Context: an optimization exercise on an open-source flow, tuned for small area, a short achievable clock period and few clock cycles per item. The choices shown serve that exercise and are no tape-out recipe.
At most, simulation tests tie the RTL to the original design; equivalence was not proved.
Some runs may be left out. An edit can pass the tests and still lose a function that they never use.
Only the layout flow was run in runs 2 to 4 and 12; the RTL was not checked for function there.

$ cat flow/run.sh
#!/bin/bash
# synth_recipe.tcl (not shown) runs the flow's synth.tcl, then flattens the netlist and writes it again
# the make line also repeats each setting of config.mk as NAME=value (left out here)
make -C /OpenROAD-flow-scripts/flow DESIGN_CONFIG=/design/flow/config.mk WORK_HOME=/design/flow/orfs CLKGATE_MAP_FILE= SYNTH_SCRIPT=/design/flow/synth_recipe.tcl finish
$ cat flow/config.mk
export PLATFORM = sky130hd
export DESIGN_NAME = SQRT
export DESIGN_NICKNAME = SQRT
export VERILOG_FILES = /design/flow/design.v
export SDC_FILE = /design/flow/constraint.sdc
export NUM_CORES = 4
export LEC_CHECK = 0
export CAP_MARGIN = 20
export CORE_MARGIN = 2
export CORE_UTILIZATION = 40
export SLEW_MARGIN = 20
$ cat flow/constraint.sdc
create_clock -name core_clock -period 34.0 [get_ports {CLK}]
set_input_delay 6.8000 -clock core_clock [delete_from_list [all_inputs] [get_ports {CLK}]]
set_output_delay 6.8000 -clock core_clock [all_outputs]
set_load 0.01 [all_outputs]
$ cat flow/design.v
module SQRT(
	CLK, RST,
	START,
	DATA_IN,
	DATA_OUT,
	DONE
);
input			CLK, RST;
input			START;
input [15:0]	DATA_IN;
output [15:0]	DATA_OUT;
output			DONE;
wire			SEL_REG_0;
wire [1:0]		SEL_REG_1;
wire [1:0]		SEL_REG_2;
wire [1:0]		SEL_REG_3;
wire [1:0]		SEL_ADD_0;
wire [1:0]		SEL_ADD_1;
wire			CTRL;
DATAPATH DATAPATH(
	CLK, RST,
	DATA_IN,
	SEL_REG_0,
	SEL_REG_1,
	SEL_REG_2,
	SEL_REG_3,
	SEL_ADD_0,
	SEL_ADD_1,
	CTRL,
	DATA_OUT
);
CONTROLLER CONTROLLER(
	CLK, RST,
	START,
	CTRL,
	DONE,
	SEL_REG_0,
	SEL_REG_1,
	SEL_REG_2,
	SEL_REG_3,
	SEL_ADD_0,
	SEL_ADD_1
);
endmodule
module DATAPATH(
	CLK, RST,  
	DATA_IN,   
	IN_SEL_REG_0,   
	IN_SEL_REG_1,   
	IN_SEL_REG_2,   
	IN_SEL_REG_3,   
	IN_SEL_ADD_0,  
	IN_SEL_ADD_1,  
	CTRL,  
	DATA_OUT   
);
input			CLK, RST;
input [15:0]	DATA_IN;
input			IN_SEL_REG_0;
input [1:0]		IN_SEL_REG_1;
input [1:0]		IN_SEL_REG_2;
input [1:0]		IN_SEL_REG_3;
input [1:0]		IN_SEL_ADD_0;
input [1:0]		IN_SEL_ADD_1;
output			CTRL;
output [15:0]	DATA_OUT;
reg [15:0]		REG_0, REG_1, REG_2, REG_3;
wire [15:0]		DATA_IN_MUL_0, DATA_IN_MUL_1, DATA_OUT_MUL;
wire [15:0]		DATA_IN_DIV_0, DATA_IN_DIV_1, DATA_OUT_DIV;
wire [15:0]		DATA_IN_ADD_0, DATA_IN_ADD_1, DATA_OUT_ADD;
wire [15:0]		DATA_IN_CMP_0, DATA_IN_CMP_1;
wire [15:0]		DATA_IN_SHIFT, DATA_OUT_SHIFT;
always @(posedge CLK or posedge RST)
begin
	if(RST) begin
		REG_0 <= 16'd0;
		REG_1 <= 16'd0;
		REG_2 <= 16'd0;
		REG_3 <= 16'd0;
	end else begin
		REG_0 <= MUX_2_TO_1(DATA_IN, REG_0, IN_SEL_REG_0);
		REG_1 <= MUX_4_TO_1(REG_1, DATA_OUT_ADD, DATA_OUT_DIV, DATA_OUT_SHIFT, IN_SEL_REG_1);
		REG_2 <= MUX_3_TO_1(REG_1, DATA_OUT_MUL, DATA_OUT_ADD, IN_SEL_REG_2);
		REG_3 <= MUX_3_TO_1(16'b0000000000000000, REG_3, DATA_OUT_ADD, IN_SEL_REG_3);
	end
end
assign DATA_IN_MUL_0 = 16'b0000000011100011;  
assign DATA_IN_MUL_1 = REG_0;
assign DATA_IN_DIV_0 = REG_0;
assign DATA_IN_DIV_1 = REG_1;
assign DATA_IN_ADD_0 = MUX_3_TO_1(16'b0000000000111000, 16'b0000000100000000, REG_2, IN_SEL_ADD_0);  
assign DATA_IN_ADD_1 = MUX_3_TO_1(REG_1, REG_2, REG_3, IN_SEL_ADD_1);
assign DATA_IN_CMP_0 = REG_3;
assign DATA_IN_CMP_1 = 16'b0000010100000000;  
assign DATA_IN_SHIFT = REG_2;
function [15:0] MUX_2_TO_1;
input [15:0]    IN_0;
input [15:0]    IN_1;
input           IN_SEL;
reg [15:0]      ANSWER;
begin
	if(IN_SEL==0)
		ANSWER = IN_0;
	else if(IN_SEL==1)
		ANSWER = IN_1;
	else
		ANSWER = 16'b0000000000000000;
	MUX_2_TO_1 = ANSWER;
end
endfunction
function [15:0] MUX_3_TO_1;
input [15:0]    IN_0;
input [15:0]    IN_1;
input [15:0]    IN_2;
input [1:0]     IN_SEL;
reg [15:0]      ANSWER;
begin
	if(IN_SEL==0)
		ANSWER = IN_0;
	else if(IN_SEL==1)
		ANSWER = IN_1;
	else if(IN_SEL==2)
		ANSWER = IN_2;
	else
		ANSWER = 16'b0000000000000000;
	MUX_3_TO_1 = ANSWER;
end
endfunction
function [15:0] MUX_4_TO_1;
input [15:0]    IN_0;
input [15:0]    IN_1;
input [15:0]    IN_2;
input [15:0]    IN_3;
input [1:0]     IN_SEL;
reg [15:0]      ANSWER;
begin
	if(IN_SEL==0)
		ANSWER = IN_0;
	else if(IN_SEL==1)
		ANSWER = IN_1;
	else if(IN_SEL==2)
		ANSWER = IN_2;
	else if(IN_SEL==3)
		ANSWER = IN_3;
	else
		ANSWER = 16'b0000000000000000;
	MUX_4_TO_1 = ANSWER;
end
endfunction
ADDER ADDER(DATA_IN_ADD_0, DATA_IN_ADD_1, DATA_OUT_ADD);
MULTIPLIER MULTIPLIER(DATA_IN_MUL_0, DATA_IN_MUL_1, DATA_OUT_MUL);
DIVIDER DIVIDER(DATA_IN_DIV_0, DATA_IN_DIV_1, DATA_OUT_DIV);
COMPARATOR COMPARATOR(DATA_IN_CMP_0, DATA_IN_CMP_1, CTRL);
SHIFTER SHIFTER(DATA_IN_SHIFT, DATA_OUT_SHIFT);
assign DATA_OUT = REG_1;
endmodule
module ADDER(A, B, Y);
	input [15:0] A;
	input [15:0] B;
	output [15:0] Y;
	assign Y = A + B;
endmodule
module MULTIPLIER(A, B, Y);
	input [15:0] A;
	input [15:0] B;
	output [15:0] Y;
	assign Y = {4'b0000, A[15:4]} * {4'b0000, B[15:4]};
endmodule
module DIVIDER(A, B, Y);
	input [15:0] A;
	input [15:0] B;
	wire [23:0] T1, T2;
	output [15:0] Y;
	assign Y = (B[15:8] == 8'd0) ? 16'hFFFF : A / {8'b00000000, B[15:8]};
endmodule
module COMPARATOR(A, B, Y);
	input [15:0] A;
	input [15:0] B;
	output Y;
	assign Y = A < B;
endmodule
module SHIFTER(A, Y);
	input [15:0] A;
	output [15:0] Y;
	assign Y = {1'b0, A[15:1]};
endmodule
module CONTROLLER(
	CLK, RST,
	START,
	CTRL,
	OUT_DONE,
	OUT_SEL_REG_0,
	OUT_SEL_REG_1,
	OUT_SEL_REG_2,
	OUT_SEL_REG_3,
	OUT_SEL_ADD_0,
	OUT_SEL_ADD_1
);
input			CLK, RST;
input			START;
input			CTRL;
output			OUT_DONE;
output			OUT_SEL_REG_0;
output [1:0]	OUT_SEL_REG_1;
output [1:0]	OUT_SEL_REG_2;
output [1:0]	OUT_SEL_REG_3;
output [1:0]	OUT_SEL_ADD_0;
output [1:0]	OUT_SEL_ADD_1;
reg		S0, S1, S2, S3, S4, S5, S6;
always @( posedge CLK or posedge RST ) begin
	if( RST )
		{S0, S1, S2, S3, S4, S5, S6} <= 7'b0000001;
	else begin
		if(S0) begin
			S0 <= 1'b0; S1 <= 1'b1;
		end else if(S1) begin
			S1 <= 1'b0; S2 <= 1'b1;
		end else if(S2) begin
			S2 <= 1'b0; S3 <= 1'b1;
		end else if(S3) begin
			S3 <= 1'b0; S4 <= 1'b1;
		end else if(S4) begin
			S4 <= 1'b0; S5 <= 1'b1;
		end else if(S5) begin
			S5 <= 1'b0;
			if(CTRL)
				S3 <= 1'b1;
			else
				S6 <= 1'b1;
		end else if(S6) begin
			if(START) begin
				S6 <= 1'b0; S1 <= 1'b1;
			end
		end else begin
			{S0, S1, S2, S3, S4, S5, S6} <= 7'b0000001;
		end
	end
end
assign OUT_DONE = S6;
assign OUT_SEL_REG_0 = GET_SEL_REG_0(S0, S1, S2, S3, S4, S5, S6) & ~(S6 & START);
assign OUT_SEL_REG_1 = GET_SEL_REG_1(S0, S1, S2, S3, S4, S5, S6);
assign OUT_SEL_REG_2 = GET_SEL_REG_2(S0, S1, S2, S3, S4, S5, S6);
assign OUT_SEL_REG_3 = GET_SEL_REG_3(S0, S1, S2, S3, S4, S5, S6);
assign OUT_SEL_ADD_0 = GET_SEL_ADD_0(S0, S1, S2, S3, S4, S5, S6);
assign OUT_SEL_ADD_1 = GET_SEL_ADD_1(S0, S1, S2, S3, S4, S5, S6);
function GET_SEL_REG_0;
	input	S0, S1, S2, S3, S4, S5, S6;
	reg		ANSWER;
	begin
		if(S0)
			ANSWER = 1'b0;
		else if(S1)
			ANSWER = 1'b1;
		else if(S2)
			ANSWER = 1'b1;
		else if(S3)
			ANSWER = 1'b1;
		else if(S4)
			ANSWER = 1'b1;
		else if(S5)
			ANSWER = 1'b1;
		else if(S6)
			ANSWER = 1'b1;
		else
			ANSWER = 1'b1;
		GET_SEL_REG_0 = ANSWER;
	end
endfunction
function [1:0] GET_SEL_REG_1;
	input		S0, S1, S2, S3, S4, S5, S6;
	reg [1:0]	ANSWER;
	begin
		if(S0)
			ANSWER = 2'b00;
		else if(S1)
			ANSWER = 2'b00;
		else if(S2)
			ANSWER = 2'b01;
		else if(S3)
			ANSWER = 2'b10;
		else if(S4)
			ANSWER = 2'b00;
		else if(S5)
			ANSWER = 2'b11;
		else if(S6)
			ANSWER = 2'b00;
		else
			ANSWER = 2'b00;
		GET_SEL_REG_1 = ANSWER;
	end
endfunction
function [1:0] GET_SEL_REG_2;
	input		S0, S1, S2, S3, S4, S5, S6;
	reg [1:0]	ANSWER;
	begin
		if(S0)
			ANSWER = 2'b00;
		else if(S1)
			ANSWER = 2'b01;
		else if(S2)
			ANSWER = 2'b00;
		else if(S3)
			ANSWER = 2'b00;
		else if(S4)
			ANSWER = 2'b10;
		else if(S5)
			ANSWER = 2'b00;
		else if(S6)
			ANSWER = 2'b00;
		else
			ANSWER = 2'b00;
		GET_SEL_REG_2 = ANSWER;
	end
endfunction
function [1:0] GET_SEL_REG_3;
	input		S0, S1, S2, S3, S4, S5, S6;
	reg [1:0]	ANSWER;
	begin
		if(S0)
			ANSWER = 2'b00;
		else if(S1)
			ANSWER = 2'b00;
		else if(S2)
			ANSWER = 2'b00;
		else if(S3)
			ANSWER = 2'b10;
		else if(S4)
			ANSWER = 2'b01;
		else if(S5)
			ANSWER = 2'b01;
		else if(S6)
			ANSWER = 2'b00;
		else
			ANSWER = 2'b00;
		GET_SEL_REG_3 = ANSWER;
	end
endfunction
function [1:0] GET_SEL_ADD_0;
	input		S0, S1, S2, S3, S4, S5, S6;
	reg [1:0]	ANSWER;
	begin
		if(S0)
			ANSWER = 2'b00;
		else if(S1)
			ANSWER = 2'b00;
		else if(S2)
			ANSWER = 2'b00;
		else if(S3)
			ANSWER = 2'b01;
		else if(S4)
			ANSWER = 2'b10;
		else if(S5)
			ANSWER = 2'b00;
		else if(S6)
			ANSWER = 2'b00;
		else
			ANSWER = 2'b00;
		GET_SEL_ADD_0 = ANSWER;
	end
endfunction
function [1:0] GET_SEL_ADD_1;
	input		S0, S1, S2, S3, S4, S5, S6;
	reg [1:0]	ANSWER;
	begin
		if(S0)
			ANSWER = 2'b00;
		else if(S1)
			ANSWER = 2'b00;
		else if(S2)
			ANSWER = 2'b01;
		else if(S3)
			ANSWER = 2'b10;
		else if(S4)
			ANSWER = 2'b00;
		else if(S5)
			ANSWER = 2'b00;
		else if(S6)
			ANSWER = 2'b00;
		else
			ANSWER = 2'b00;
		GET_SEL_ADD_1 = ANSWER;
	end
endfunction
endmodule
==> summary.md, run 1 <==
| Metric | Value |
|---|---|
| Slew margin rel. | `33.5%` |
| Layout cells sized above 1 | `11.2%` |
| Max layer used | `met4` |
| Met1 usage | `32.8%` |
| Worst-case reg-to-reg path depth | `141` |
| CP max FO | `14` |
| Layout area overhead | `11.1%` |
| Core Box Area | `26900 µm²` |
| Setup ws final | `2.31 ns` |
| Top cells by area, synth | `ha_1 17%, dfrtp_1 16%, a21oi_1 4.1%` |
| Final Instance Count excl. Fillers | `1710` |
| N_diodes | `0` |
| Filler Cell Count | `2669` |
| Sequential cell area share | `14.6%` |
| Final Cell Area | `12100 µm²` |
| Syn_nets | `1518` |
| DR pass1 iterations | `5` |
| Setup Skew | `0.00962 ns` |
| Synth cell types | `109` |
| Setup crit start | `DATAPATH.REG_0[0]$_DFFE_PP0P_` |
| Sequential cell area | `1760 µm²` |
| Synthesis-stage register bit count | `70` |
| Most frequent cell after synthesis | `ha_1` |
| WS Path Type | `flip-flop to flip-flop` |
| Family with the most delay on the worst path | `compound AO/OA/AOI/OAI gates` |
| Buffer and inverter count on the worst path | `5` |
| HP Class | `flip-flop to flip-flop` |
| Post-Syn Area per Cell | `8.13 µm²` |
| # hold bufs at CTS | `0` |
| Critical Path End Type | `flip-flop` |
| Clk buf depth | `2` |
| Root buffer cell | `clkbuf_16` |
| Synth cell count leaders | `147 x ha_1, 110 x nor2_1, 100 x nand2_1` |
| GR Util met3 | `2.90%` |
| Async S/R FF share, synth | `100%` |
| Number of synthesized flops with an enable pin | `0` |
| Startpoint types | `flip-flop` |
| M1 wire length | `15700 µm` |
| Sequential-to-total area share from yosys stat | `16.1%` |
| FF-to-FF End | `DATAPATH.REG_1[0]$_DFFE_PP0P_` |
| Multi-Input Combinational | `1161` |
| Top_reg_cell synth | `dfrtp_1` |
| Final Slew Violations | `0` |
| Post-synth top area cell | `ha_1` |
| Placed Area | `11600 µm²` |
| R2R setup slack | `2.31 ns` |
| Outcome | `timing/DRC/antenna clean` |
| Die width | `169 µm` |
| F_max | `31.6 MHz` |
| Cts bufs inserted | `9` |
| Worst-margin pin slew | `0.998 ns` |
| Max_cap viols | `0` |
| Die height | `169 µm` |
| WHS | `0.501 ns` |
| Largest net degree at the start of global routing | `61` |
| Met3 WL | `1650 µm` |
| Worst Path Required | `34.25 ns` |
| Multi-input combinational area share | `73.1%` |
| Post-layout util | `45.0%` |
| Worst Hold End | `DATAPATH.REG_3[1]$_DFFE_PP0P_` |
| Slowest CP cell | `or4_4` |
| M2 GR Usage | `35.5%` |
| Final ANT Viol Nets | `0` |
| Inverters | `67` |
| Dpl hpwl | `24900 µm` |
| Endpoints failing hold | `0` |
Testbench counts for the RTL of run 1, summed over its fixed seeds: cycles 36,872, items 2,048.
-- run 1: kinds of logic (layout without fill, tap and decap cells) --
logic type | Yosys count | after routing | share of synthesized area, %
xor+xnor | 70 | 70 | 5.76
simple gates | 422 | 422 | 19.7
compound gates | 449 | 449 | 29.0
mux | 60 | 60 | 6.31
flops | 70 | 70 | 16.1
buf+inv | 108 | 138 | 3.89
fa+ha+maj | 160 | 160 | 19.3
-- run 1: placed cells by master, fill, tap and decap left out, drive strengths merged, types with 45 or more instances in the layout --
cell,synthesis,routed
nor2,112,112
nor3,54,54
o21ai,88,88
dfrtp,69,69
nand2,101,101
ha,147,147
o21a,47,47
mux2,45,45
xnor2,46,46
a21oi,91,91
inv,67,69
-- run 1: flip-flops by register name, indices dropped and copies added (netlist names) --
signal and flops:
DATAPATH.REG_3 16, DATAPATH.REG_2 16, DATAPATH.REG_1 16, DATAPATH.REG_0 16
CONTROLLER.S4 1, CONTROLLER.S5 1, CONTROLLER.S6 1, CONTROLLER.S3 1
CONTROLLER.S2 1, CONTROLLER.S1 1
-- run 1: timing repair --
item / in CTS / in global routing
setup buffers: 0 / 10
resized for setup: 0 / 28
setup endpoints to repair: 0 / 2
run_1/wires.png
Scale bar: 50 µm. Only two layers are drawn.
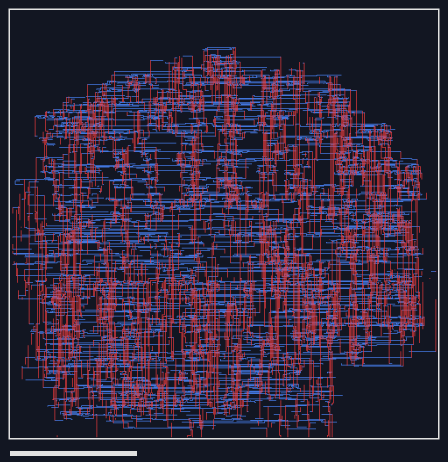
| color | layer | wire length |
|---|---|---|
| red | metal 2 | 14300 µm |
| blue | metal 1 | 15700 µm |
Total Routed Length: 32500 µm
gr usage total: 22.7%
Via Count: 10.4k
routed len/inst: 19.0 µm

run_1/by_instance.png
Other cells in gray.
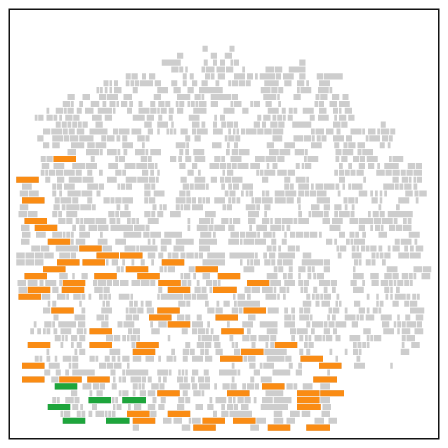
| color | scope | flops |
|---|---|---|
| orange | DATAPATH | 64 |
| green | CONTROLLER | 6 |

run_1/metal_density.png
34 x 34 tiles, from black (low) to pale yellow (high), scaled to the fullest tile. Values are wire area over tile area, all layers added.
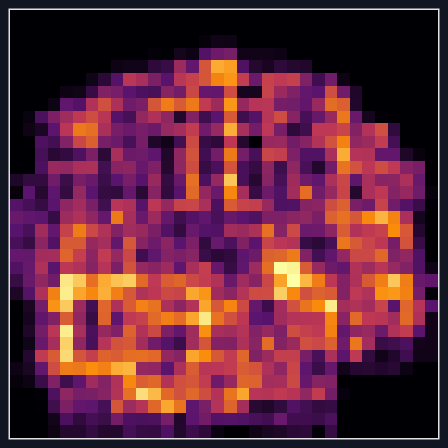
tiles over half the peak: 22%
nearly empty tiles: 23%
mean over tiles: 0.18
fullest tile: 0.60

run_1/logic_types.png
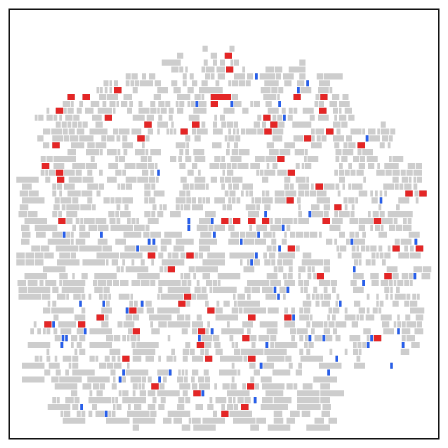
| color | family | cells |
|---|---|---|
| red | xor and xnor cells | 70 |
| blue | inv cells | 67 |

--- run 2 (diff from run 1) ---
==> flow/design.v (replaced) <==
module SQRT(
	CLK, RST,
	START,
	DATA_IN,
	DATA_OUT,
	DONE
);
input			CLK, RST;
input			START;
input [15:0]	DATA_IN;
output [15:0]	DATA_OUT;
output			DONE;
reg			done_r;		 
reg [2:0]	iter;		 
reg			first;		 
reg [1:0]	nib;		 
reg [15:0]	X;			 
reg [15:0]	G;			 
reg [11:0]	Q;			 
reg [7:0]	R;			 
function [8:0] DSTEP;
	input [7:0] r;
	input       b;
	input [7:0] d;
	reg   [7:0] t, g, p, gn, pn;
	reg         q;
	integer     i, k;
	begin
		t = {r[6:0], b};
		for (i = 0; i < 8; i = i + 1) begin
			g[i] = ~t[i] & d[i];
			p[i] = ~(t[i] ^ d[i]);
		end
		for (k = 1; k < 8; k = k * 2) begin
			gn = g; pn = p;
			for (i = k; i < 8; i = i + 1) begin
				gn[i] = g[i] | (p[i] & g[i-k]);
				pn[i] = p[i] & p[i-k];
			end
			g = gn; p = pn;
		end
		q = r[7] | ~g[7];
		DSTEP[8] = q;
		DSTEP[0] = q ? (t[0] ^ d[0]) : t[0];
		for (i = 1; i < 8; i = i + 1)
			DSTEP[i] = q ? (t[i] ^ d[i] ^ g[i-1]) : t[i];
	end
endfunction
wire [7:0]	gi    = G[15:8];
wire		last  = (nib == 2'd3);
reg [3:0]	xb;
always @(*) begin
	case (nib)
	2'd0: xb = X[15:12];
	2'd1: xb = X[11:8];
	2'd2: xb = X[7:4];
	default: xb = X[3:0];
	endcase
end
wire [7:0]	r0 = first ? (nib[0] ? {4'b0000, X[15:12]} : 8'd0) : R;
wire [8:0]	s3 = DSTEP(r0,       xb[3], gi);
wire [8:0]	s2 = DSTEP(s3[7:0],  xb[2], gi);
wire [8:0]	s1 = DSTEP(s2[7:0],  xb[1], gi);
wire [8:0]	s0 = DSTEP(s1[7:0],  xb[0], gi);
wire [3:0]	qn = {s3[8], s2[8], s1[8], s0[8]};
wire [11:0]	hi0 = G[15:4] + Q;
wire [11:0]	hi1 = G[15:4] + Q + 12'd1;
wire [4:0]	lo  = {1'b0, G[3:0]} + {1'b0, qn};
wire [15:0]	sum = {lo[4] ? hi1 : hi0, lo[3:0]};
function SKIPS;
	input [11:0] h;		 
	input [3:0]  xt;	 
	begin
		SKIPS = (|h[11:9]) | (xt < h[8:5]);
	end
endfunction
wire		sk0 = SKIPS(hi0, X[15:12]);
wire		sk1 = SKIPS(hi1, X[15:12]);
wire		skn = lo[4] ? sk1 : sk0;
wire [15:0]	ea  = {DATA_IN[15:4], 4'b0000};
wire [15:0]	eb  = ~{3'b000, DATA_IN[15:4], 1'b0};
wire [15:0]	ek  = 16'h0038;
wire [15:0]	ex  = ea ^ eb ^ ek;
wire [15:0]	ec  = (ea & eb) | (ek & (ea ^ eb));
wire [15:0]	g0  = ex + {ec[14:0], 1'b1};
wire		take = done_r & START;
wire		sk_in = |DATA_IN[15:8] | (&DATA_IN[7:4]);
always @(posedge CLK or posedge RST) begin
	if (RST)
		done_r <= 1'b1;
	else if (done_r)
		done_r <= ~START;
	else if (last && iter == 3'd4)
		done_r <= 1'b1;
end
always @(posedge CLK) begin
	R   <= s0[7:0];
	Q   <= first ? {8'd0, qn} : {Q[7:0], qn};
end
always @(posedge CLK) begin
	if (take) begin
		X     <= DATA_IN;
		G     <= g0;
		iter  <= 3'd0;
		first <= 1'b1;
		nib   <= {1'b0, sk_in};
	end else if (!done_r) begin
		if (last) begin
			G     <= {1'b0, sum[15:1]};
			iter  <= iter + 3'd1;
			first <= 1'b1;
			nib   <= {1'b0, skn};
		end else begin
			first <= 1'b0;
			nib   <= nib + 2'd1;
		end
	end
end
assign DONE     = done_r;
assign DATA_OUT = G;
endmodule
--- a/flow/config.mk
+++ b/flow/config.mk
@@ -7,2 +7,3 @@
 export LEC_CHECK = 0
+export ABC_AREA = 1
 export CAP_MARGIN = 20
run_2/logic_types.png
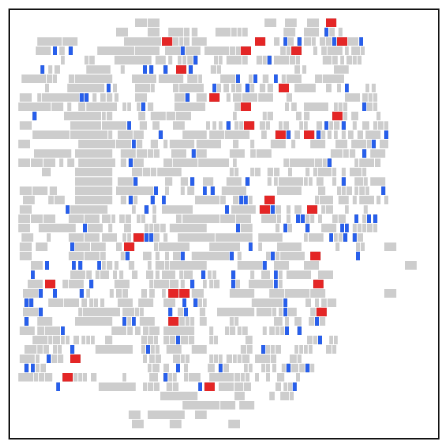
| color | family | cells |
|---|---|---|
| blue | inv cells | 130 |
| red | xor and xnor cells | 29 |
multi-input combinational area share: 56.6%
Final Instance Count excl. Fillers: 1033
commonest non-fill, non-tap cell in the layout: nand2_1

run_2/metal_density.png
25 x 25 tiles, from black (low) to pale yellow (high), scaled to the fullest tile. Values are wire area over tile area, all layers added.
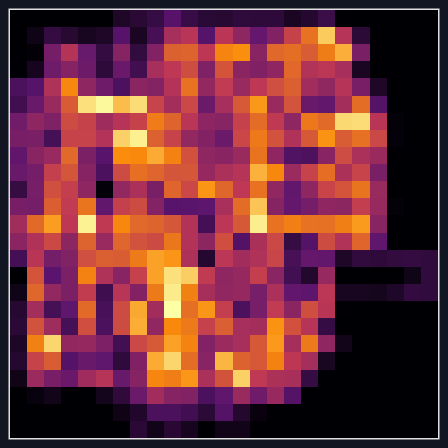
nearly empty tiles: 22%
tiles over half the peak: 30%
fullest tile: 0.43
emptiest ninth of the die: bottom right
mean over tiles: 0.15
Via Count: 5184
gr usage total: 19.4%

==> summary.md, run 2 <==
| Metric | Value |
|---|---|
| Layout area overhead | `14.5%` |
| Max layer used | `met4` |
| Compound-cell area share of the yosys netlist | `13.4%` |
| Top cells by area, synth | `ha_1 18%, edfxtp_1 17%, nand2_1 14%` |
| DRT iter0 DRCs | `340` |
| Arrival @ worst endpoint | `9.84 ns` |
| XOR/XNOR share of the synthesized area | `4.35%` |
| Warnings from Yosys | `1` |
| DR pass1 iterations | `5` |
| Syn_nets | `913` |
| Async S/R FF share, synth | `1.69%` |
| Min-delay src | `Q[6]$_SDFF_PP0_` |
| Worst-margin pin slew | `0.843 ns` |
| Synthesis-stage register bit count | `59` |
| Mapped Cells | `805` |
| IO Pins | `36` |
| CP max stage delay | `0.53 ns` |
| Htree depth | `3` |
| Vias in the first global route | `4917` |
| Crit-path most repeated cell | `nand2_1` |
| CP endpoint | `nib[0]$_DFFE_PP_` |
| WS Path Type | `flip-flop to flip-flop` |
| Initial core utilization | `40.6%` |
| Root buffer cell | `clkbuf_16` |
| Unrepaired setup endpoints after global routing | `no` |
| Max_cap viols | `0` |
| # hold bufs at CTS | `0` |
| Core Box Area | `14400 µm²` |
| Biggest registers after layout | `G (16), X (16), Q (12)` |
| Post-synth top area cell | `ha_1` |
| Dpl hpwl | `12000 µm` |
| PortBufs | `35` |
| R2r startpoint | `nib[0]$_DFFE_PP_` |
| DRC Markers | `0` |
| Clk Latency, worst-skew pair | `0.33 ns` |
| Slowest CP cell | `a31oi_1` |
| Via density | `5.02` |
| Full die area | `15600 µm²` |
| Routed len/inst | `14.3 µm` |
| Final period util | `28.7%` |
| Critical Path End Type | `flip-flop` |
| Die width | `125 µm` |
| Clock transition at path regs | `0.06 ns` |
| Setup repair bufs after CTS | `0` |
| Row cnt | `44` |
| Endpoints failing setup | `0` |
| M1 wire length | `7340 µm` |
| Area of the mapped netlist | `5830 µm²` |
| Slew margin rel. | `43.7%` |
| Most frequent cell after synthesis | `nand2_1` |
| Cts bufs inserted | `9` |
| Outcome | `timing/DRC/antenna clean` |
| DP Cell Count | `1017` |
| Top_reg_cell synth | `edfxtp_1` |
| Mux cell area share after synthesis | `0.172%` |
| Endpoints failing hold | `0` |
| Sink Count | `59` |
| Final Slew Violations | `0` |
| CP max FO | `18` |
| Clk buf depth | `2` |
| Final worst path period need | `9.77 ns` |
| Post-cts sizing count | `0` |
| Synth cell types | `47` |
| Post-Syn Area per Cell | `7.25 µm²` |
| Total Routed Length | `14700 µm` |
| Number of synthesized flops with an enable pin | `33` |
| R2R setup slack | `24.23 ns` |
| Die height | `125 µm` |
| Routability Congestion | `0.834` |
| First-pass GRT wire length | `24600 µm` |
| CTS tree | `yes` |
| Post-synthesis adder-cell area fraction | `19.9%` |
| Setup Skew | `0.0100 ns` |
| Worst Hold End | `Q[10]$_SDFF_PP0_` |
| Most frequent cells in the layout | `210 x nand2_1, 122 x inv_1, 83 x ha_1` |
| FF-to-FF End | `nib[0]$_DFFE_PP_` |
| Initial antenna violation count | `0` |
| Worst-case reg-to-reg path depth | `54` |
| Setup crit start | `nib[0]$_DFFE_PP_` |
| WL met2 | `6800 µm` |
| Met3 WL | `487 µm` |
| Worst Path Required | `34.07 ns` |
| N_diodes | `0` |
| Startpoint types | `flip-flop` |
| Layout cells sized above 1 | `5.77%` |
| Grt total ovfl | `0` |
| Main combinational cell family by area after synthesis | `simple AND/OR/NAND/NOR gates` |
| Synth cell count leaders | `210 x nand2_1, 122 x inv_1, 83 x ha_1` |
| Min-Delay Path Depth | `2` |
| Post-Synth Simple-Gate Area | `27.0%` |
| HP Class | `flip-flop to flip-flop` |
| F_max | `102 MHz` |
| Largest net degree at the start of global routing | `22` |
| Nets | `952` |
| Sequential-to-total area share from yosys stat | `26.0%` |
| Final ANT Viol Nets | `0` |
| Synth top area share | `17.8%` |
| Setup_tns | `0 ns` |
run_2/wires.png
Scale bar: 20 µm. Only two layers are drawn.
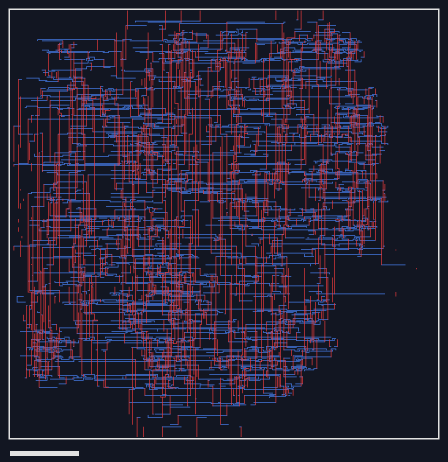
| color | layer | wire length |
|---|---|---|
| red | metal 2 | 6800 µm |
| blue | metal 1 | 7340 µm |

run 2: final cells by class:
cell class                 instances  area, µm²
clock buffer                       9        225
multi-input combinational        608       3780
tap                              184        230
inverter                         130        488
clock inverter                     7       83.8
sequential                        59       1520
fill                            1441       7690
timing repair buffer              36        358
run 2: per-layer routing:
metal	up-vias	global-route usage, %
met3	8	2.53
met2	86	32.5
met1	2321	27.0
li1	2769	-
met4	0	3.77
met5	-	0
run 2: metrics by stage:
| step | worst slack (ns) | utilization [%] | hold slack, ns | area (µm²) |
|---|---|---|---|---|
| final | 24.23 | 46.5 | 0.424 | 6680 |
| after global routing | 23.11 | 46.5 | 0.440 | 6680 |
| after CTS | 24.22 | 46.5 | 0.426 | 6680 |
| after detailed placement | 24.23 | 44.3 | 0.418 | 6370 |
| after global placement | 24.19 | 44.3 | 0.419 | 6370 |
| after floorplan | 25.14 | - | 0.407 | 5830 |
run 2: critical path, delay by kind of cell (launching register included):
family,cells,cell delay [ns]
adders and majority gates,7,2.49
DFF,1,0.44
AOI/OAI and AO/OA,12,2.31
and+or+nand+nor,26,2.91
buffers and inverters,9,1.36
--- run 3 (diff from run 2) ---
==> flow/flow/run.sh (new file) <==
#!/bin/bash
# Standard layout, with repair_timing aiming for 25 ns of setup slack
# (the clock period and constraints are the design's own).
set -euo pipefail
bash standard.sh SETUP_SLACK_MARGIN=25 finish > make_finish.log 2>&1
==> flow/standard.sh (new file) <==
#!/bin/bash
# synth_recipe.tcl (not shown) runs the flow's synth.tcl, then flattens the netlist and writes it again
# the make line also repeats each setting of config.mk as NAME=value (left out here)
make -C /OpenROAD-flow-scripts/flow DESIGN_CONFIG=/design/flow/config.mk WORK_HOME=/design/flow/orfs CLKGATE_MAP_FILE= SYNTH_SCRIPT=/design/flow/synth_recipe.tcl "${@:-finish}"
removed: flow/run.sh
run_3/placement.png
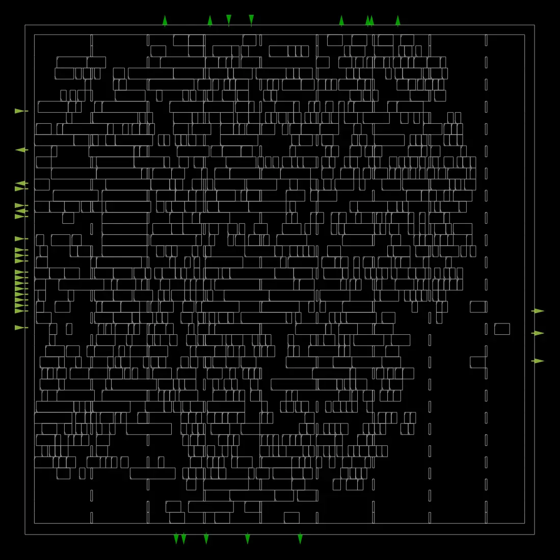
Filler Cell Count: 1428
Final Instance Count excl. Fillers: 1049
FF+latch count: 59
Core Box Area: 14400 µm²
TAP cells: 184

run_3/wires.png
Scale bar: 20 µm. Only two layers are drawn.
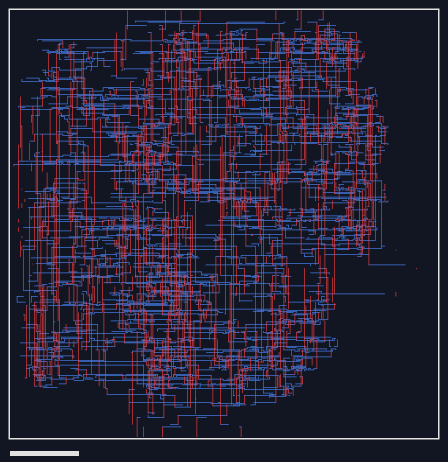
| color | layer | wire length |
|---|---|---|
| red | metal 2 | 6890 µm |
| blue | metal 1 | 7510 µm |
Via Count: 5356
Total Routed Length: 15100 µm

==> summary.md, run 3 <==
| Metric | Value |
|---|---|
| Warnings from Yosys | `1` |
| Arrival @ worst endpoint | `8.93 ns` |
| R2r startpoint | `nib[0]$_DFFE_PP_` |
| Met1 usage | `26.9%` |
| Final Slew Violations | `0` |
| Sequential-to-total area share from yosys stat | `26.0%` |
| Final worst path period need | `8.86 ns` |
| Initial antenna violation count | `0` |
| First-pass GRT wire length | `24700 µm` |
| Slew margin rel. | `44.4%` |
| WHS | `0.424 ns` |
| CP max FO | `4` |
| Most frequent cells in the layout | `209 x nand2_1, 117 x inv_1, 79 x ha_1` |
| Max_cap viols | `0` |
| Max layer used | `met4` |
| Via density | `5.11` |
| Area of the mapped netlist | `5830 µm²` |
| PortBufs | `35` |
| Die height | `125 µm` |
| Slowest CP cell | `clkdlybuf4s50_1` |
| Biggest registers after layout | `G (16), X (16), Q (12)` |
| Die width | `125 µm` |
| Min-delay src | `Q[6]$_SDFF_PP0_` |
| R2R setup slack | `25.68 ns` |
| M2 GR Usage | `32.5%` |
| Setup crit start | `DATA_IN[11]` |
| Routed len/inst | `14.4 µm` |
| F_max | `113 MHz` |
| IO Pins | `36` |
| Family with the most delay on the worst path | `buffers and inverters` |
| CP endpoint | `G[14]$_DFFE_PP_` |
| Dpl hpwl | `12000 µm` |
| DRC Markers | `0` |
| FF-to-FF End | `nib[0]$_DFFE_PP_` |
| Most frequent cell after synthesis | `nand2_1` |
| Async S/R FF share, synth | `1.69%` |
| Setup_tns | `0 ns` |
| Post-Syn Area per Cell | `7.25 µm²` |
| Min-Delay Path Depth | `2` |
| DRT iter0 DRCs | `340` |
| Sink Count | `59` |
| Clk buf depth | `2` |
| M1 wire length | `7510 µm` |
| Layout area overhead | `18.7%` |
| Commonest non-fill, non-tap cell in the layout | `nand2_1` |
| Critical Path End Type | `flip-flop` |
| Final ANT Viol Nets | `0` |
| WS Path Type | `input pin to flip-flop` |
| HP Class | `flip-flop to flip-flop` |
| Synth top area share | `17.8%` |
| Post-synth top area cell | `ha_1` |
| Layout cells sized above 1 | `11.7%` |
| Worst-case reg-to-reg path depth | `53` |
| Crit-path most repeated cell | `nand2_1` |
| Unrepaired setup endpoints after global routing | `yes` |
| Outcome | `timing/DRC/antenna clean` |
| Largest net degree at the start of global routing | `22` |
| Nets | `968` |
| Top cells by area, synth | `ha_1 18%, edfxtp_1 17%, nand2_1 14%` |
| Full die area | `15600 µm²` |
| CP Cell Sequence | `clkdlybuf4s50_1 > inv_1 > ha_1 > ha_1 > nand2_1 > nand2_1 > a21oi_2 > o21ai_2 > nand2_1 > a21oi_2 > nor2_1 > nand2_1 > nand3_1 > nand2_1` |
| Placed Area | `6370 µm²` |
| Mapped Cells | `805` |
| Grt total ovfl | `0` |
| Initial core utilization | `40.6%` |
| GR Util met3 | `2.71%` |
| Post-layout util | `48.2%` |
| Htree depth | `3` |
| Startpoint types | `input pin` |
| DR pass1 iterations | `4` |
| Vias in the first global route | `4954` |
| Cts bufs inserted | `9` |
| Worst Hold End | `Q[10]$_SDFF_PP0_` |
| Buffer and inverter count on the worst path | `2` |
| Endpoints failing hold | `0` |
| Clk Latency, worst-skew pair | `0.33 ns` |
| Root buffer cell | `clkbuf_16` |
| Met3 WL | `460 µm` |
| Setup Skew | `0.00784 ns` |
| Row cnt | `44` |
| N_diodes | `0` |
| Synth cell count leaders | `210 x nand2_1, 122 x inv_1, 83 x ha_1` |
| Setup ws final | `25.14 ns` |
| Top Usage Layer GRT | `met2` |
| Synth cell types | `47` |
| Number of synthesized flops with an enable pin | `33` |
| Crit. path cell count | `14` |
| CTS tree | `yes` |
| Routability Congestion | `0.834` |
| Endpoints failing setup | `0` |
| Final Cell Area | `6920 µm²` |
| Syn_nets | `913` |
| Worst-margin pin slew | `0.831 ns` |
| Gr usage total | `19.5%` |
| Final period util | `26.1%` |
| Clock transition at path regs | `0.05 ns` |
| Synthesis-stage register bit count | `59` |
| DP Cell Count | `1017` |
| CP max stage delay | `0.56 ns` |
| Worst Path Required | `34.07 ns` |
| WL met2 | `6890 µm` |
| Worst slack at placement | `24.23 ns` |
| Top_reg_cell synth | `edfxtp_1` |
run_3/logic_types.png
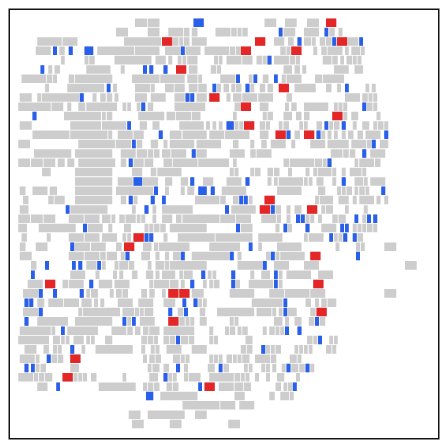
| color | family | cells |
|---|---|---|
| red | xor and xnor cells | 29 |
| blue | inv cells | 130 |
multi-input combinational area share: 56.5%

-- run 3: timing repair --
action	4_1_cts	5_1_grt
endpoints found under the setup margin	14	15
resized for setup	22	45
buffers inserted	0	16
pin swaps	0	18
hold buffers	0	0
gates cloned	0	0
-- run 3: kinds of logic (layout without fill, tap and decap cells) --
logic type / after synthesis / in the layout / share of synthesized area (%)
mux: 1 / 1 / 0.172
xor+xnor: 29 / 29 / 4.35
fa+ha+maj: 89 / 89 / 19.9
compound gates: 135 / 135 / 13.4
simple gates: 354 / 354 / 27.0
flops: 59 / 59 / 26.0
buf+inv: 138 / 198 / 9.22
-- run 3: layout make-up --
class | count | area [µm²]
clock inverters | 7 | 83.8
inverters | 130 | 509
flip-flops and latches | 59 | 1520
clock buffers | 9 | 225
fillers | 1428 | 7440
repair buffers | 52 | 448
well taps | 184 | 230
multi-input cells | 608 | 3910
--- run 4 (diff from run 3) ---
==> flow/flow/run.sh (replaced) <==
#!/bin/bash
# Standard layout, with repair_timing aiming for 26 ns of setup slack
# (the clock period and constraints are the design's own).
set -euo pipefail
bash standard.sh SETUP_SLACK_MARGIN=26 finish > make_finish.log 2>&1
run_4/wires.png
Scale bar: 20 µm. Only two layers are drawn.
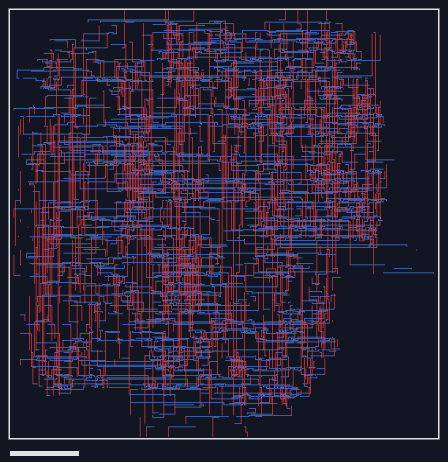
| color | layer | wire length |
|---|---|---|
| blue | metal 1 | 7730 µm |
| red | metal 2 | 8170 µm |

run_4/flops_by_reg.png
Other sequential cells in the stronger gray, the rest of the logic in the fainter gray.
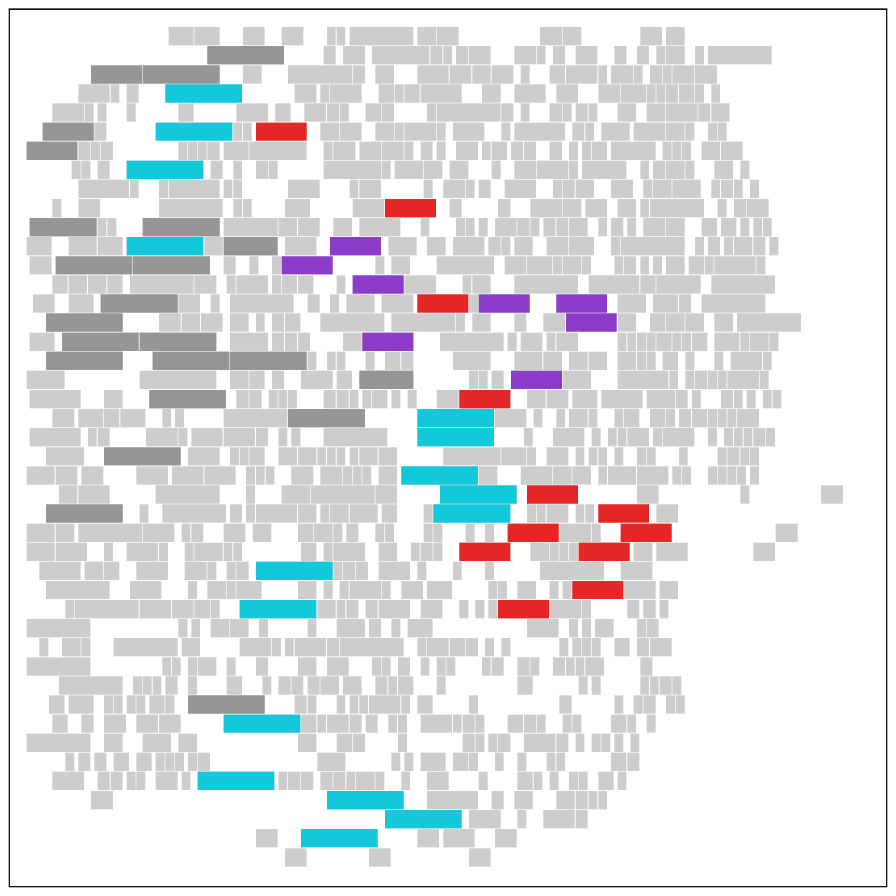
| color | signal | flops |
|---|---|---|
| red | Q | 12 |
| purple | R | 8 |
| cyan | G | 16 |
not colored: 23
sequential cell area share: 19.0%
Sequential cell area: 1520 µm²
post-layout util: 55.7%

==> summary.md, run 4 <==
| Metric | Value |
|---|---|
| CP max stage delay | `0.50 ns` |
| Outcome | `timing/DRC/antenna clean` |
| Buffer and inverter count on the worst path | `2` |
| Sink Count | `59` |
| Routed len/inst | `15.3 µm` |
| Biggest registers after layout | `G (16), X (16), Q (12)` |
| First-pass GRT wire length | `26300 µm` |
| Full die area | `15600 µm²` |
| Mapped Cells | `805` |
| Area of the mapped netlist | `5830 µm²` |
| CTS tree | `yes` |
| Max_cap viols | `0` |
| TAP cells | `184` |
| Worst slack at placement | `24.28 ns` |
| Most frequent cell after synthesis | `nand2_1` |
| Synthesis-stage register bit count | `59` |
| Sequential-to-total area share from yosys stat | `26.0%` |
| Async S/R FF share, synth | `1.69%` |
| Clk Latency, worst-skew pair | `0.33 ns` |
| GR Util met3 | `2.66%` |
| Startpoint types | `input pin` |
| Final Instance Count excl. Fillers | `1117` |
| DR pass1 iterations | `5` |
| Layout area overhead | `37.1%` |
| Root buffer cell | `clkbuf_16` |
| Signal buffers | `117` |
| Min-delay src | `Q[7]$_SDFF_PP0_` |
| Initial antenna violation count | `0` |
| Top cells by area, synth | `ha_1 18%, edfxtp_1 17%, nand2_1 14%` |
| Total Routed Length | `17000 µm` |
| WHS | `0.422 ns` |
| Grt total ovfl | `0` |
| Commonest non-fill, non-tap cell in the layout | `nand2_1` |
| Die width | `125 µm` |
| Final period util | `25.3%` |
| Met1 usage | `27.2%` |
| Syn_nets | `913` |
| Min-Delay Path Depth | `2` |
| Multi-input combinational area share | `54.5%` |
| R2R setup slack | `26.07 ns` |
| Final ANT Viol Nets | `0` |
| FF+latch count | `59` |
| PortBufs | `35` |
| Die height | `125 µm` |
| CP endpoint | `G[15]$_SDFFCE_PN0P_` |
| Top_reg_cell synth | `edfxtp_1` |
| Top Usage Layer GRT | `met2` |
| Dpl hpwl | `12100 µm` |
| F_max | `116 MHz` |
| Inverters | `131` |
| FF-to-FF End | `G[12]$_DFFE_PP_` |
| Critical Path End Type | `flip-flop` |
| M2 GR Usage | `36.5%` |
| Clock transition at path regs | `0.05 ns` |
| Routability Congestion | `0.852` |
| Setup_tns | `0 ns` |
| DRT iter0 DRCs | `349` |
| CLK BUF | `9` |
| Clk buf depth | `2` |
| IO Pins | `36` |
| Setup Skew | `0.00805 ns` |
| DP Cell Count | `1017` |
| Slowest CP cell | `clkdlybuf4s50_1` |
run_4/placement.png
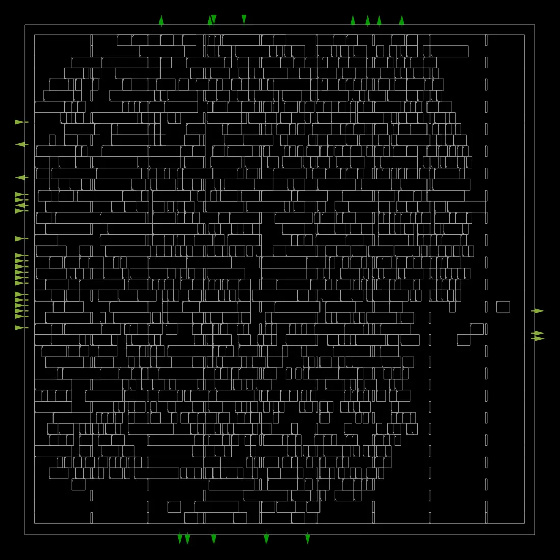
Filler Cell Count: 1303
row cnt: 44

==> run 4: cell counts after synthesis <==
Identical to the previous run, type by type.
==> run 4: logic make-up (layout without fill, tap and decap cells) <==
logic type | after synthesis | in the layout | synth area share, %
and+or+nand+nor | 354 | 356 | 27.0
AOI/OAI and AO/OA | 135 | 135 | 13.4
buffers and inverters | 138 | 264 | 9.22
DFF | 59 | 59 | 26.0
xor gates and xnor gates | 29 | 29 | 4.35
adders and majority gates | 89 | 89 | 19.9
muxes | 1 | 1 | 0.172
==> run 4: timing repair <==
item | CTS | global route
cloned | 1 | 2
setup endpoints to repair | 68 | 14
setup buffers | 42 | 39
pin swaps | 35 | 68
gates resized for setup | 114 | 90
==> run 4: metal layers <==
layer | wire (µm) | up-vias
met3 | 693 | 27
li1 | - | 2940
met1 | 7730 | 2629
met5 | 0 | -
met2 | 8170 | 143
met4 | 439 | 0
==> run 4: per-stage QoR <==
| step | cell area (µm²) |
|---|---|
| finish | 8000 |
| global route | 8000 |
| CTS | 7320 |
| detailed placement | 6500 |
| global placement | 6500 |
| floorplan | 5960 |
--- run 5 (diff from run 4) ---
--- a/flow/design.v
+++ b/flow/design.v
@@ -18,3 +18,3 @@
 reg [15:0]	G;			 
-reg [11:0]	Q;			 
+reg [11:0]	A;			 
 reg [7:0]	R;			 
@@ -65,5 +65,15 @@
 wire [3:0]	qn = {s3[8], s2[8], s1[8], s0[8]};
-wire [11:0]	hi0 = G[15:4] + Q;
-wire [11:0]	hi1 = G[15:4] + Q + 12'd1;
-wire [4:0]	lo  = {1'b0, G[3:0]} + {1'b0, qn};
+reg [3:0]	gb;
+always @(*) begin
+	case (nib)
+	2'd0: gb = G[15:12];
+	2'd1: gb = G[11:8];
+	2'd2: gb = G[7:4];
+	default: gb = G[3:0];
+	endcase
+end
+wire [11:0]	ain = first ? {8'd0, nib[0] ? G[15:12] : 4'd0} : A;
+wire [11:0]	hi0 = ain;
+wire [11:0]	hi1 = ain + 12'd1;
+wire [4:0]	lo  = {1'b0, gb} + {1'b0, qn};
 wire [15:0]	sum = {lo[4] ? hi1 : hi0, lo[3:0]};
@@ -97,3 +107,3 @@
 	R   <= s0[7:0];
-	Q   <= first ? {8'd0, qn} : {Q[7:0], qn};
+	A   <= sum[11:0];
 end
==> flow/flow/run.sh (replaced) <==
#!/bin/bash
# Standard layout, with repair_timing aiming for 25.5 ns of setup slack
# (the clock period and constraints are the design's own).
set -euo pipefail
bash standard.sh SETUP_SLACK_MARGIN=25.5 finish > make_finish.log 2>&1
run_5/metal_density.png
25 x 25 tiles, from black (low) to pale yellow (high), scaled to the fullest tile. Values are wire area over tile area, all layers added.
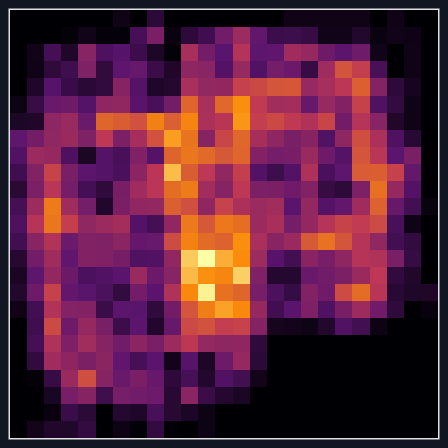
mean over tiles: 0.18
densest ninth of the die: middle
tiles over half the peak: 15%
nearly empty tiles: 21%
fullest tile: 0.67

run_5/flops_by_reg.png
Other sequential cells in the stronger gray, the rest of the logic in the fainter gray.
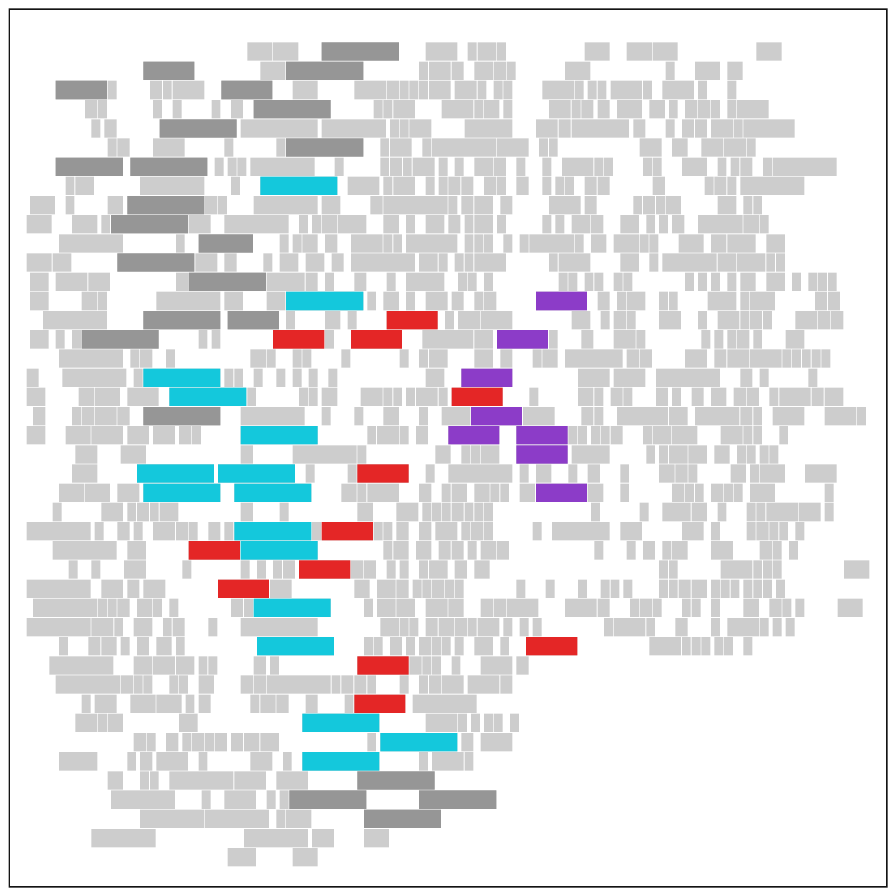
| color | signal | flops |
|---|---|---|
| cyan | G | 16 |
| red | A | 12 |
| purple | R | 8 |
not colored: 23

==> summary.md, run 5 <==
| Metric | Value |
|---|---|
| Outcome | `timing/DRC/antenna clean` |
| # hold bufs at CTS | `0` |
| Top_reg_cell synth | `edfxtp_1` |
| Via Count | `5505` |
| R2r startpoint | `first$_SDFFE_PP1N_` |
| DR pass1 iterations | `5` |
| CP endpoint | `DATA_OUT[15]` |
| Largest net degree at the start of global routing | `30` |
| R2R setup slack | `26.08 ns` |
| Total Routed Length | `17100 µm` |
| Synthesis-stage register bit count | `59` |
| CLK BUF | `10` |
| Setup_tns | `0 ns` |
| Core Box Area | `14000 µm²` |
| Die width | `124 µm` |
| Most frequent cells in the layout | `229 x nand2_1, 123 x inv_1, 66 x nand3_1` |
| IO Pins | `36` |
| Syn_nets | `910` |
| Cts bufs inserted | `9` |
| Initial antenna violation count | `0` |
| Multi-input combinational area share | `56.4%` |
| Final Cell Area | `7310 µm²` |
| TAP cells | `180` |
| Root buffer cell | `clkbuf_16` |
| Setup crit start | `G[15]$_SDFFCE_PN0P_` |
| Htree depth | `3` |
| M1 wire length | `7580 µm` |
| M2 GR Usage | `36.7%` |
| Placed Area | `6400 µm²` |
| Layout area overhead | `26.5%` |
| Number of synthesized flops with an enable pin | `33` |
| Mapped Cells | `813` |
| Max layer used | `met4` |
| Layout cells sized above 1 | `19.0%` |
| Routability Congestion | `0.909` |
| Met1 usage | `27.3%` |
| Die height | `124 µm` |
| CP max stage delay | `0.73 ns` |
| Signal buffers | `69` |
| DRC Markers | `0` |
| Post-Syn Area per Cell | `7.11 µm²` |
| Grt total ovfl | `0` |
| Unrepaired setup endpoints after global routing | `yes` |
| FF+latch count | `59` |
| Critical Path End Type | `primary output` |
| Clock transition at path regs | `0.05 ns` |
| CP Cell Sequence | `clkdlybuf4s50_1` |
| Worst Hold End | `done_r$_DFF_PP1_` |
| Fraction of area in non-clock buffers | `8.11%` |
| F_max | `117 MHz` |
| Full die area | `15400 µm²` |
| Crit. path cell count | `1` |
| Most frequent cell after synthesis | `nand2_1` |
| Inverters | `140` |
| Sequential cell area share | `20.8%` |
| Area of the mapped netlist | `5780 µm²` |
| Setup ws final | `25.48 ns` |
| Post-synth top area cell | `edfxtp_1` |
| Top cells by area, synth | `edfxtp_1 17%, ha_1 16%, nand2_1 15%` |
| Nets | `980` |
| Max_cap viols | `0` |
| Multi-input logic area | `4120 µm²` |
| Via density | `5.15` |
| Row cnt | `43` |
| Dpl hpwl | `12700 µm` |
| Worst slack at placement | `24.60 ns` |
| Arrival @ worst endpoint | `1.72 ns` |
| Synth top area share | `17.1%` |
| PortBufs | `35` |
| Slowest CP cell | `edfxtp_1` |
| Synth cell types | `46` |
| ClkCell Share | `4.23%` |
| Setup Skew | `0.00618 ns` |
| Initial core utilization | `41.3%` |
| Final worst path period need | `8.52 ns` |
| Min-Delay Path Depth | `2` |
| Endpoints failing setup | `0` |
| FF-to-FF End | `G[6]$_DFFE_PP_` |
| WS Path Type | `flip-flop to primary output` |
| Worst-margin pin slew | `0.745 ns` |
| GR Util met3 | `3.44%` |
| CTS tree | `yes` |
| Warnings from Yosys | `1` |
| Buffer and inverter count on the worst path | `1` |
| HP Class | `flip-flop to flip-flop` |
| Worst Path Required | `27.20 ns` |
| N_diodes | `0` |
| Sequential-to-total area share from yosys stat | `26.2%` |
| Sink Count | `59` |
| Filler Cell Count | `1374` |
| Sequential cell area | `1520 µm²` |
| CP max FO | `7` |
| First-pass GRT wire length | `26600 µm` |
| Biggest registers after layout | `G (16), X (16), A (12)` |
| Min-delay src | `iter[2]$_SDFFE_PP0P_` |
Testbench counts for the RTL of run 5, summed over its fixed seeds: cycles 32,821, items 2,048.
run_5/logic_types.png
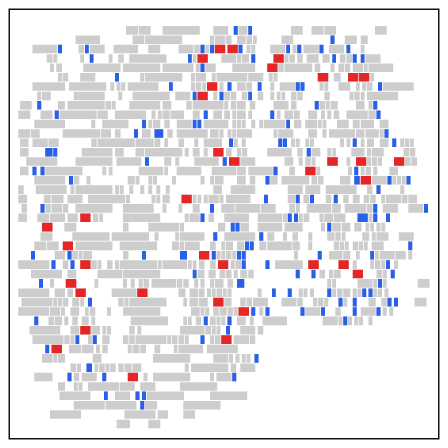
| color | family | cells | where |
|---|---|---|---|
| blue | inv cells | 140 | all over the die |
| red | xor and xnor cells | 36 | all over the die |

-- run 5: changes by cell type after synthesis, moves of 5 or more --
| cell | change |
|---|---|
| nand2_1 | +26 |
| ha_1 | -10 |
| a21oi_1 | -6 |
| nor2_1 | -17 |
| inv_1 | +12 |
| nand4_1 | -8 |
| o21ai_1 | -13 |
| nand3_1 | +23 |
| o21ai_0 | -9 |
| xor2_1 | +5 |
-- run 5: timing repair --
action | 4_1_cts | 5_1_grt
buffers inserted | 3 | 30
resized for setup | 65 | 59
setup endpoints to repair | 40 | 27
cloned | 0 | 4
pin swaps | 4 | 21
-- run 5: logic make-up after synthesis --
kind of cell | Yosys count | share of synthesized area, %
xor+xnor | 36 | 5.45
fa+ha+maj | 78 | 17.5
simple gates | 388 | 30.2
flops | 59 | 26.2
compound gates | 99 | 9.98
buf+inv | 153 | 10.6
-- run 5: worst min-delay path, cell delays in order, from the launching register on --
cell and delay (ns):
dfxtp_1 0.32, nand3_1 0.08, nand2_1 0.05
-- run 5: stage by stage --
step	cells	hold slack [ns]	util, %
floorplan	813	0.418	-
global placement	1015	0.454	45.8
detailed placement	1015	0.437	45.8
CTS	1034	0.451	48.7
global route	1068	0.496	52.3
finish	1068	0.445	52.3
--- run 6 (diff from run 5) ---
==> flow/flow/run.sh (replaced) <==
#!/bin/bash
set -euo pipefail
bash standard.sh SETUP_SLACK_MARGIN=25 "BUFFER_PORTS_ARGS=-buffer_cell sky130_fd_sc_hd__buf_2" finish > make_finish.log 2>&1
run_6/logic_types.png
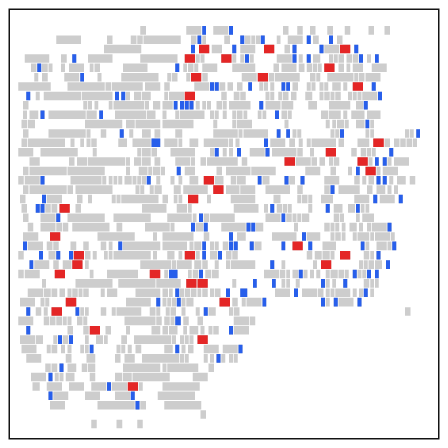
| color | family | cells |
|---|---|---|
| red | xor and xnor cells | 36 |
| blue | inv cells | 140 |

run_6/wires.png
Scale bar: 20 µm. Only two layers are drawn.
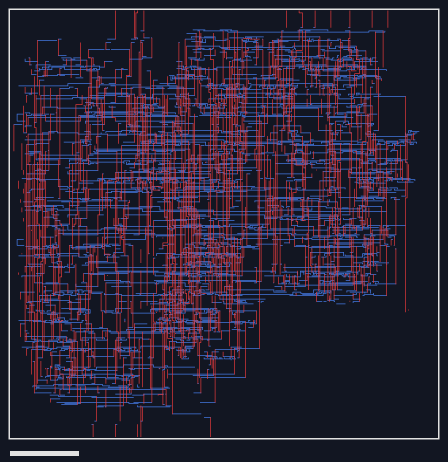
| color | layer | wire length |
|---|---|---|
| blue | metal 1 | 7090 µm |
| red | metal 2 | 7580 µm |
gr usage total: 20.4%
routed len/inst: 15.1 µm
Total Routed Length: 15800 µm
Via Count: 5306

==> summary.md, run 6 <==
| Metric | Value |
|---|---|
| Outcome | `timing/DRC/antenna clean` |
| HP Class | `flip-flop to flip-flop` |
| CTS tree | `yes` |
| First-pass GRT wire length | `25500 µm` |
| Async S/R FF share, synth | `1.69%` |
| Family with the most delay on the worst path | `adder cells` |
| Syn_nets | `910` |
| PortBufs | `35` |
| Nets | `959` |
| R2r startpoint | `nib[0]$_DFFE_PP_` |
| Final Cell Area | `6580 µm²` |
| Buffer and inverter count on the worst path | `3` |
| Sequential-to-total area share from yosys stat | `26.2%` |
| Setup crit start | `DATA_IN[5]` |
| CP max stage delay | `0.36 ns` |
| Synth top area share | `17.1%` |
| IO Pins | `36` |
| Worst-margin pin slew | `0.834 ns` |
| Synth cell types | `46` |
| Setup_tns | `0 ns` |
| Final Instance Count excl. Fillers | `1047` |
| Unrepaired setup endpoints after global routing | `no` |
| DR pass1 iterations | `6` |
| Number of synthesized flops with an enable pin | `33` |
| Via density | `5.07` |
| CP max FO | `5` |
| Crit. path cell count | `15` |
| # hold bufs at CTS | `0` |
| Biggest registers after layout | `G (16), X (16), A (12)` |
| Placed Area | `6100 µm²` |
| Startpoint types | `input pin` |
| Cts bufs inserted | `9` |
| Min-delay src | `iter[2]$_SDFFE_PP0P_` |
| Synthesis-stage register bit count | `59` |
| Initial antenna violation count | `0` |
| Crit-path most repeated cell | `nand2_1` |
| Routability Congestion | `0.868` |
| Max_cap viols | `0` |
| Vias in the first global route | `4991` |
| Clock transition at path regs | `0.05 ns` |
| Root buffer cell | `clkbuf_16` |
| Sink Count | `59` |
| Grt total ovfl | `0` |
| Endpoints failing hold | `0` |
| Warnings from Yosys | `1` |
| Setup Skew | `0.00928 ns` |
| Min-Delay Path Depth | `2` |
| DRT iter0 DRCs | `394` |
| Core Box Area | `14000 µm²` |
| Clk buf depth | `2` |
| Worst-case reg-to-reg path depth | `58` |
| Most frequent cells in the layout | `235 x nand2_1, 132 x inv_1, 69 x ha_1` |
| Post-layout util | `47.0%` |
| WS Path Type | `input pin to flip-flop` |
| R2R setup slack | `25.68 ns` |
| Dpl hpwl | `12300 µm` |
| Clk Latency, worst-skew pair | `0.33 ns` |
| Worst Path Required | `34.06 ns` |
| Mapped Cells | `813` |
| Htree depth | `3` |
| DRC Markers | `0` |
| Setup ws final | `25.28 ns` |
| Critical Path End Type | `flip-flop` |
| Worst Hold End | `done_r$_DFF_PP1_` |
| WHS | `0.449 ns` |
| Commonest non-fill, non-tap cell in the layout | `nand2_1` |
| Die height | `124 µm` |
| Initial core utilization | `41.3%` |
| Layout area overhead | `13.8%` |
| Top cells by area, synth | `edfxtp_1 17%, ha_1 16%, nand2_1 15%` |
| Slew margin rel. | `44.1%` |
| Final worst path period need | `8.72 ns` |
| F_max | `115 MHz` |
| Worst slack at placement | `24.82 ns` |
run_6/metal_density.png
25 x 25 tiles, from black (low) to pale yellow (high), scaled to the fullest tile. Values are wire area over tile area, all layers added.
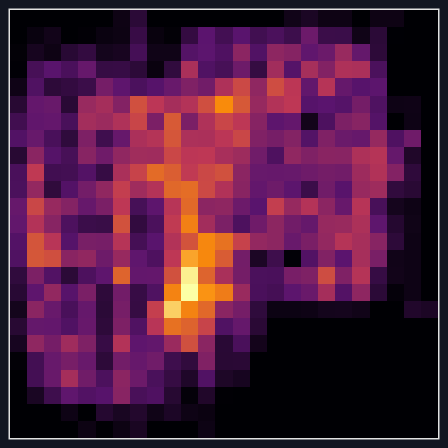
emptiest ninth of the die: bottom right
fullest tile: 0.71
nearly empty tiles: 24%
densest ninth of the die: middle
mean over tiles: 0.16
tiles over half the peak: 9.3%

[run 6: cell counts after synthesis]
Identical to the previous run, type by type.
[run 6: layer usage]
layer  share of wire (%)  GRT usage [%]  vias up
met3                 5.0           2.88       32
li1                    -              -     2751
met5                   0              0        -
met2                  48           34.7      125
met4                 2.4           6.21        0
met1                  45           26.9     2398
[run 6: cell families (layout without fill, tap and decap cells)]
logic type	count (synthesis)	count (layout)	share of synthesized area [%]
simple gates	388	389	30.2
buf+inv	153	206	10.6
compound gates	99	99	9.98
fa+ha+maj	78	78	17.5
flops	59	59	26.2
xor+xnor	36	36	5.45
[run 6: cell type report]
class	instances	area, µm²
fill	1476	7410
multi-input combinational	602	3740
sequential	59	1520
inverter	139	532
timing repair buffer	50	288
clock buffer	10	229
tap	180	225
clock inverter	6	43.8
timing repair inverter	1	5.00
[run 6: what timing repair did]
| action | 4_1_cts | 5_1_grt |
|---|---|---|
| cloned | 0 | 2 |
| gates resized for setup | 2 | 18 |
| endpoints found under the setup margin | 6 | 21 |
| pin swaps | 0 | 3 |
| setup buffers | 0 | 14 |
--- run 7 (diff from run 6) ---
--- a/flow/config.mk
+++ b/flow/config.mk
@@ -11,2 +11,4 @@
 export CORE_UTILIZATION = 40
+export CTS_BUF_LIST = sky130_fd_sc_hd__clkbuf_4 sky130_fd_sc_hd__clkbuf_8
+export CTS_CLUSTER_SIZE = 30
 export SLEW_MARGIN = 20
run_7/logic_types.png
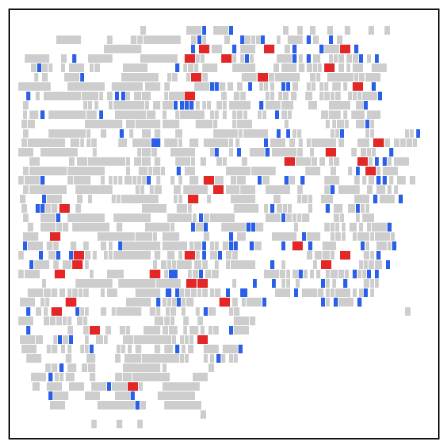
| color | family | cells |
|---|---|---|
| blue | inv cells | 140 |
| red | xor and xnor cells | 36 |
Final Instance Count excl. Fillers: 1047
multi-input combinational area share: 57.7%

run_7/wires.png
Scale bar: 20 µm. Only two layers are drawn.
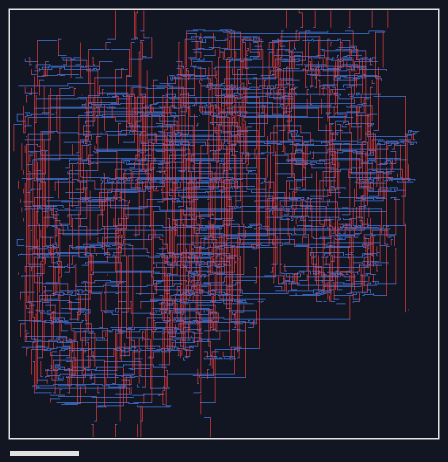
| color | layer | wire length |
|---|---|---|
| red | metal 2 | 7610 µm |
| blue | metal 1 | 7200 µm |

==> summary.md, run 7 <==
| Metric | Value |
|---|---|
| Biggest registers after layout | `G (16), X (16), A (12)` |
| Final ANT Viol Nets | `0` |
| DRT iter0 DRCs | `446` |
| Multi-Input Combinational | `602` |
| Synthesis-stage register bit count | `59` |
| Signal buffers | `50` |
| Full die area | `15400 µm²` |
| CP max FO | `5` |
| Final Slew Violations | `0` |
| DR pass1 iterations | `5` |
| Worst Hold End | `done_r$_DFF_PP1_` |
| Clk Latency, worst-skew pair | `0.35 ns` |
| Inverters | `140` |
| Via density | `5.07` |
| Placed Area | `6100 µm²` |
| Final Cell Area | `6480 µm²` |
| M2 GR Usage | `34.6%` |
| FF-to-FF End | `G[6]$_DFFE_PP_` |
| Worst-margin pin slew | `0.820 ns` |
| WL met2 | `7610 µm` |
| Sink Count | `59` |
| Outcome | `timing/DRC/antenna clean` |
| R2R setup slack | `25.67 ns` |
| Total Routed Length | `15800 µm` |
| Sequential-to-total area share from yosys stat | `26.2%` |
| Number of synthesized flops with an enable pin | `33` |
| XOR/XNOR share of the synthesized area | `5.45%` |
| Sequential cell area | `1520 µm²` |
| CP Cell Sequence | `buf_2 > inv_1 > ha_1 > inv_1 > ha_1 > nand4_1 > o21ai_1 > nand3_1 > nand2_1 > nand2_1 > nand2_1 > a21o_1 > nand2_1 > nand2_1 > o21ai_0` |
| Cts bufs inserted | `9` |
| Endpoints failing setup | `0` |
| Largest net degree at the start of global routing | `30` |
| Worst-case reg-to-reg path depth | `59` |
| Post-layout util | `46.3%` |
| Initial antenna violation count | `0` |
| Gr usage total | `20.3%` |
| Warnings from Yosys | `1` |
| WS Path Type | `input pin to flip-flop` |
| Dpl hpwl | `12300 µm` |
| Setup_tns | `0 ns` |
| FF+latch count | `59` |
| Fraction of area in non-clock buffers | `4.44%` |
| M1 wire length | `7200 µm` |
| TAP cells | `180` |
| Synth cell types | `46` |
| Clk buf depth | `2` |
| Routed len/inst | `15.1 µm` |
| Final period util | `25.6%` |
| Root buffer cell | `clkbuf_8` |
| ClkCell Share | `2.70%` |
| Endpoints failing hold | `0` |
| Min-delay src | `iter[2]$_SDFFE_PP0P_` |
| Startpoint types | `input pin` |
| Area of the mapped netlist | `5780 µm²` |
| Top cells by area, synth | `edfxtp_1 17%, ha_1 16%, nand2_1 15%` |
| Routability Congestion | `0.868` |
| R2r startpoint | `nib[0]$_DFFE_PP_` |
run_7/placement.png
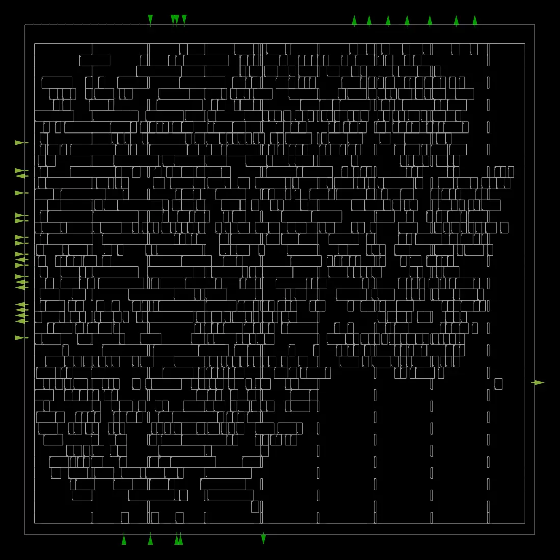
row cnt: 43
Core Box Area: 14000 µm²
Filler Cell Count: 1481
sequential cell area share: 23.4%

run 7: cell counts after synthesis:
Identical to the previous run, type by type.
run 7: per-stage QoR:
| stage | hold WS, ns | worst slack [ns] | instances |
|---|---|---|---|
| 2_1_floorplan | 0.418 | 25.28 | 813 |
| 3_3_place_gp | 0.445 | 24.84 | 1015 |
| 3_5_place_dp | 0.444 | 24.82 | 1015 |
| 4_1_cts | 0.458 | 25.07 | 1031 |
| 5_1_grt | 0.474 | 25.02 | 1047 |
| 6_report | 0.451 | 25.29 | 1047 |
run 7: worst max-delay path by stage:
stage | from | to | slack (ns) | cells after the start
floorplan | DATA_IN[5] | G[12]$_DFFE_PP_ | 25.28 | 14
global placement | DATA_IN[5] | G[12]$_DFFE_PP_ | 24.84 | 15
detailed placement | DATA_IN[5] | G[12]$_DFFE_PP_ | 24.82 | 15
CTS | nib[0]$_DFFE_PP_ | G[7]$_DFFE_PP_ | 25.07 | 58
global route | nib[0]$_DFFE_PP_ | G[8]$_DFFE_PP_ | 25.02 | 54
finish | DATA_IN[5] | G[12]$_DFFE_PP_ | 25.29 | 15
--- run 8 (diff from run 7) ---
--- a/flow/config.mk
+++ b/flow/config.mk
@@ -7,3 +7,3 @@
 export LEC_CHECK = 0
-export ABC_AREA = 1
+export ABC_AREA = 0
 export CAP_MARGIN = 20
run_8/placement.png
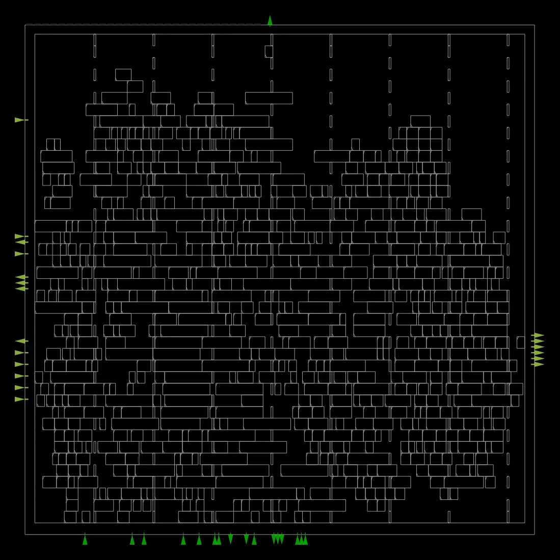
Filler Cell Count: 1143
sequential cell area share: 21.5%
row cnt: 42

run_8/logic_types.png
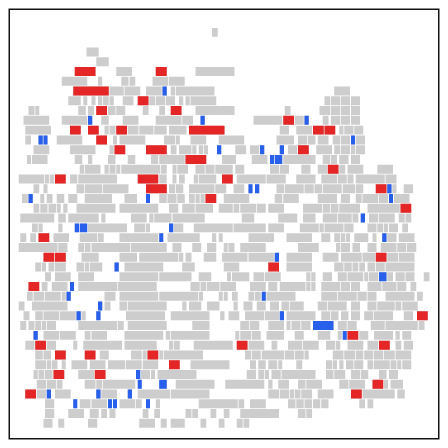
| color | family | cells |
|---|---|---|
| red | xor and xnor cells | 46 |
| blue | inv cells | 47 |
commonest non-fill, non-tap cell in the layout: buf_4
multi-input combinational area share: 57.5%
Final Instance Count excl. Fillers: 883

==> summary.md, run 8 <==
| Metric | Value |
|---|---|
| Setup Skew | `0.0147 ns` |
| Mux cell area share after synthesis | `3.82%` |
| Synthesis-stage register bit count | `59` |
| Post-synth top area cell | `edfxtp_1` |
| Dpl hpwl | `11600 µm` |
| Gr usage total | `23.2%` |
| Cts bufs inserted | `9` |
| Final Cell Area | `7070 µm²` |
| Outcome | `timing/DRC/antenna clean` |
| Worst Path Required | `34.07 ns` |
| Post-layout util | `54.0%` |
| Unrepaired setup endpoints after global routing | `yes` |
| DR pass1 iterations | `5` |
| PortBufs | `35` |
| Clk Latency, worst-skew pair | `0.35 ns` |
| DP Cell Count | `785` |
| Top cells by area, synth | `edfxtp_1 19%, ha_1 17%, dfxtp_1 9.4%` |
| Setup_tns | `0 ns` |
| Initial antenna violation count | `0` |
| Die height | `119 µm` |
| Htree depth | `3` |
| Sequential-to-total area share from yosys stat | `28.6%` |
| CP max stage delay | `0.48 ns` |
| Biggest registers after layout | `G (16), X (16), A (12)` |
| Area of the mapped netlist | `5300 µm²` |
| DRT iter0 DRCs | `277` |
| Clk buf depth | `2` |
| Endpoints failing hold | `0` |
| Synth cell count leaders | `73 x ha_1, 63 x nand2_1, 42 x inv_1` |
| Setup ws final | `24.64 ns` |
| Final ANT Viol Nets | `0` |
| Sink Count | `59` |
| Critical Path End Type | `flip-flop` |
| Slowest CP cell | `edfxtp_1` |
| Min-Delay Path Depth | `2` |
| Number of synthesized flops with an enable pin | `33` |
| N_diodes | `0` |
| CP max FO | `17` |
| Routed len/inst | `18.5 µm` |
| Most frequent cells in the layout | `79 x buf_4, 60 x ha_1, 57 x nand2_1` |
| Min-delay src | `iter[2]$_SDFFE_PP0P_` |
| Largest net degree at the start of global routing | `31` |
| Worst Hold End | `done_r$_DFF_PP1_` |
| Main combinational cell family by area after synthesis | `compound AO/OA/AOI/OAI gates` |
| Placed Area | `5790 µm²` |
| Post-cts sizing count | `57` |
| Startpoint types | `flip-flop` |
| Via density | `5.57` |
| Async S/R FF share, synth | `1.69%` |
| Routability Congestion | `0.929` |
| Total Routed Length | `16300 µm` |
| Warnings from Yosys | `1` |
| Post-Synth Simple-Gate Area | `14.5%` |
| Final period util | `27.5%` |
| F_max | `107 MHz` |
| Setup crit start | `nib[0]$_DFFE_PP_` |
| CP endpoint | `G[14]$_DFFE_PP_` |
| Post-synthesis adder-cell area fraction | `19.1%` |
| Post-Syn Area per Cell | `9.01 µm²` |
| HP Class | `flip-flop to flip-flop` |
run_8/metal_density.png
24 x 24 tiles, from black (low) to pale yellow (high), scaled to the fullest tile. Values are wire area over tile area, all layers added.
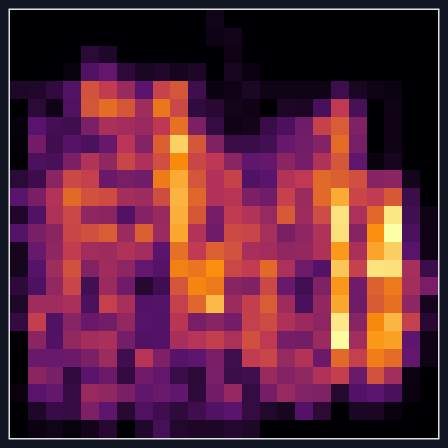
densest ninth of the die: middle
fullest tile: 0.65
emptiest ninth of the die: top right
nearly empty tiles: 21%

run 8: changes by cell type after synthesis, moves of 10 or more:
cell	before	now
inv_1	134	42
nor2b_1	0	12
mux2_2	0	10
xnor2_1	14	29
nand2_1	236	63
nand2b_1	0	11
a21o_1	3	15
nand3_1	68	12
o21ai_0	23	37
run 8: worst max-delay path: cells and delay by family, from the launching register on:
kind                     cells  cell delay (ns)
multiplexers                 2             0.64
AND/OR/NAND/NOR             13             1.34
flip-flops                   1             0.48
AO/OA/AOI/OAI               21             3.52
adder cells (fa/ha/maj)      8             2.15
buffers and inverters        7             0.74
XOR/XNOR                     1             0.18
run 8: routing by layer:
layer  share of wire (%)  vias up  track usage (%)
met5                   0        -                0
met4                 4.7        0             13.2
met3                 4.1       47             2.97
met2                  50      162             40.9
met1                  41     2339             27.1
li1                    -     2372                -
run 8: area by class of cell:
class	instances	area, µm²
Sequential cell	59	1520
Clock buffer	11	145
Multi-Input combinational cell	469	4070
Timing Repair Buffer	116	813
Inverter	47	199
Tap cell	176	220
Clock inverter	5	101
Fill cell	1143	6020
--- run 9 (diff from run 8) ---
==> flow/flow/run.sh (replaced) <==
#!/bin/bash
set -euo pipefail
bash standard.sh SETUP_SLACK_MARGIN=24.5 "BUFFER_PORTS_ARGS=-buffer_cell sky130_fd_sc_hd__buf_2" finish > make_finish.log 2>&1
--- a/flow/config.mk
+++ b/flow/config.mk
@@ -7,3 +7,3 @@
 export LEC_CHECK = 0
-export ABC_AREA = 0
+export ABC_AREA = 1
 export CAP_MARGIN = 20
run_9/metal_density.png
25 x 25 tiles, from black (low) to pale yellow (high), scaled to the fullest tile. Values are wire area over tile area, all layers added.
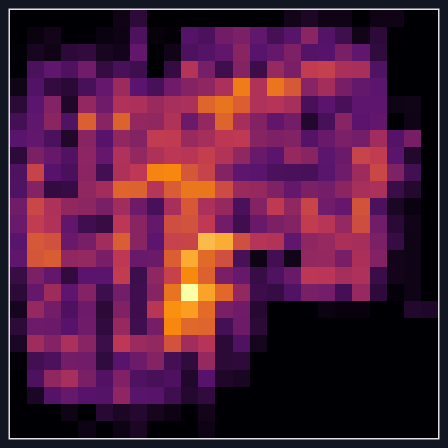
densest ninth of the die: middle
fullest tile: 0.67
emptiest ninth of the die: bottom right
mean over tiles: 0.16

run_9/wires.png
Scale bar: 20 µm. Only two layers are drawn.
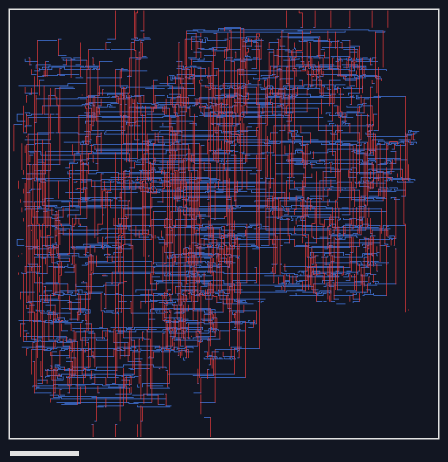
| color | layer | wire length |
|---|---|---|
| red | metal 2 | 7340 µm |
| blue | metal 1 | 7130 µm |

==> summary.md, run 9 <==
| Metric | Value |
|---|---|
| WS Path Type | `input pin to flip-flop` |
| CTS tree | `yes` |
| Htree depth | `3` |
| Biggest registers after layout | `G (16), X (16), A (12)` |
| Synthesis-stage register bit count | `59` |
| Dpl hpwl | `12300 µm` |
| Routability Congestion | `0.868` |
| Initial core utilization | `41.3%` |
| Full die area | `15400 µm²` |
| Final period util | `26.0%` |
| Top_reg_cell synth | `edfxtp_1` |
| Cts bufs inserted | `9` |
| Warnings from Yosys | `1` |
| Row cnt | `43` |
| Multi-input logic area | `3670 µm²` |
| Endpoints failing setup | `0` |
| Post-Syn Area per Cell | `7.11 µm²` |
| Max_cap viols | `0` |
| Worst-case reg-to-reg path depth | `59` |
| M2 GR Usage | `34.7%` |
| Die width | `124 µm` |
| Commonest non-fill, non-tap cell in the layout | `nand2_1` |
| F_max | `113 MHz` |
| Outcome | `timing/DRC/antenna clean` |
| Nets | `949` |
| Clk buf depth | `2` |
| Most frequent cells in the layout | `235 x nand2_1, 133 x inv_1, 71 x ha_1` |
| Via Count | `5242` |
| Layout cells sized above 1 | `11.6%` |
| Arrival @ worst endpoint | `8.92 ns` |
| Async S/R FF share, synth | `1.69%` |
| Sink Count | `59` |
| Min-Delay Path Depth | `2` |
| Area of the mapped netlist | `5780 µm²` |
| N_diodes | `0` |
| Synth cell count leaders | `236 x nand2_1, 134 x inv_1, 73 x ha_1` |
| CP endpoint | `G[12]$_DFFE_PP_` |
| DRC Markers | `0` |
| Worst slack at placement | `24.82 ns` |
| Met1 usage | `26.8%` |
| Final ANT Viol Nets | `0` |
| Post-cts sizing count | `0` |
| Synth top area share | `17.1%` |
| Worst Path Required | `34.08 ns` |
| HP Class | `flip-flop to flip-flop` |
| Setup ws final | `25.16 ns` |
| FF-to-FF End | `G[7]$_DFFE_PP_` |
| WHS | `0.451 ns` |
| Slowest CP cell | `o21ai_0` |
| Most frequent cell after synthesis | `nand2_1` |
| Final Instance Count excl. Fillers | `1037` |
| Setup_tns | `0 ns` |
| Mapped Cells | `813` |
| Unrepaired setup endpoints after global routing | `no` |
| # hold bufs at CTS | `0` |
| Gr usage total | `20.3%` |
| R2r startpoint | `nib[0]$_DFFE_PP_` |
| Top Usage Layer GRT | `met2` |
| Placed Area | `6100 µm²` |
| Largest net degree at the start of global routing | `30` |
| DR pass1 iterations | `6` |
| Slew margin rel. | `43.5%` |
| Min-delay src | `iter[2]$_SDFFE_PP0P_` |
| Endpoints failing hold | `0` |
| Layout area overhead | `9.74%` |
| Synth cell types | `46` |
| Critical Path End Type | `flip-flop` |
| Core Box Area | `14000 µm²` |
| Number of synthesized flops with an enable pin | `33` |
| Setup repair bufs after CTS | `0` |
| GR Util met3 | `2.58%` |
| PortBufs | `35` |
| Initial antenna violation count | `0` |
| First-pass GRT wire length | `25400 µm` |
| Clock transition at path regs | `0.07 ns` |
| Via density | `5.05` |
| DP Cell Count | `1015` |
| Final Cell Area | `6340 µm²` |
| Root buffer cell | `clkbuf_8` |
| Buffer and inverter count on the worst path | `3` |
| Syn_nets | `910` |
| Crit-path most repeated cell | `nand2_1` |
| R2R setup slack | `25.33 ns` |
| CP max FO | `5` |
| Setup Skew | `0.0155 ns` |
| Sequential cell area | `1520 µm²` |
| Post-synth top area cell | `edfxtp_1` |
run_9/placement.png
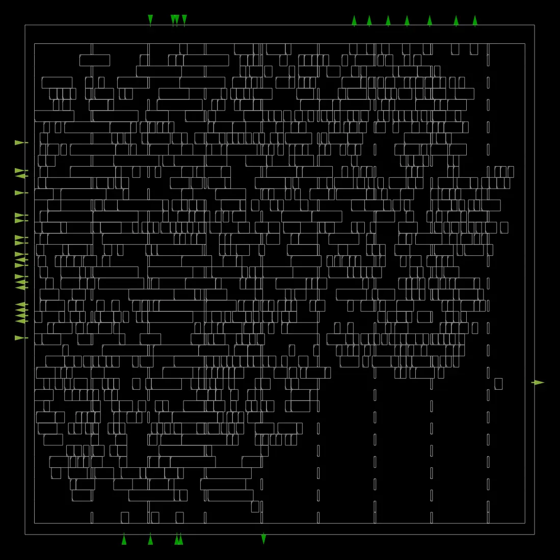
post-layout util: 45.4%
TAP cells: 180
sequential cell area share: 23.9%
Filler Cell Count: 1497

## run 9: cell count changes after synthesis, moves of 8 or more
cell,previous run,this run
mux2i_1,9,0
nand3_1,12,68
inv_1,42,134
nand2_1,63,236
mux2_2,10,0
o21a_1,8,0
nor2b_1,12,0
xnor2_1,29,14
nand2_2,0,9
o21ai_0,37,23
a21o_1,15,3
nand2b_1,11,0
a211oi_1,9,1
## run 9: layout make-up
class                   instances  area share, %
clock buffers                  10           2.07
clock inverters                 6          0.690
inverters                     139           8.38
multi-input cells             601           57.8
flip-flops and latches         59           23.9
well taps                     180           3.55
repair buffers                 42           3.59
## run 9: kinds of logic (layout without fill, tap and decap cells)
kind of cell / count (synthesis) / after routing / synth area share, %
buffers and inverters: 153 / 197 / 10.6
AO/OA/AOI/OAI: 99 / 99 / 9.98
flip-flops: 59 / 59 / 26.2
XOR/XNOR: 36 / 36 / 5.45
adder cells (fa/ha/maj): 78 / 78 / 17.5
AND/OR/NAND/NOR: 388 / 388 / 30.2
## run 9: layer usage
layer | share of wire, % | up-vias
li1 | - | 2726
met1 | 46 | 2376
met2 | 47 | 113
met5 | 0 | -
met4 | 2.6 | 0
met3 | 4.4 | 27
--- run 10 (diff from run 9) ---
==> flow/flow/run.sh (replaced) <==
#!/bin/bash
set -euo pipefail
bash standard.sh SETUP_SLACK_MARGIN=25.5 "BUFFER_PORTS_ARGS=-buffer_cell sky130_fd_sc_hd__buf_2" finish > make_finish.log 2>&1
--- a/flow/config.mk
+++ b/flow/config.mk
@@ -11,4 +11,2 @@
 export CORE_UTILIZATION = 40
-export CTS_BUF_LIST = sky130_fd_sc_hd__clkbuf_4 sky130_fd_sc_hd__clkbuf_8
-export CTS_CLUSTER_SIZE = 30
 export SLEW_MARGIN = 20
run_10/flops_by_reg.png
Other sequential cells in the stronger gray, the rest of the logic in the fainter gray.
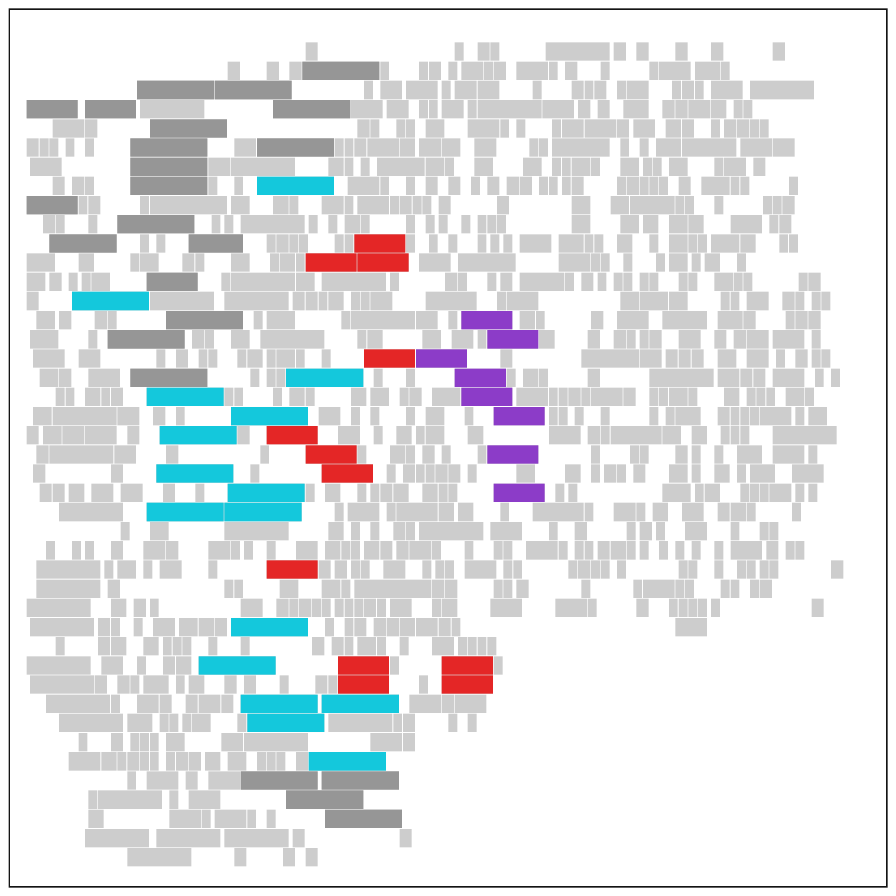
| color | signal | flops |
|---|---|---|
| red | A | 12 |
| purple | R | 8 |
| cyan | G | 16 |
not colored: 23
post-layout util: 51.1%

run_10/placement.png
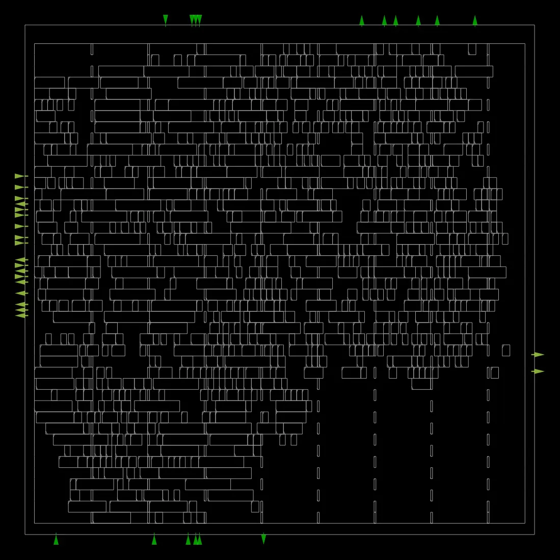
row cnt: 43
Final Instance Count excl. Fillers: 1064
Filler Cell Count: 1422
sequential cell area share: 21.3%

==> summary.md, run 10 <==
| Metric | Value |
|---|---|
| PortBufs | `35` |
| Synthesis-stage register bit count | `59` |
| Largest net degree at the start of global routing | `30` |
| Sequential-to-total area share from yosys stat | `26.2%` |
| Crit. path cell count | `10` |
| Syn_nets | `910` |
| Clk buf depth | `2` |
| Post-Syn Area per Cell | `7.11 µm²` |
| Area of the mapped netlist | `5780 µm²` |
| Async S/R FF share, synth | `1.69%` |
| WS Path Type | `input pin to flip-flop` |
| Layout area overhead | `23.6%` |
| Dpl hpwl | `12600 µm` |
| Sink Count | `59` |
| Buffer and inverter count on the worst path | `1` |
| Worst-case reg-to-reg path depth | `58` |
| Unrepaired setup endpoints after global routing | `no` |
| Number of synthesized flops with an enable pin | `33` |
| Met1 usage | `26.7%` |
| Min-Delay Path Depth | `2` |
| Arrival @ worst endpoint | `8.49 ns` |
| Final Slew Violations | `0` |
| Routed len/inst | `15.7 µm` |
| Nets | `976` |
| HP Class | `flip-flop to flip-flop` |
| Htree depth | `3` |
| Gr usage total | `20.7%` |
| Met3 WL | `800 µm` |
| WL met2 | `8150 µm` |
| # hold bufs at CTS | `0` |
| Die height | `124 µm` |
| Clock transition at path regs | `0.06 ns` |
| Most frequent cell after synthesis | `nand2_1` |
| Grt total ovfl | `0` |
| Placed Area | `6220 µm²` |
| GR Util met3 | `2.32%` |
| Final worst path period need | `8.42 ns` |
| Top_reg_cell synth | `edfxtp_1` |
| Post-synth top area cell | `edfxtp_1` |
| Setup_tns | `0 ns` |
| Final Cell Area | `7150 µm²` |
| Most frequent cells in the layout | `230 x nand2_1, 128 x inv_1, 66 x nand3_1` |
| Root buffer cell | `clkbuf_16` |
| Min-delay src | `iter[2]$_SDFFE_PP0P_` |
| Full die area | `15400 µm²` |
| Endpoints failing setup | `0` |
| Top cells by area, synth | `edfxtp_1 17%, ha_1 16%, nand2_1 15%` |
| Outcome | `timing/DRC/antenna clean` |
| Via Count | `5536` |
| Critical Path End Type | `flip-flop` |
| Initial antenna violation count | `0` |
| CP endpoint | `G[13]$_DFFE_PP_` |
| Worst-margin pin slew | `0.807 ns` |
| IO Pins | `36` |
| Routability Congestion | `0.876` |
| Startpoint types | `input pin` |
| R2r startpoint | `nib[0]$_DFFE_PP_` |
| Clk Latency, worst-skew pair | `0.33 ns` |
| R2R setup slack | `25.95 ns` |
| F_max | `119 MHz` |
| Commonest non-fill, non-tap cell in the layout | `nand2_1` |
| Worst Hold End | `done_r$_DFF_PP1_` |
| Slew margin rel. | `46.1%` |
| Setup ws final | `25.58 ns` |
| Max_cap viols | `0` |
| DP Cell Count | `1015` |
| Final period util | `24.8%` |
| Worst slack at placement | `24.84 ns` |
| Setup crit start | `DATA_IN[11]` |
| Total Routed Length | `16700 µm` |
| Biggest registers after layout | `G (16), X (16), A (12)` |
| Synth cell count leaders | `236 x nand2_1, 134 x inv_1, 73 x ha_1` |
| CP max stage delay | `0.33 ns` |
| Setup Skew | `0.00725 ns` |
| Synth cell types | `46` |
| DRT iter0 DRCs | `427` |
| Mapped Cells | `813` |
| FF-to-FF End | `nib[0]$_DFFE_PP_` |
| Vias in the first global route | `5101` |
| Warnings from Yosys | `1` |
| WHS | `0.444 ns` |
| Core Box Area | `14000 µm²` |
| First-pass GRT wire length | `25700 µm` |
| CP Cell Sequence | `clkbuf_4 > ha_1 > ha_4 > nand2_1 > a21oi_1 > a211oi_2 > nand3_2 > or2_2 > nand3_1 > o21ai_1` |
| CTS tree | `yes` |
run_10/wires.png
Scale bar: 20 µm. Only two layers are drawn.
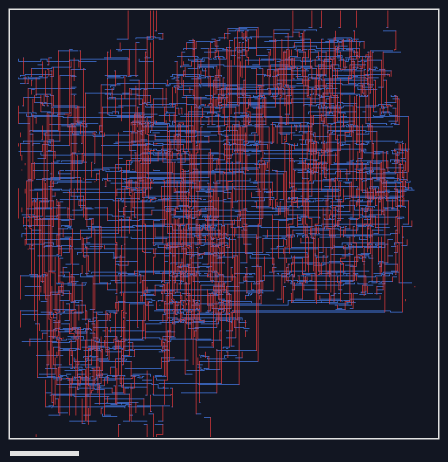
| color | layer | wire length |
|---|---|---|
| red | metal 2 | 8150 µm |
| blue | metal 1 | 7300 µm |

-- run 10: cell type report --
class | count | area (µm²)
Tap cell | 180 | 225
Inverter | 139 | 538
Multi-Input combinational cell | 603 | 4100
Fill cell | 1422 | 6840
Sequential cell | 59 | 1520
Clock inverter | 7 | 98.8
Clock buffer | 9 | 225
Timing Repair Buffer | 67 | 440
-- run 10: kinds of logic (layout without fill, tap and decap cells) --
family,count (synthesis),in the layout,share of synthesized area (%)
DFF,59,59,26.2
adders and majority gates,78,78,17.5
xor gates and xnor gates,36,36,5.45
and+or+nand+nor,388,390,30.2
buffers and inverters,153,222,10.6
AOI/OAI and AO/OA,99,99,9.98
-- run 10: repair_timing --
item	4_1_cts	5_1_grt
pin swaps	2	13
gates resized for setup	10	60
setup endpoints to repair	21	27
setup buffers	3	28
cloned	0	2
--- run 11 (diff from run 10) ---
==> flow/flow/run.sh (replaced) <==
#!/bin/bash
# Standard layout, with repair_timing aiming for 25 ns of setup slack
# (the clock period and constraints are the design's own).
set -euo pipefail
bash standard.sh SETUP_SLACK_MARGIN=25 finish > make_finish.log 2>&1
run_11/metal_density.png
25 x 25 tiles, from black (low) to pale yellow (high), scaled to the fullest tile. Values are wire area over tile area, all layers added.
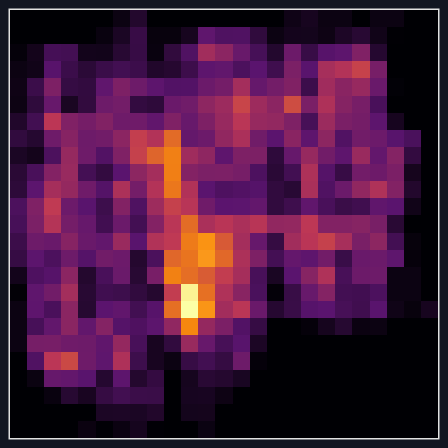
mean over tiles: 0.17
densest ninth of the die: middle
tiles over half the peak: 5.4%
emptiest ninth of the die: bottom right
fullest tile: 0.83

run_11/placement.png
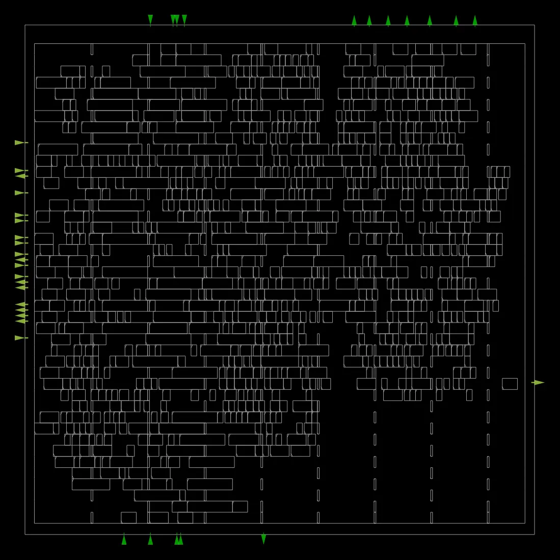
post-layout util: 49.2%
Final Instance Count excl. Fillers: 1051
Filler Cell Count: 1413

==> summary.md, run 11 <==
| Metric | Value |
|---|---|
| Dpl hpwl | `12300 µm` |
| Cts bufs inserted | `9` |
| Endpoints failing setup | `0` |
| Max_cap viols | `0` |
| Layout area overhead | `19.0%` |
| N_diodes | `0` |
| Synth cell count leaders | `236 x nand2_1, 134 x inv_1, 73 x ha_1` |
| Final period util | `25.9%` |
| Crit-path most repeated cell | `nand3_1` |
| R2r startpoint | `first$_SDFFE_PP1N_` |
| Compound-cell area share of the yosys netlist | `9.98%` |
| WL met2 | `7800 µm` |
| Endpoints failing hold | `0` |
| Async S/R FF share, synth | `1.69%` |
| Top cells by area, synth | `edfxtp_1 17%, ha_1 16%, nand2_1 15%` |
| # hold bufs at CTS | `0` |
| Gr usage total | `20.3%` |
| Setup_tns | `0 ns` |
| Full die area | `15400 µm²` |
| CP endpoint | `G[13]$_DFFE_PP_` |
| Area of the mapped netlist | `5780 µm²` |
| Worst Hold End | `done_r$_DFF_PP1_` |
| Setup ws final | `25.18 ns` |
| Post-cts sizing count | `9` |
| DR pass1 iterations | `5` |
| WS Path Type | `input pin to flip-flop` |
| Sequential-to-total area share from yosys stat | `26.2%` |
| Post-Synth Simple-Gate Area | `30.2%` |
| HP Class | `flip-flop to flip-flop` |
| DRC Markers | `0` |
| PortBufs | `35` |
| Slowest CP cell | `clkdlybuf4s50_1` |
| Largest net degree at the start of global routing | `30` |
| First-pass GRT wire length | `25200 µm` |
| Worst Path Required | `34.07 ns` |
| DRT iter0 DRCs | `414` |
| Met3 WL | `770 µm` |
| Warnings from Yosys | `1` |
| XOR/XNOR share of the synthesized area | `5.45%` |
| Clk buf depth | `2` |
| Critical Path End Type | `flip-flop` |
| Core Box Area | `14000 µm²` |
| Family with the most delay on the worst path | `simple AND/OR/NAND/NOR gates` |
| FF-to-FF End | `nib[0]$_DFFE_PP_` |
| Post-Syn Area per Cell | `7.11 µm²` |
| Startpoint types | `input pin` |
| Vias in the first global route | `5002` |
| Nets | `963` |
| Worst slack at placement | `24.37 ns` |
| Synth top area share | `17.1%` |
| Row cnt | `43` |
| Main combinational cell family by area after synthesis | `simple AND/OR/NAND/NOR gates` |
| Clk Latency, worst-skew pair | `0.33 ns` |
| Layout cells sized above 1 | `11.3%` |
| Post-synth top area cell | `edfxtp_1` |
| WHS | `0.458 ns` |
| Slew margin rel. | `49.9%` |
| Synth cell types | `46` |
| Number of synthesized flops with an enable pin | `33` |
| CTS tree | `yes` |
| Placed Area | `6270 µm²` |
| Mux cell area share after synthesis | `0%` |
| Final Cell Area | `6880 µm²` |
| Final ANT Viol Nets | `0` |
| Outcome | `timing/DRC/antenna clean` |
| Max layer used | `met4` |
| Min-delay src | `iter[2]$_SDFFE_PP0P_` |
| Initial core utilization | `41.3%` |
| Final Slew Violations | `0` |
| Via density | `5.16` |
| Final worst path period need | `8.82 ns` |
| CP Cell Sequence | `clkdlybuf4s50_1 > inv_1 > ha_1 > ha_2 > nand2_1 > a21oi_1 > a211oi_2 > nand3_1 > or2_2 > nand3_1 > o21ai_0` |
| Biggest registers after layout | `G (16), X (16), A (12)` |
| Arrival @ worst endpoint | `8.89 ns` |
| Min-Delay Path Depth | `2` |
| IO Pins | `36` |
| Via Count | `5426` |
| Setup crit start | `DATA_IN[15]` |
| Multi-input logic area | `3810 µm²` |
| Sink Count | `59` |
| Synthesis-stage register bit count | `59` |
| Setup repair bufs after CTS | `1` |
| Die width | `124 µm` |
| Clock transition at path regs | `0.05 ns` |
| Crit. path cell count | `11` |
| Htree depth | `3` |
| Grt total ovfl | `0` |
| DP Cell Count | `1014` |
| Syn_nets | `910` |
| F_max | `113 MHz` |
| R2R setup slack | `25.62 ns` |
| Initial antenna violation count | `0` |
| Mapped Cells | `813` |
| Unrepaired setup endpoints after global routing | `no` |
| Routability Congestion | `0.906` |
| Total Routed Length | `16400 µm` |
| CP max stage delay | `0.48 ns` |
| Setup Skew | `0.00481 ns` |
| Worst-margin pin slew | `0.749 ns` |
| Most frequent cells in the layout | `233 x nand2_1, 132 x inv_1, 67 x nand3_1` |
| M1 wire length | `7250 µm` |
| Most frequent cell after synthesis | `nand2_1` |
| CP max FO | `6` |
| Worst-case reg-to-reg path depth | `49` |
| Sequential cell area | `1520 µm²` |
run_11/logic_types.png
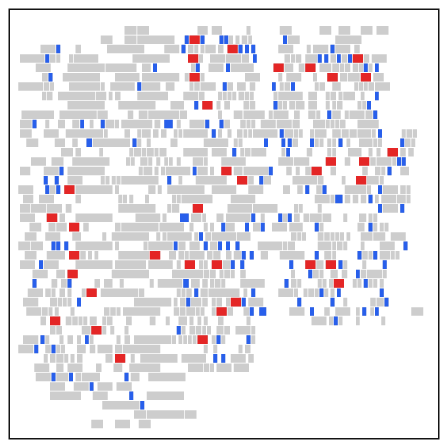
| color | family | cells |
|---|---|---|
| red | xor and xnor cells | 36 |
| blue | inv cells | 140 |
commonest non-fill, non-tap cell in the layout: nand2_1
multi-input combinational area share: 55.3%

## run 11: final cells by class
| cell class | count | share of cell area [%] |
|---|---|---|
| Tap cell | 180 | 3.27 |
| Sequential cell | 59 | 22.1 |
| Clock buffer | 9 | 3.27 |
| Timing Repair inverter | 1 | 0.0727 |
| Inverter | 139 | 7.78 |
| Clock inverter | 7 | 1.11 |
| Timing Repair Buffer | 52 | 7.11 |
| Multi-Input combinational cell | 604 | 55.3 |
## run 11: kinds of logic after synthesis
kind of cell,after synthesis
XOR/XNOR,36
buffers and inverters,153
adder cells (fa/ha/maj),78
AND/OR/NAND/NOR,388
AO/OA/AOI/OAI,99
flip-flops,59
## run 11: per-layer routing
metal,GRT usage [%],vias to the layer above
li1,-,2759
met5,0,-
met3,2.19,43
met2,33.9,154
met1,26.3,2470
met4,9.25,0
--- run 12 (diff from run 11) ---
--- a/flow/design.v
+++ b/flow/design.v
@@ -14,7 +14,6 @@
 reg [2:0]	iter;		 
-reg			first;		 
-reg [1:0]	nib;		 
+reg [1:0]	cnt;		 
 reg [15:0]	X;			 
 reg [15:0]	G;			 
-reg [11:0]	A;			 
+reg [11:0]	Q;			 
 reg [7:0]	R;			 
@@ -49,2 +48,5 @@
 wire [7:0]	gi    = G[15:8];
+wire		first = (cnt == 2'd0);
+wire		skip  = first & ((|gi[7:4]) | (X[15:12] < gi[3:0]));
+wire [1:0]	nib   = first ? {1'b0, skip} : cnt;
 wire		last  = (nib == 2'd3);
@@ -59,3 +61,3 @@
 end
-wire [7:0]	r0 = first ? (nib[0] ? {4'b0000, X[15:12]} : 8'd0) : R;
+wire [7:0]	r0 = first ? (skip ? {4'b0000, X[15:12]} : 8'd0) : R;
 wire [8:0]	s3 = DSTEP(r0,       xb[3], gi);
@@ -65,26 +67,6 @@
 wire [3:0]	qn = {s3[8], s2[8], s1[8], s0[8]};
-reg [3:0]	gb;
-always @(*) begin
-	case (nib)
-	2'd0: gb = G[15:12];
-	2'd1: gb = G[11:8];
-	2'd2: gb = G[7:4];
-	default: gb = G[3:0];
-	endcase
-end
-wire [11:0]	ain = first ? {8'd0, nib[0] ? G[15:12] : 4'd0} : A;
-wire [11:0]	hi0 = ain;
-wire [11:0]	hi1 = ain + 12'd1;
-wire [4:0]	lo  = {1'b0, gb} + {1'b0, qn};
+wire [11:0]	hi0 = G[15:4] + Q;
+wire [11:0]	hi1 = G[15:4] + Q + 12'd1;
+wire [4:0]	lo  = {1'b0, G[3:0]} + {1'b0, qn};
 wire [15:0]	sum = {lo[4] ? hi1 : hi0, lo[3:0]};
-function SKIPS;
-	input [11:0] h;		 
-	input [3:0]  xt;	 
-	begin
-		SKIPS = (|h[11:9]) | (xt < h[8:5]);
-	end
-endfunction
-wire		sk0 = SKIPS(hi0, X[15:12]);
-wire		sk1 = SKIPS(hi1, X[15:12]);
-wire		skn = lo[4] ? sk1 : sk0;
 wire [15:0]	ea  = {DATA_IN[15:4], 4'b0000};
@@ -96,3 +78,2 @@
 wire		take = done_r & START;
-wire		sk_in = |DATA_IN[15:8] | (&DATA_IN[7:4]);
 always @(posedge CLK or posedge RST) begin
@@ -107,3 +88,4 @@
 	R   <= s0[7:0];
-	A   <= sum[11:0];
+	Q   <= first ? {8'd0, qn} : {Q[7:0], qn};
+	cnt <= (done_r | last) ? 2'd0 : nib + 2'd1;
 end
@@ -111,17 +93,8 @@
 	if (take) begin
-		X     <= DATA_IN;
-		G     <= g0;
-		iter  <= 3'd0;
-		first <= 1'b1;
-		nib   <= {1'b0, sk_in};
-	end else if (!done_r) begin
-		if (last) begin
-			G     <= {1'b0, sum[15:1]};
-			iter  <= iter + 3'd1;
-			first <= 1'b1;
-			nib   <= {1'b0, skn};
-		end else begin
-			first <= 1'b0;
-			nib   <= nib + 2'd1;
-		end
+		X    <= DATA_IN;
+		G    <= g0;
+		iter <= 3'd0;
+	end else if (!done_r && last) begin
+		G    <= {1'b0, sum[15:1]};
+		iter <= iter + 3'd1;
 	end
==> flow/run.sh (new file) <==
#!/bin/bash
# synth_recipe.tcl (not shown) runs the flow's synth.tcl, then flattens the netlist and writes it again
# the make line also repeats each setting of config.mk as NAME=value (left out here)
make -C /OpenROAD-flow-scripts/flow DESIGN_CONFIG=/design/flow/config.mk WORK_HOME=/design/flow/orfs CLKGATE_MAP_FILE= SYNTH_SCRIPT=/design/flow/synth_recipe.tcl finish
removed: flow/flow/run.sh
removed: flow/standard.sh
run_12/metal_density.png
24 x 24 tiles, from black (low) to pale yellow (high), scaled to the fullest tile. Values are wire area over tile area, all layers added.
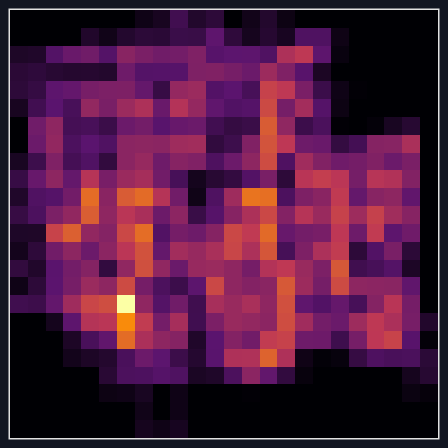
tiles over half the peak: 9.0%
emptiest ninth of the die: top right
fullest tile: 0.67
mean over tiles: 0.15

run_12/placement.png
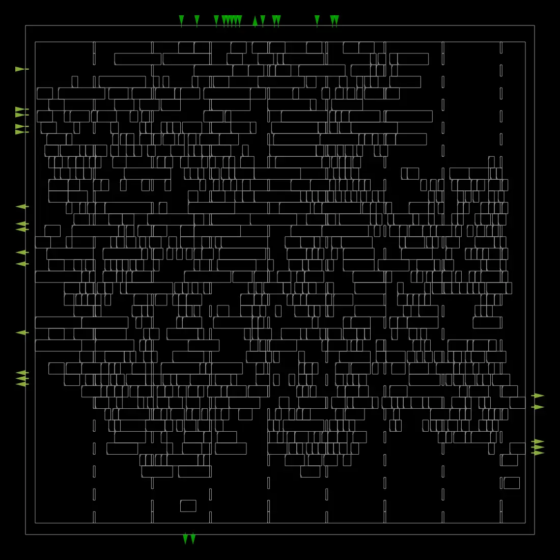
Filler Cell Count: 1329
FF+latch count: 58
row cnt: 42
post-layout util: 47.7%
Core Box Area: 13300 µm²

==> summary.md, run 12 <==
| Metric | Value |
|---|---|
| Via Count | `4845` |
| Vias in the first global route | `4896` |
| Post-Syn Area per Cell | `7.51 µm²` |
| Signal buffers | `37` |
| Synth cell count leaders | `169 x nand2_1, 121 x inv_1, 74 x ha_1` |
| Cell class ranked first by area | `multi-input gates` |
| N_diodes | `0` |
| Cts bufs inserted | `9` |
| # hold bufs at CTS | `0` |
| Routability Congestion | `0.919` |
| Routed len/inst | `14.8 µm` |
| Clk Latency, worst-skew pair | `0.33 ns` |
| Synth cell types | `46` |
| Most frequent cells in the layout | `169 x nand2_1, 121 x inv_1, 74 x ha_1` |
| Final period util | `30.4%` |
| Full die area | `14600 µm²` |
| HP Class | `flip-flop to flip-flop` |
| Synthesis-stage register bit count | `58` |
| Outcome | `timing/DRC/antenna clean` |
| Warnings from Yosys | `1` |
| Biggest registers after layout | `G (16), X (16), Q (12)` |
| Max_cap viols | `0` |
| DRT iter0 DRCs | `248` |
| Clk buf depth | `2` |
| Final Instance Count excl. Fillers | `950` |
| Multi-input logic area | `3440 µm²` |
| Post-synth top area cell | `edfxtp_1` |
| Crit-path most repeated cell | `nand2_1` |
| First-pass GRT wire length | `23500 µm` |
| Final worst path period need | `10.33 ns` |
| Met1 usage | `26.4%` |
| Endpoints failing hold | `0` |
| Fraction of area in non-clock buffers | `6.08%` |
| WS Path Type | `flip-flop to flip-flop` |
| Setup_tns | `0 ns` |
| Die height | `121 µm` |
| Syn_nets | `826` |
| Final Slew Violations | `0` |
| Worst-margin pin slew | `0.765 ns` |
| Sequential cell area share | `23.5%` |
| DR pass1 iterations | `5` |
| Grt total ovfl | `0` |
| Gr usage total | `20.6%` |
| Layout area overhead | `16.1%` |
| Layout cells sized above 1 | `7.36%` |
| Sequential cell area | `1490 µm²` |
| Sequential-to-total area share from yosys stat | `27.2%` |
| IO Pins | `36` |
| Slew margin rel. | `48.9%` |
| TAP cells | `176` |
| CLK BUF | `10` |
| Initial antenna violation count | `0` |
| Critical Path End Type | `flip-flop` |
| CP max FO | `14` |
| M2 GR Usage | `34.8%` |
| Endpoints failing setup | `0` |
| Largest net degree at the start of global routing | `34` |
| Final ANT Viol Nets | `0` |
| Startpoint types | `flip-flop` |
| Commonest non-fill, non-tap cell in the layout | `nand2_1` |
| Nets | `868` |
| Top Usage Layer GRT | `met2` |
| DP Cell Count | `933` |
| Clock transition at path regs | `0.06 ns` |
| Dpl hpwl | `11000 µm` |
| Top cells by area, synth | `edfxtp_1 18%, ha_1 17%, nand2_1 12%` |
| Worst slack at placement | `23.69 ns` |
| Setup ws final | `23.67 ns` |
| Number of synthesized flops with an enable pin | `32` |
| Die width | `121 µm` |
| Most frequent cell after synthesis | `nand2_1` |
| PortBufs | `35` |
| Post-cts sizing count | `0` |
| Sink Count | `58` |
| Inverters | `128` |
| Family with the most delay on the worst path | `simple AND/OR/NAND/NOR gates` |
| WHS | `0.431 ns` |
| CTS tree | `yes` |
| Initial core utilization | `41.1%` |
| Multi-input combinational area share | `54.3%` |
| Root buffer cell | `clkbuf_16` |
| Multi-Input Combinational | `535` |
| Async S/R FF share, synth | `1.72%` |
| Area of the mapped netlist | `5460 µm²` |
| F_max | `96.8 MHz` |
| Synth top area share | `17.6%` |
| DRC Markers | `0` |
| Setup repair bufs after CTS | `0` |
| Via density | `5.10` |
| Htree depth | `3` |
| Final Cell Area | `6340 µm²` |
| Mapped Cells | `727` |
| GR Util met3 | `3.24%` |
| CP max stage delay | `0.71 ns` |
| Unrepaired setup endpoints after global routing | `no` |
| Buffer and inverter count on the worst path | `9` |
| Total Routed Length | `14100 µm` |
| Placed Area | `5990 µm²` |
run_12/flops_by_reg.png
Other sequential cells in the stronger gray, the rest of the logic in the fainter gray.
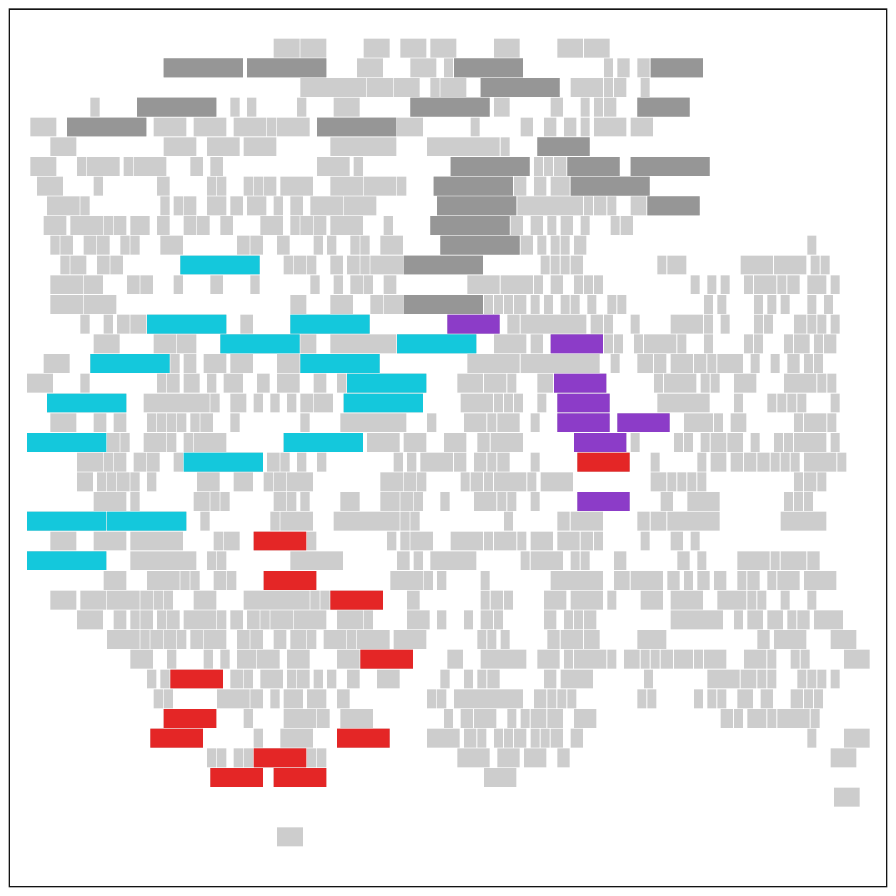
| color | signal | flops |
|---|---|---|
| purple | R | 8 |
| cyan | G | 16 |
| red | Q | 12 |
not colored: 22

run 12: kinds of logic (layout without fill, tap and decap cells):
family                     count (synthesis)  after routing  synth area share, %
adders and majority gates                 80             80                 19.1
AOI/OAI and AO/OA                        135            135                 14.5
muxes                                      2              2                0.366
DFF                                       58             58                 27.2
and+or+nand+nor                          282            282                 23.3
buffers and inverters                    134            181                 9.71
xor gates and xnor gates                  36             36                 5.77
run 12: path summary, 6_finish.rpt:
| check | from | to | slack (ns) | cells after the start |
|---|---|---|---|---|
| setup / recovery | G[9]$_DFFE_PP_ | G[14]$_DFFE_PP_ | 23.67 | 62 |
| setup reg to reg | G[9]$_DFFE_PP_ | G[14]$_DFFE_PP_ | 23.67 | 62 |
| hold reg to reg | Q[7]$_SDFF_PP0_ | Q[11]$_SDFF_PP0_ | 0.43 | 2 |
| hold / removal | Q[7]$_SDFF_PP0_ | Q[11]$_SDFF_PP0_ | 0.43 | 2 |
| min in group asynchronous | RST | done_r$_DFF_PP1_ | 6.77 | 2 |
| max in group asynchronous | RST | done_r$_DFF_PP1_ | 27.21 | 2 |
run 12: routing by layer:
metal	vias up	part of all wire, %
met5	-	0
met4	0	2.6
met3	27	3.3
met2	86	47
met1	2237	47
li1	2495	-

## Gallery

Routed metal per tile.
25 x 25 tiles, from black (low) to pale yellow (high), scaled to the fullest tile. Values are wire area over tile area, all layers added.
shot_01.png
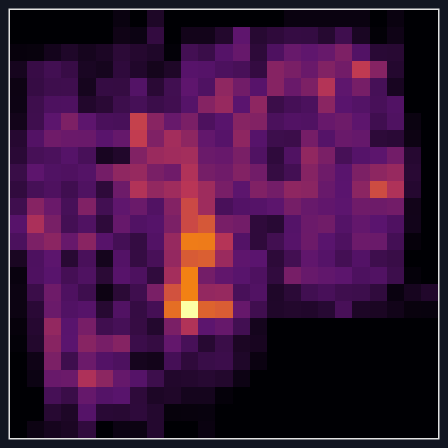
shot_02.png
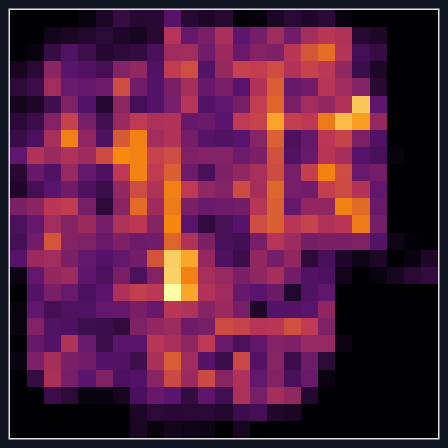
For run 4, see shot_02.png.
For run 10, see shot_01.png.

Key to shot_01.png:
emptiest ninth of the die: bottom right
fullest tile: 0.98
densest ninth of the die: middle


==> gallery <==
Where the registers sit.
Other sequential cells in the stronger gray, the rest of the logic in the fainter gray.
picture 1
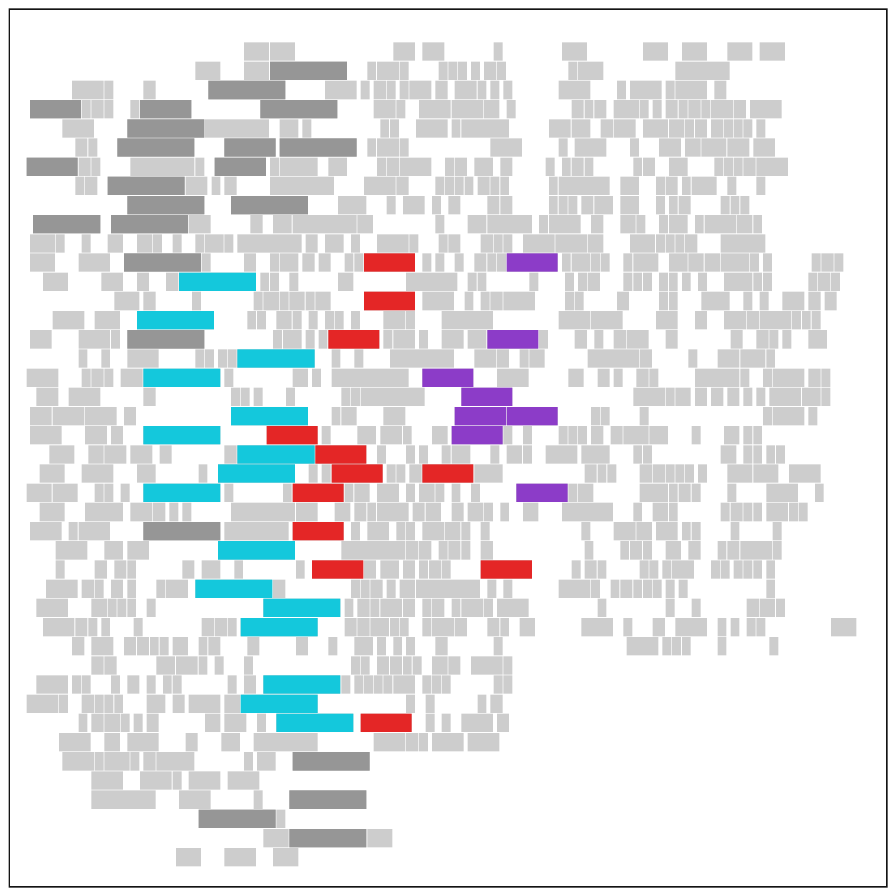
picture 2
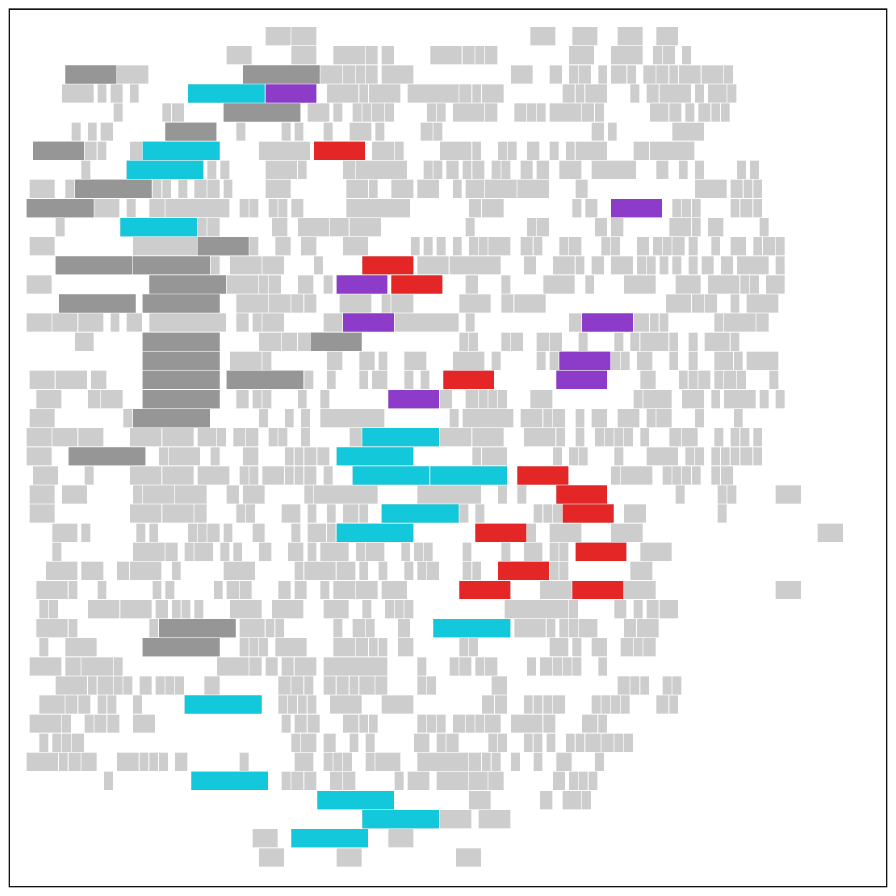
picture 3
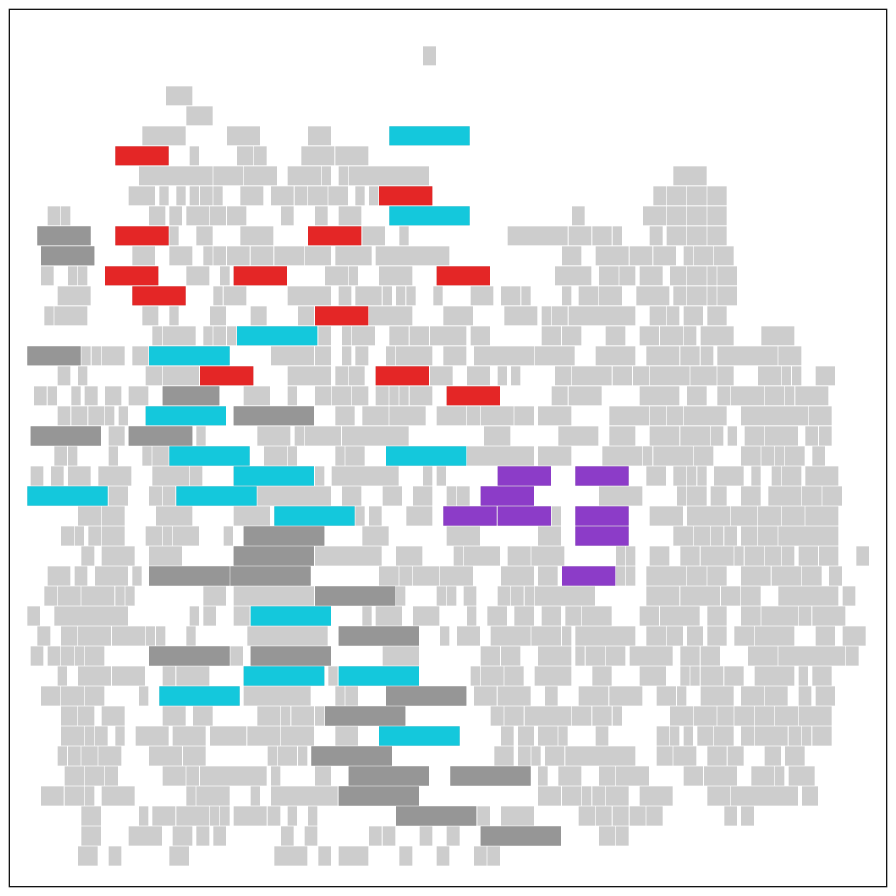
The one with the fewest cells is picture 3.
Picture 1 comes from run 11.
Picture 2 comes from run 2.
Picture 3 comes from run 8.

[static timing again, ports no longer ideal]
No port has a modelled driver above. Below, the same layouts with a new extraction and two added sets of constraints. Step 1 sets driving cells, clkbuf_16 on the clock port and buf_2 on the other inputs (assumed; they add their load-dependent delay and slew). Step 2 adds t to the input delays and takes it off the output delays; t is the mean of the earliest and latest rising clock arrival at the registers after step 1. Input paths then give back, and output paths get back, about the clock's delay inside the block. Three values: ideal, step 1, step 2; two values: the first two.
run | t, ns | setup WS [ns] | latest minus earliest clock arrival (ns)
run 1 | 0.384 | 2.309 / 2.309 / 2.309 | 0.009 / 0.010
run 2 | 0.361 | 24.225 / 24.225 / 24.179 | 0.010 / 0.010
run 3 | 0.363 | 25.142 / 25.157 / 24.794 | 0.008 / 0.008
run 4 | 0.366 | 25.388 / 25.367 / 25.001 | 0.008 / 0.008
run 5 | 0.363 | 25.485 / 25.448 / 25.261 | 0.006 / 0.006
run 6 | 0.363 | 25.282 / 25.294 / 24.931 | 0.010 / 0.009
run 7 | 0.372 | 25.292 / 25.298 / 24.925 | 0.014 / 0.015
run 8 | 0.371 | 24.642 / 24.642 / 24.628 | 0.015 / 0.014
run 9 | 0.369 | 25.158 / 25.164 / 24.795 | 0.015 / 0.015
run 10 | 0.368 | 25.582 / 25.601 / 25.233 | 0.007 / 0.007
run 11 | 0.363 | 25.184 / 25.196 / 24.833 | 0.004 / 0.004
run 12 | 0.364 | 23.673 / 23.673 / 23.673 | 0.006 / 0.006
After both steps every run listed still meets setup and hold. For run 4, which loses most, drivers alone change the setup slack by -0.021 ns; drivers and shift together by -0.387 ns.
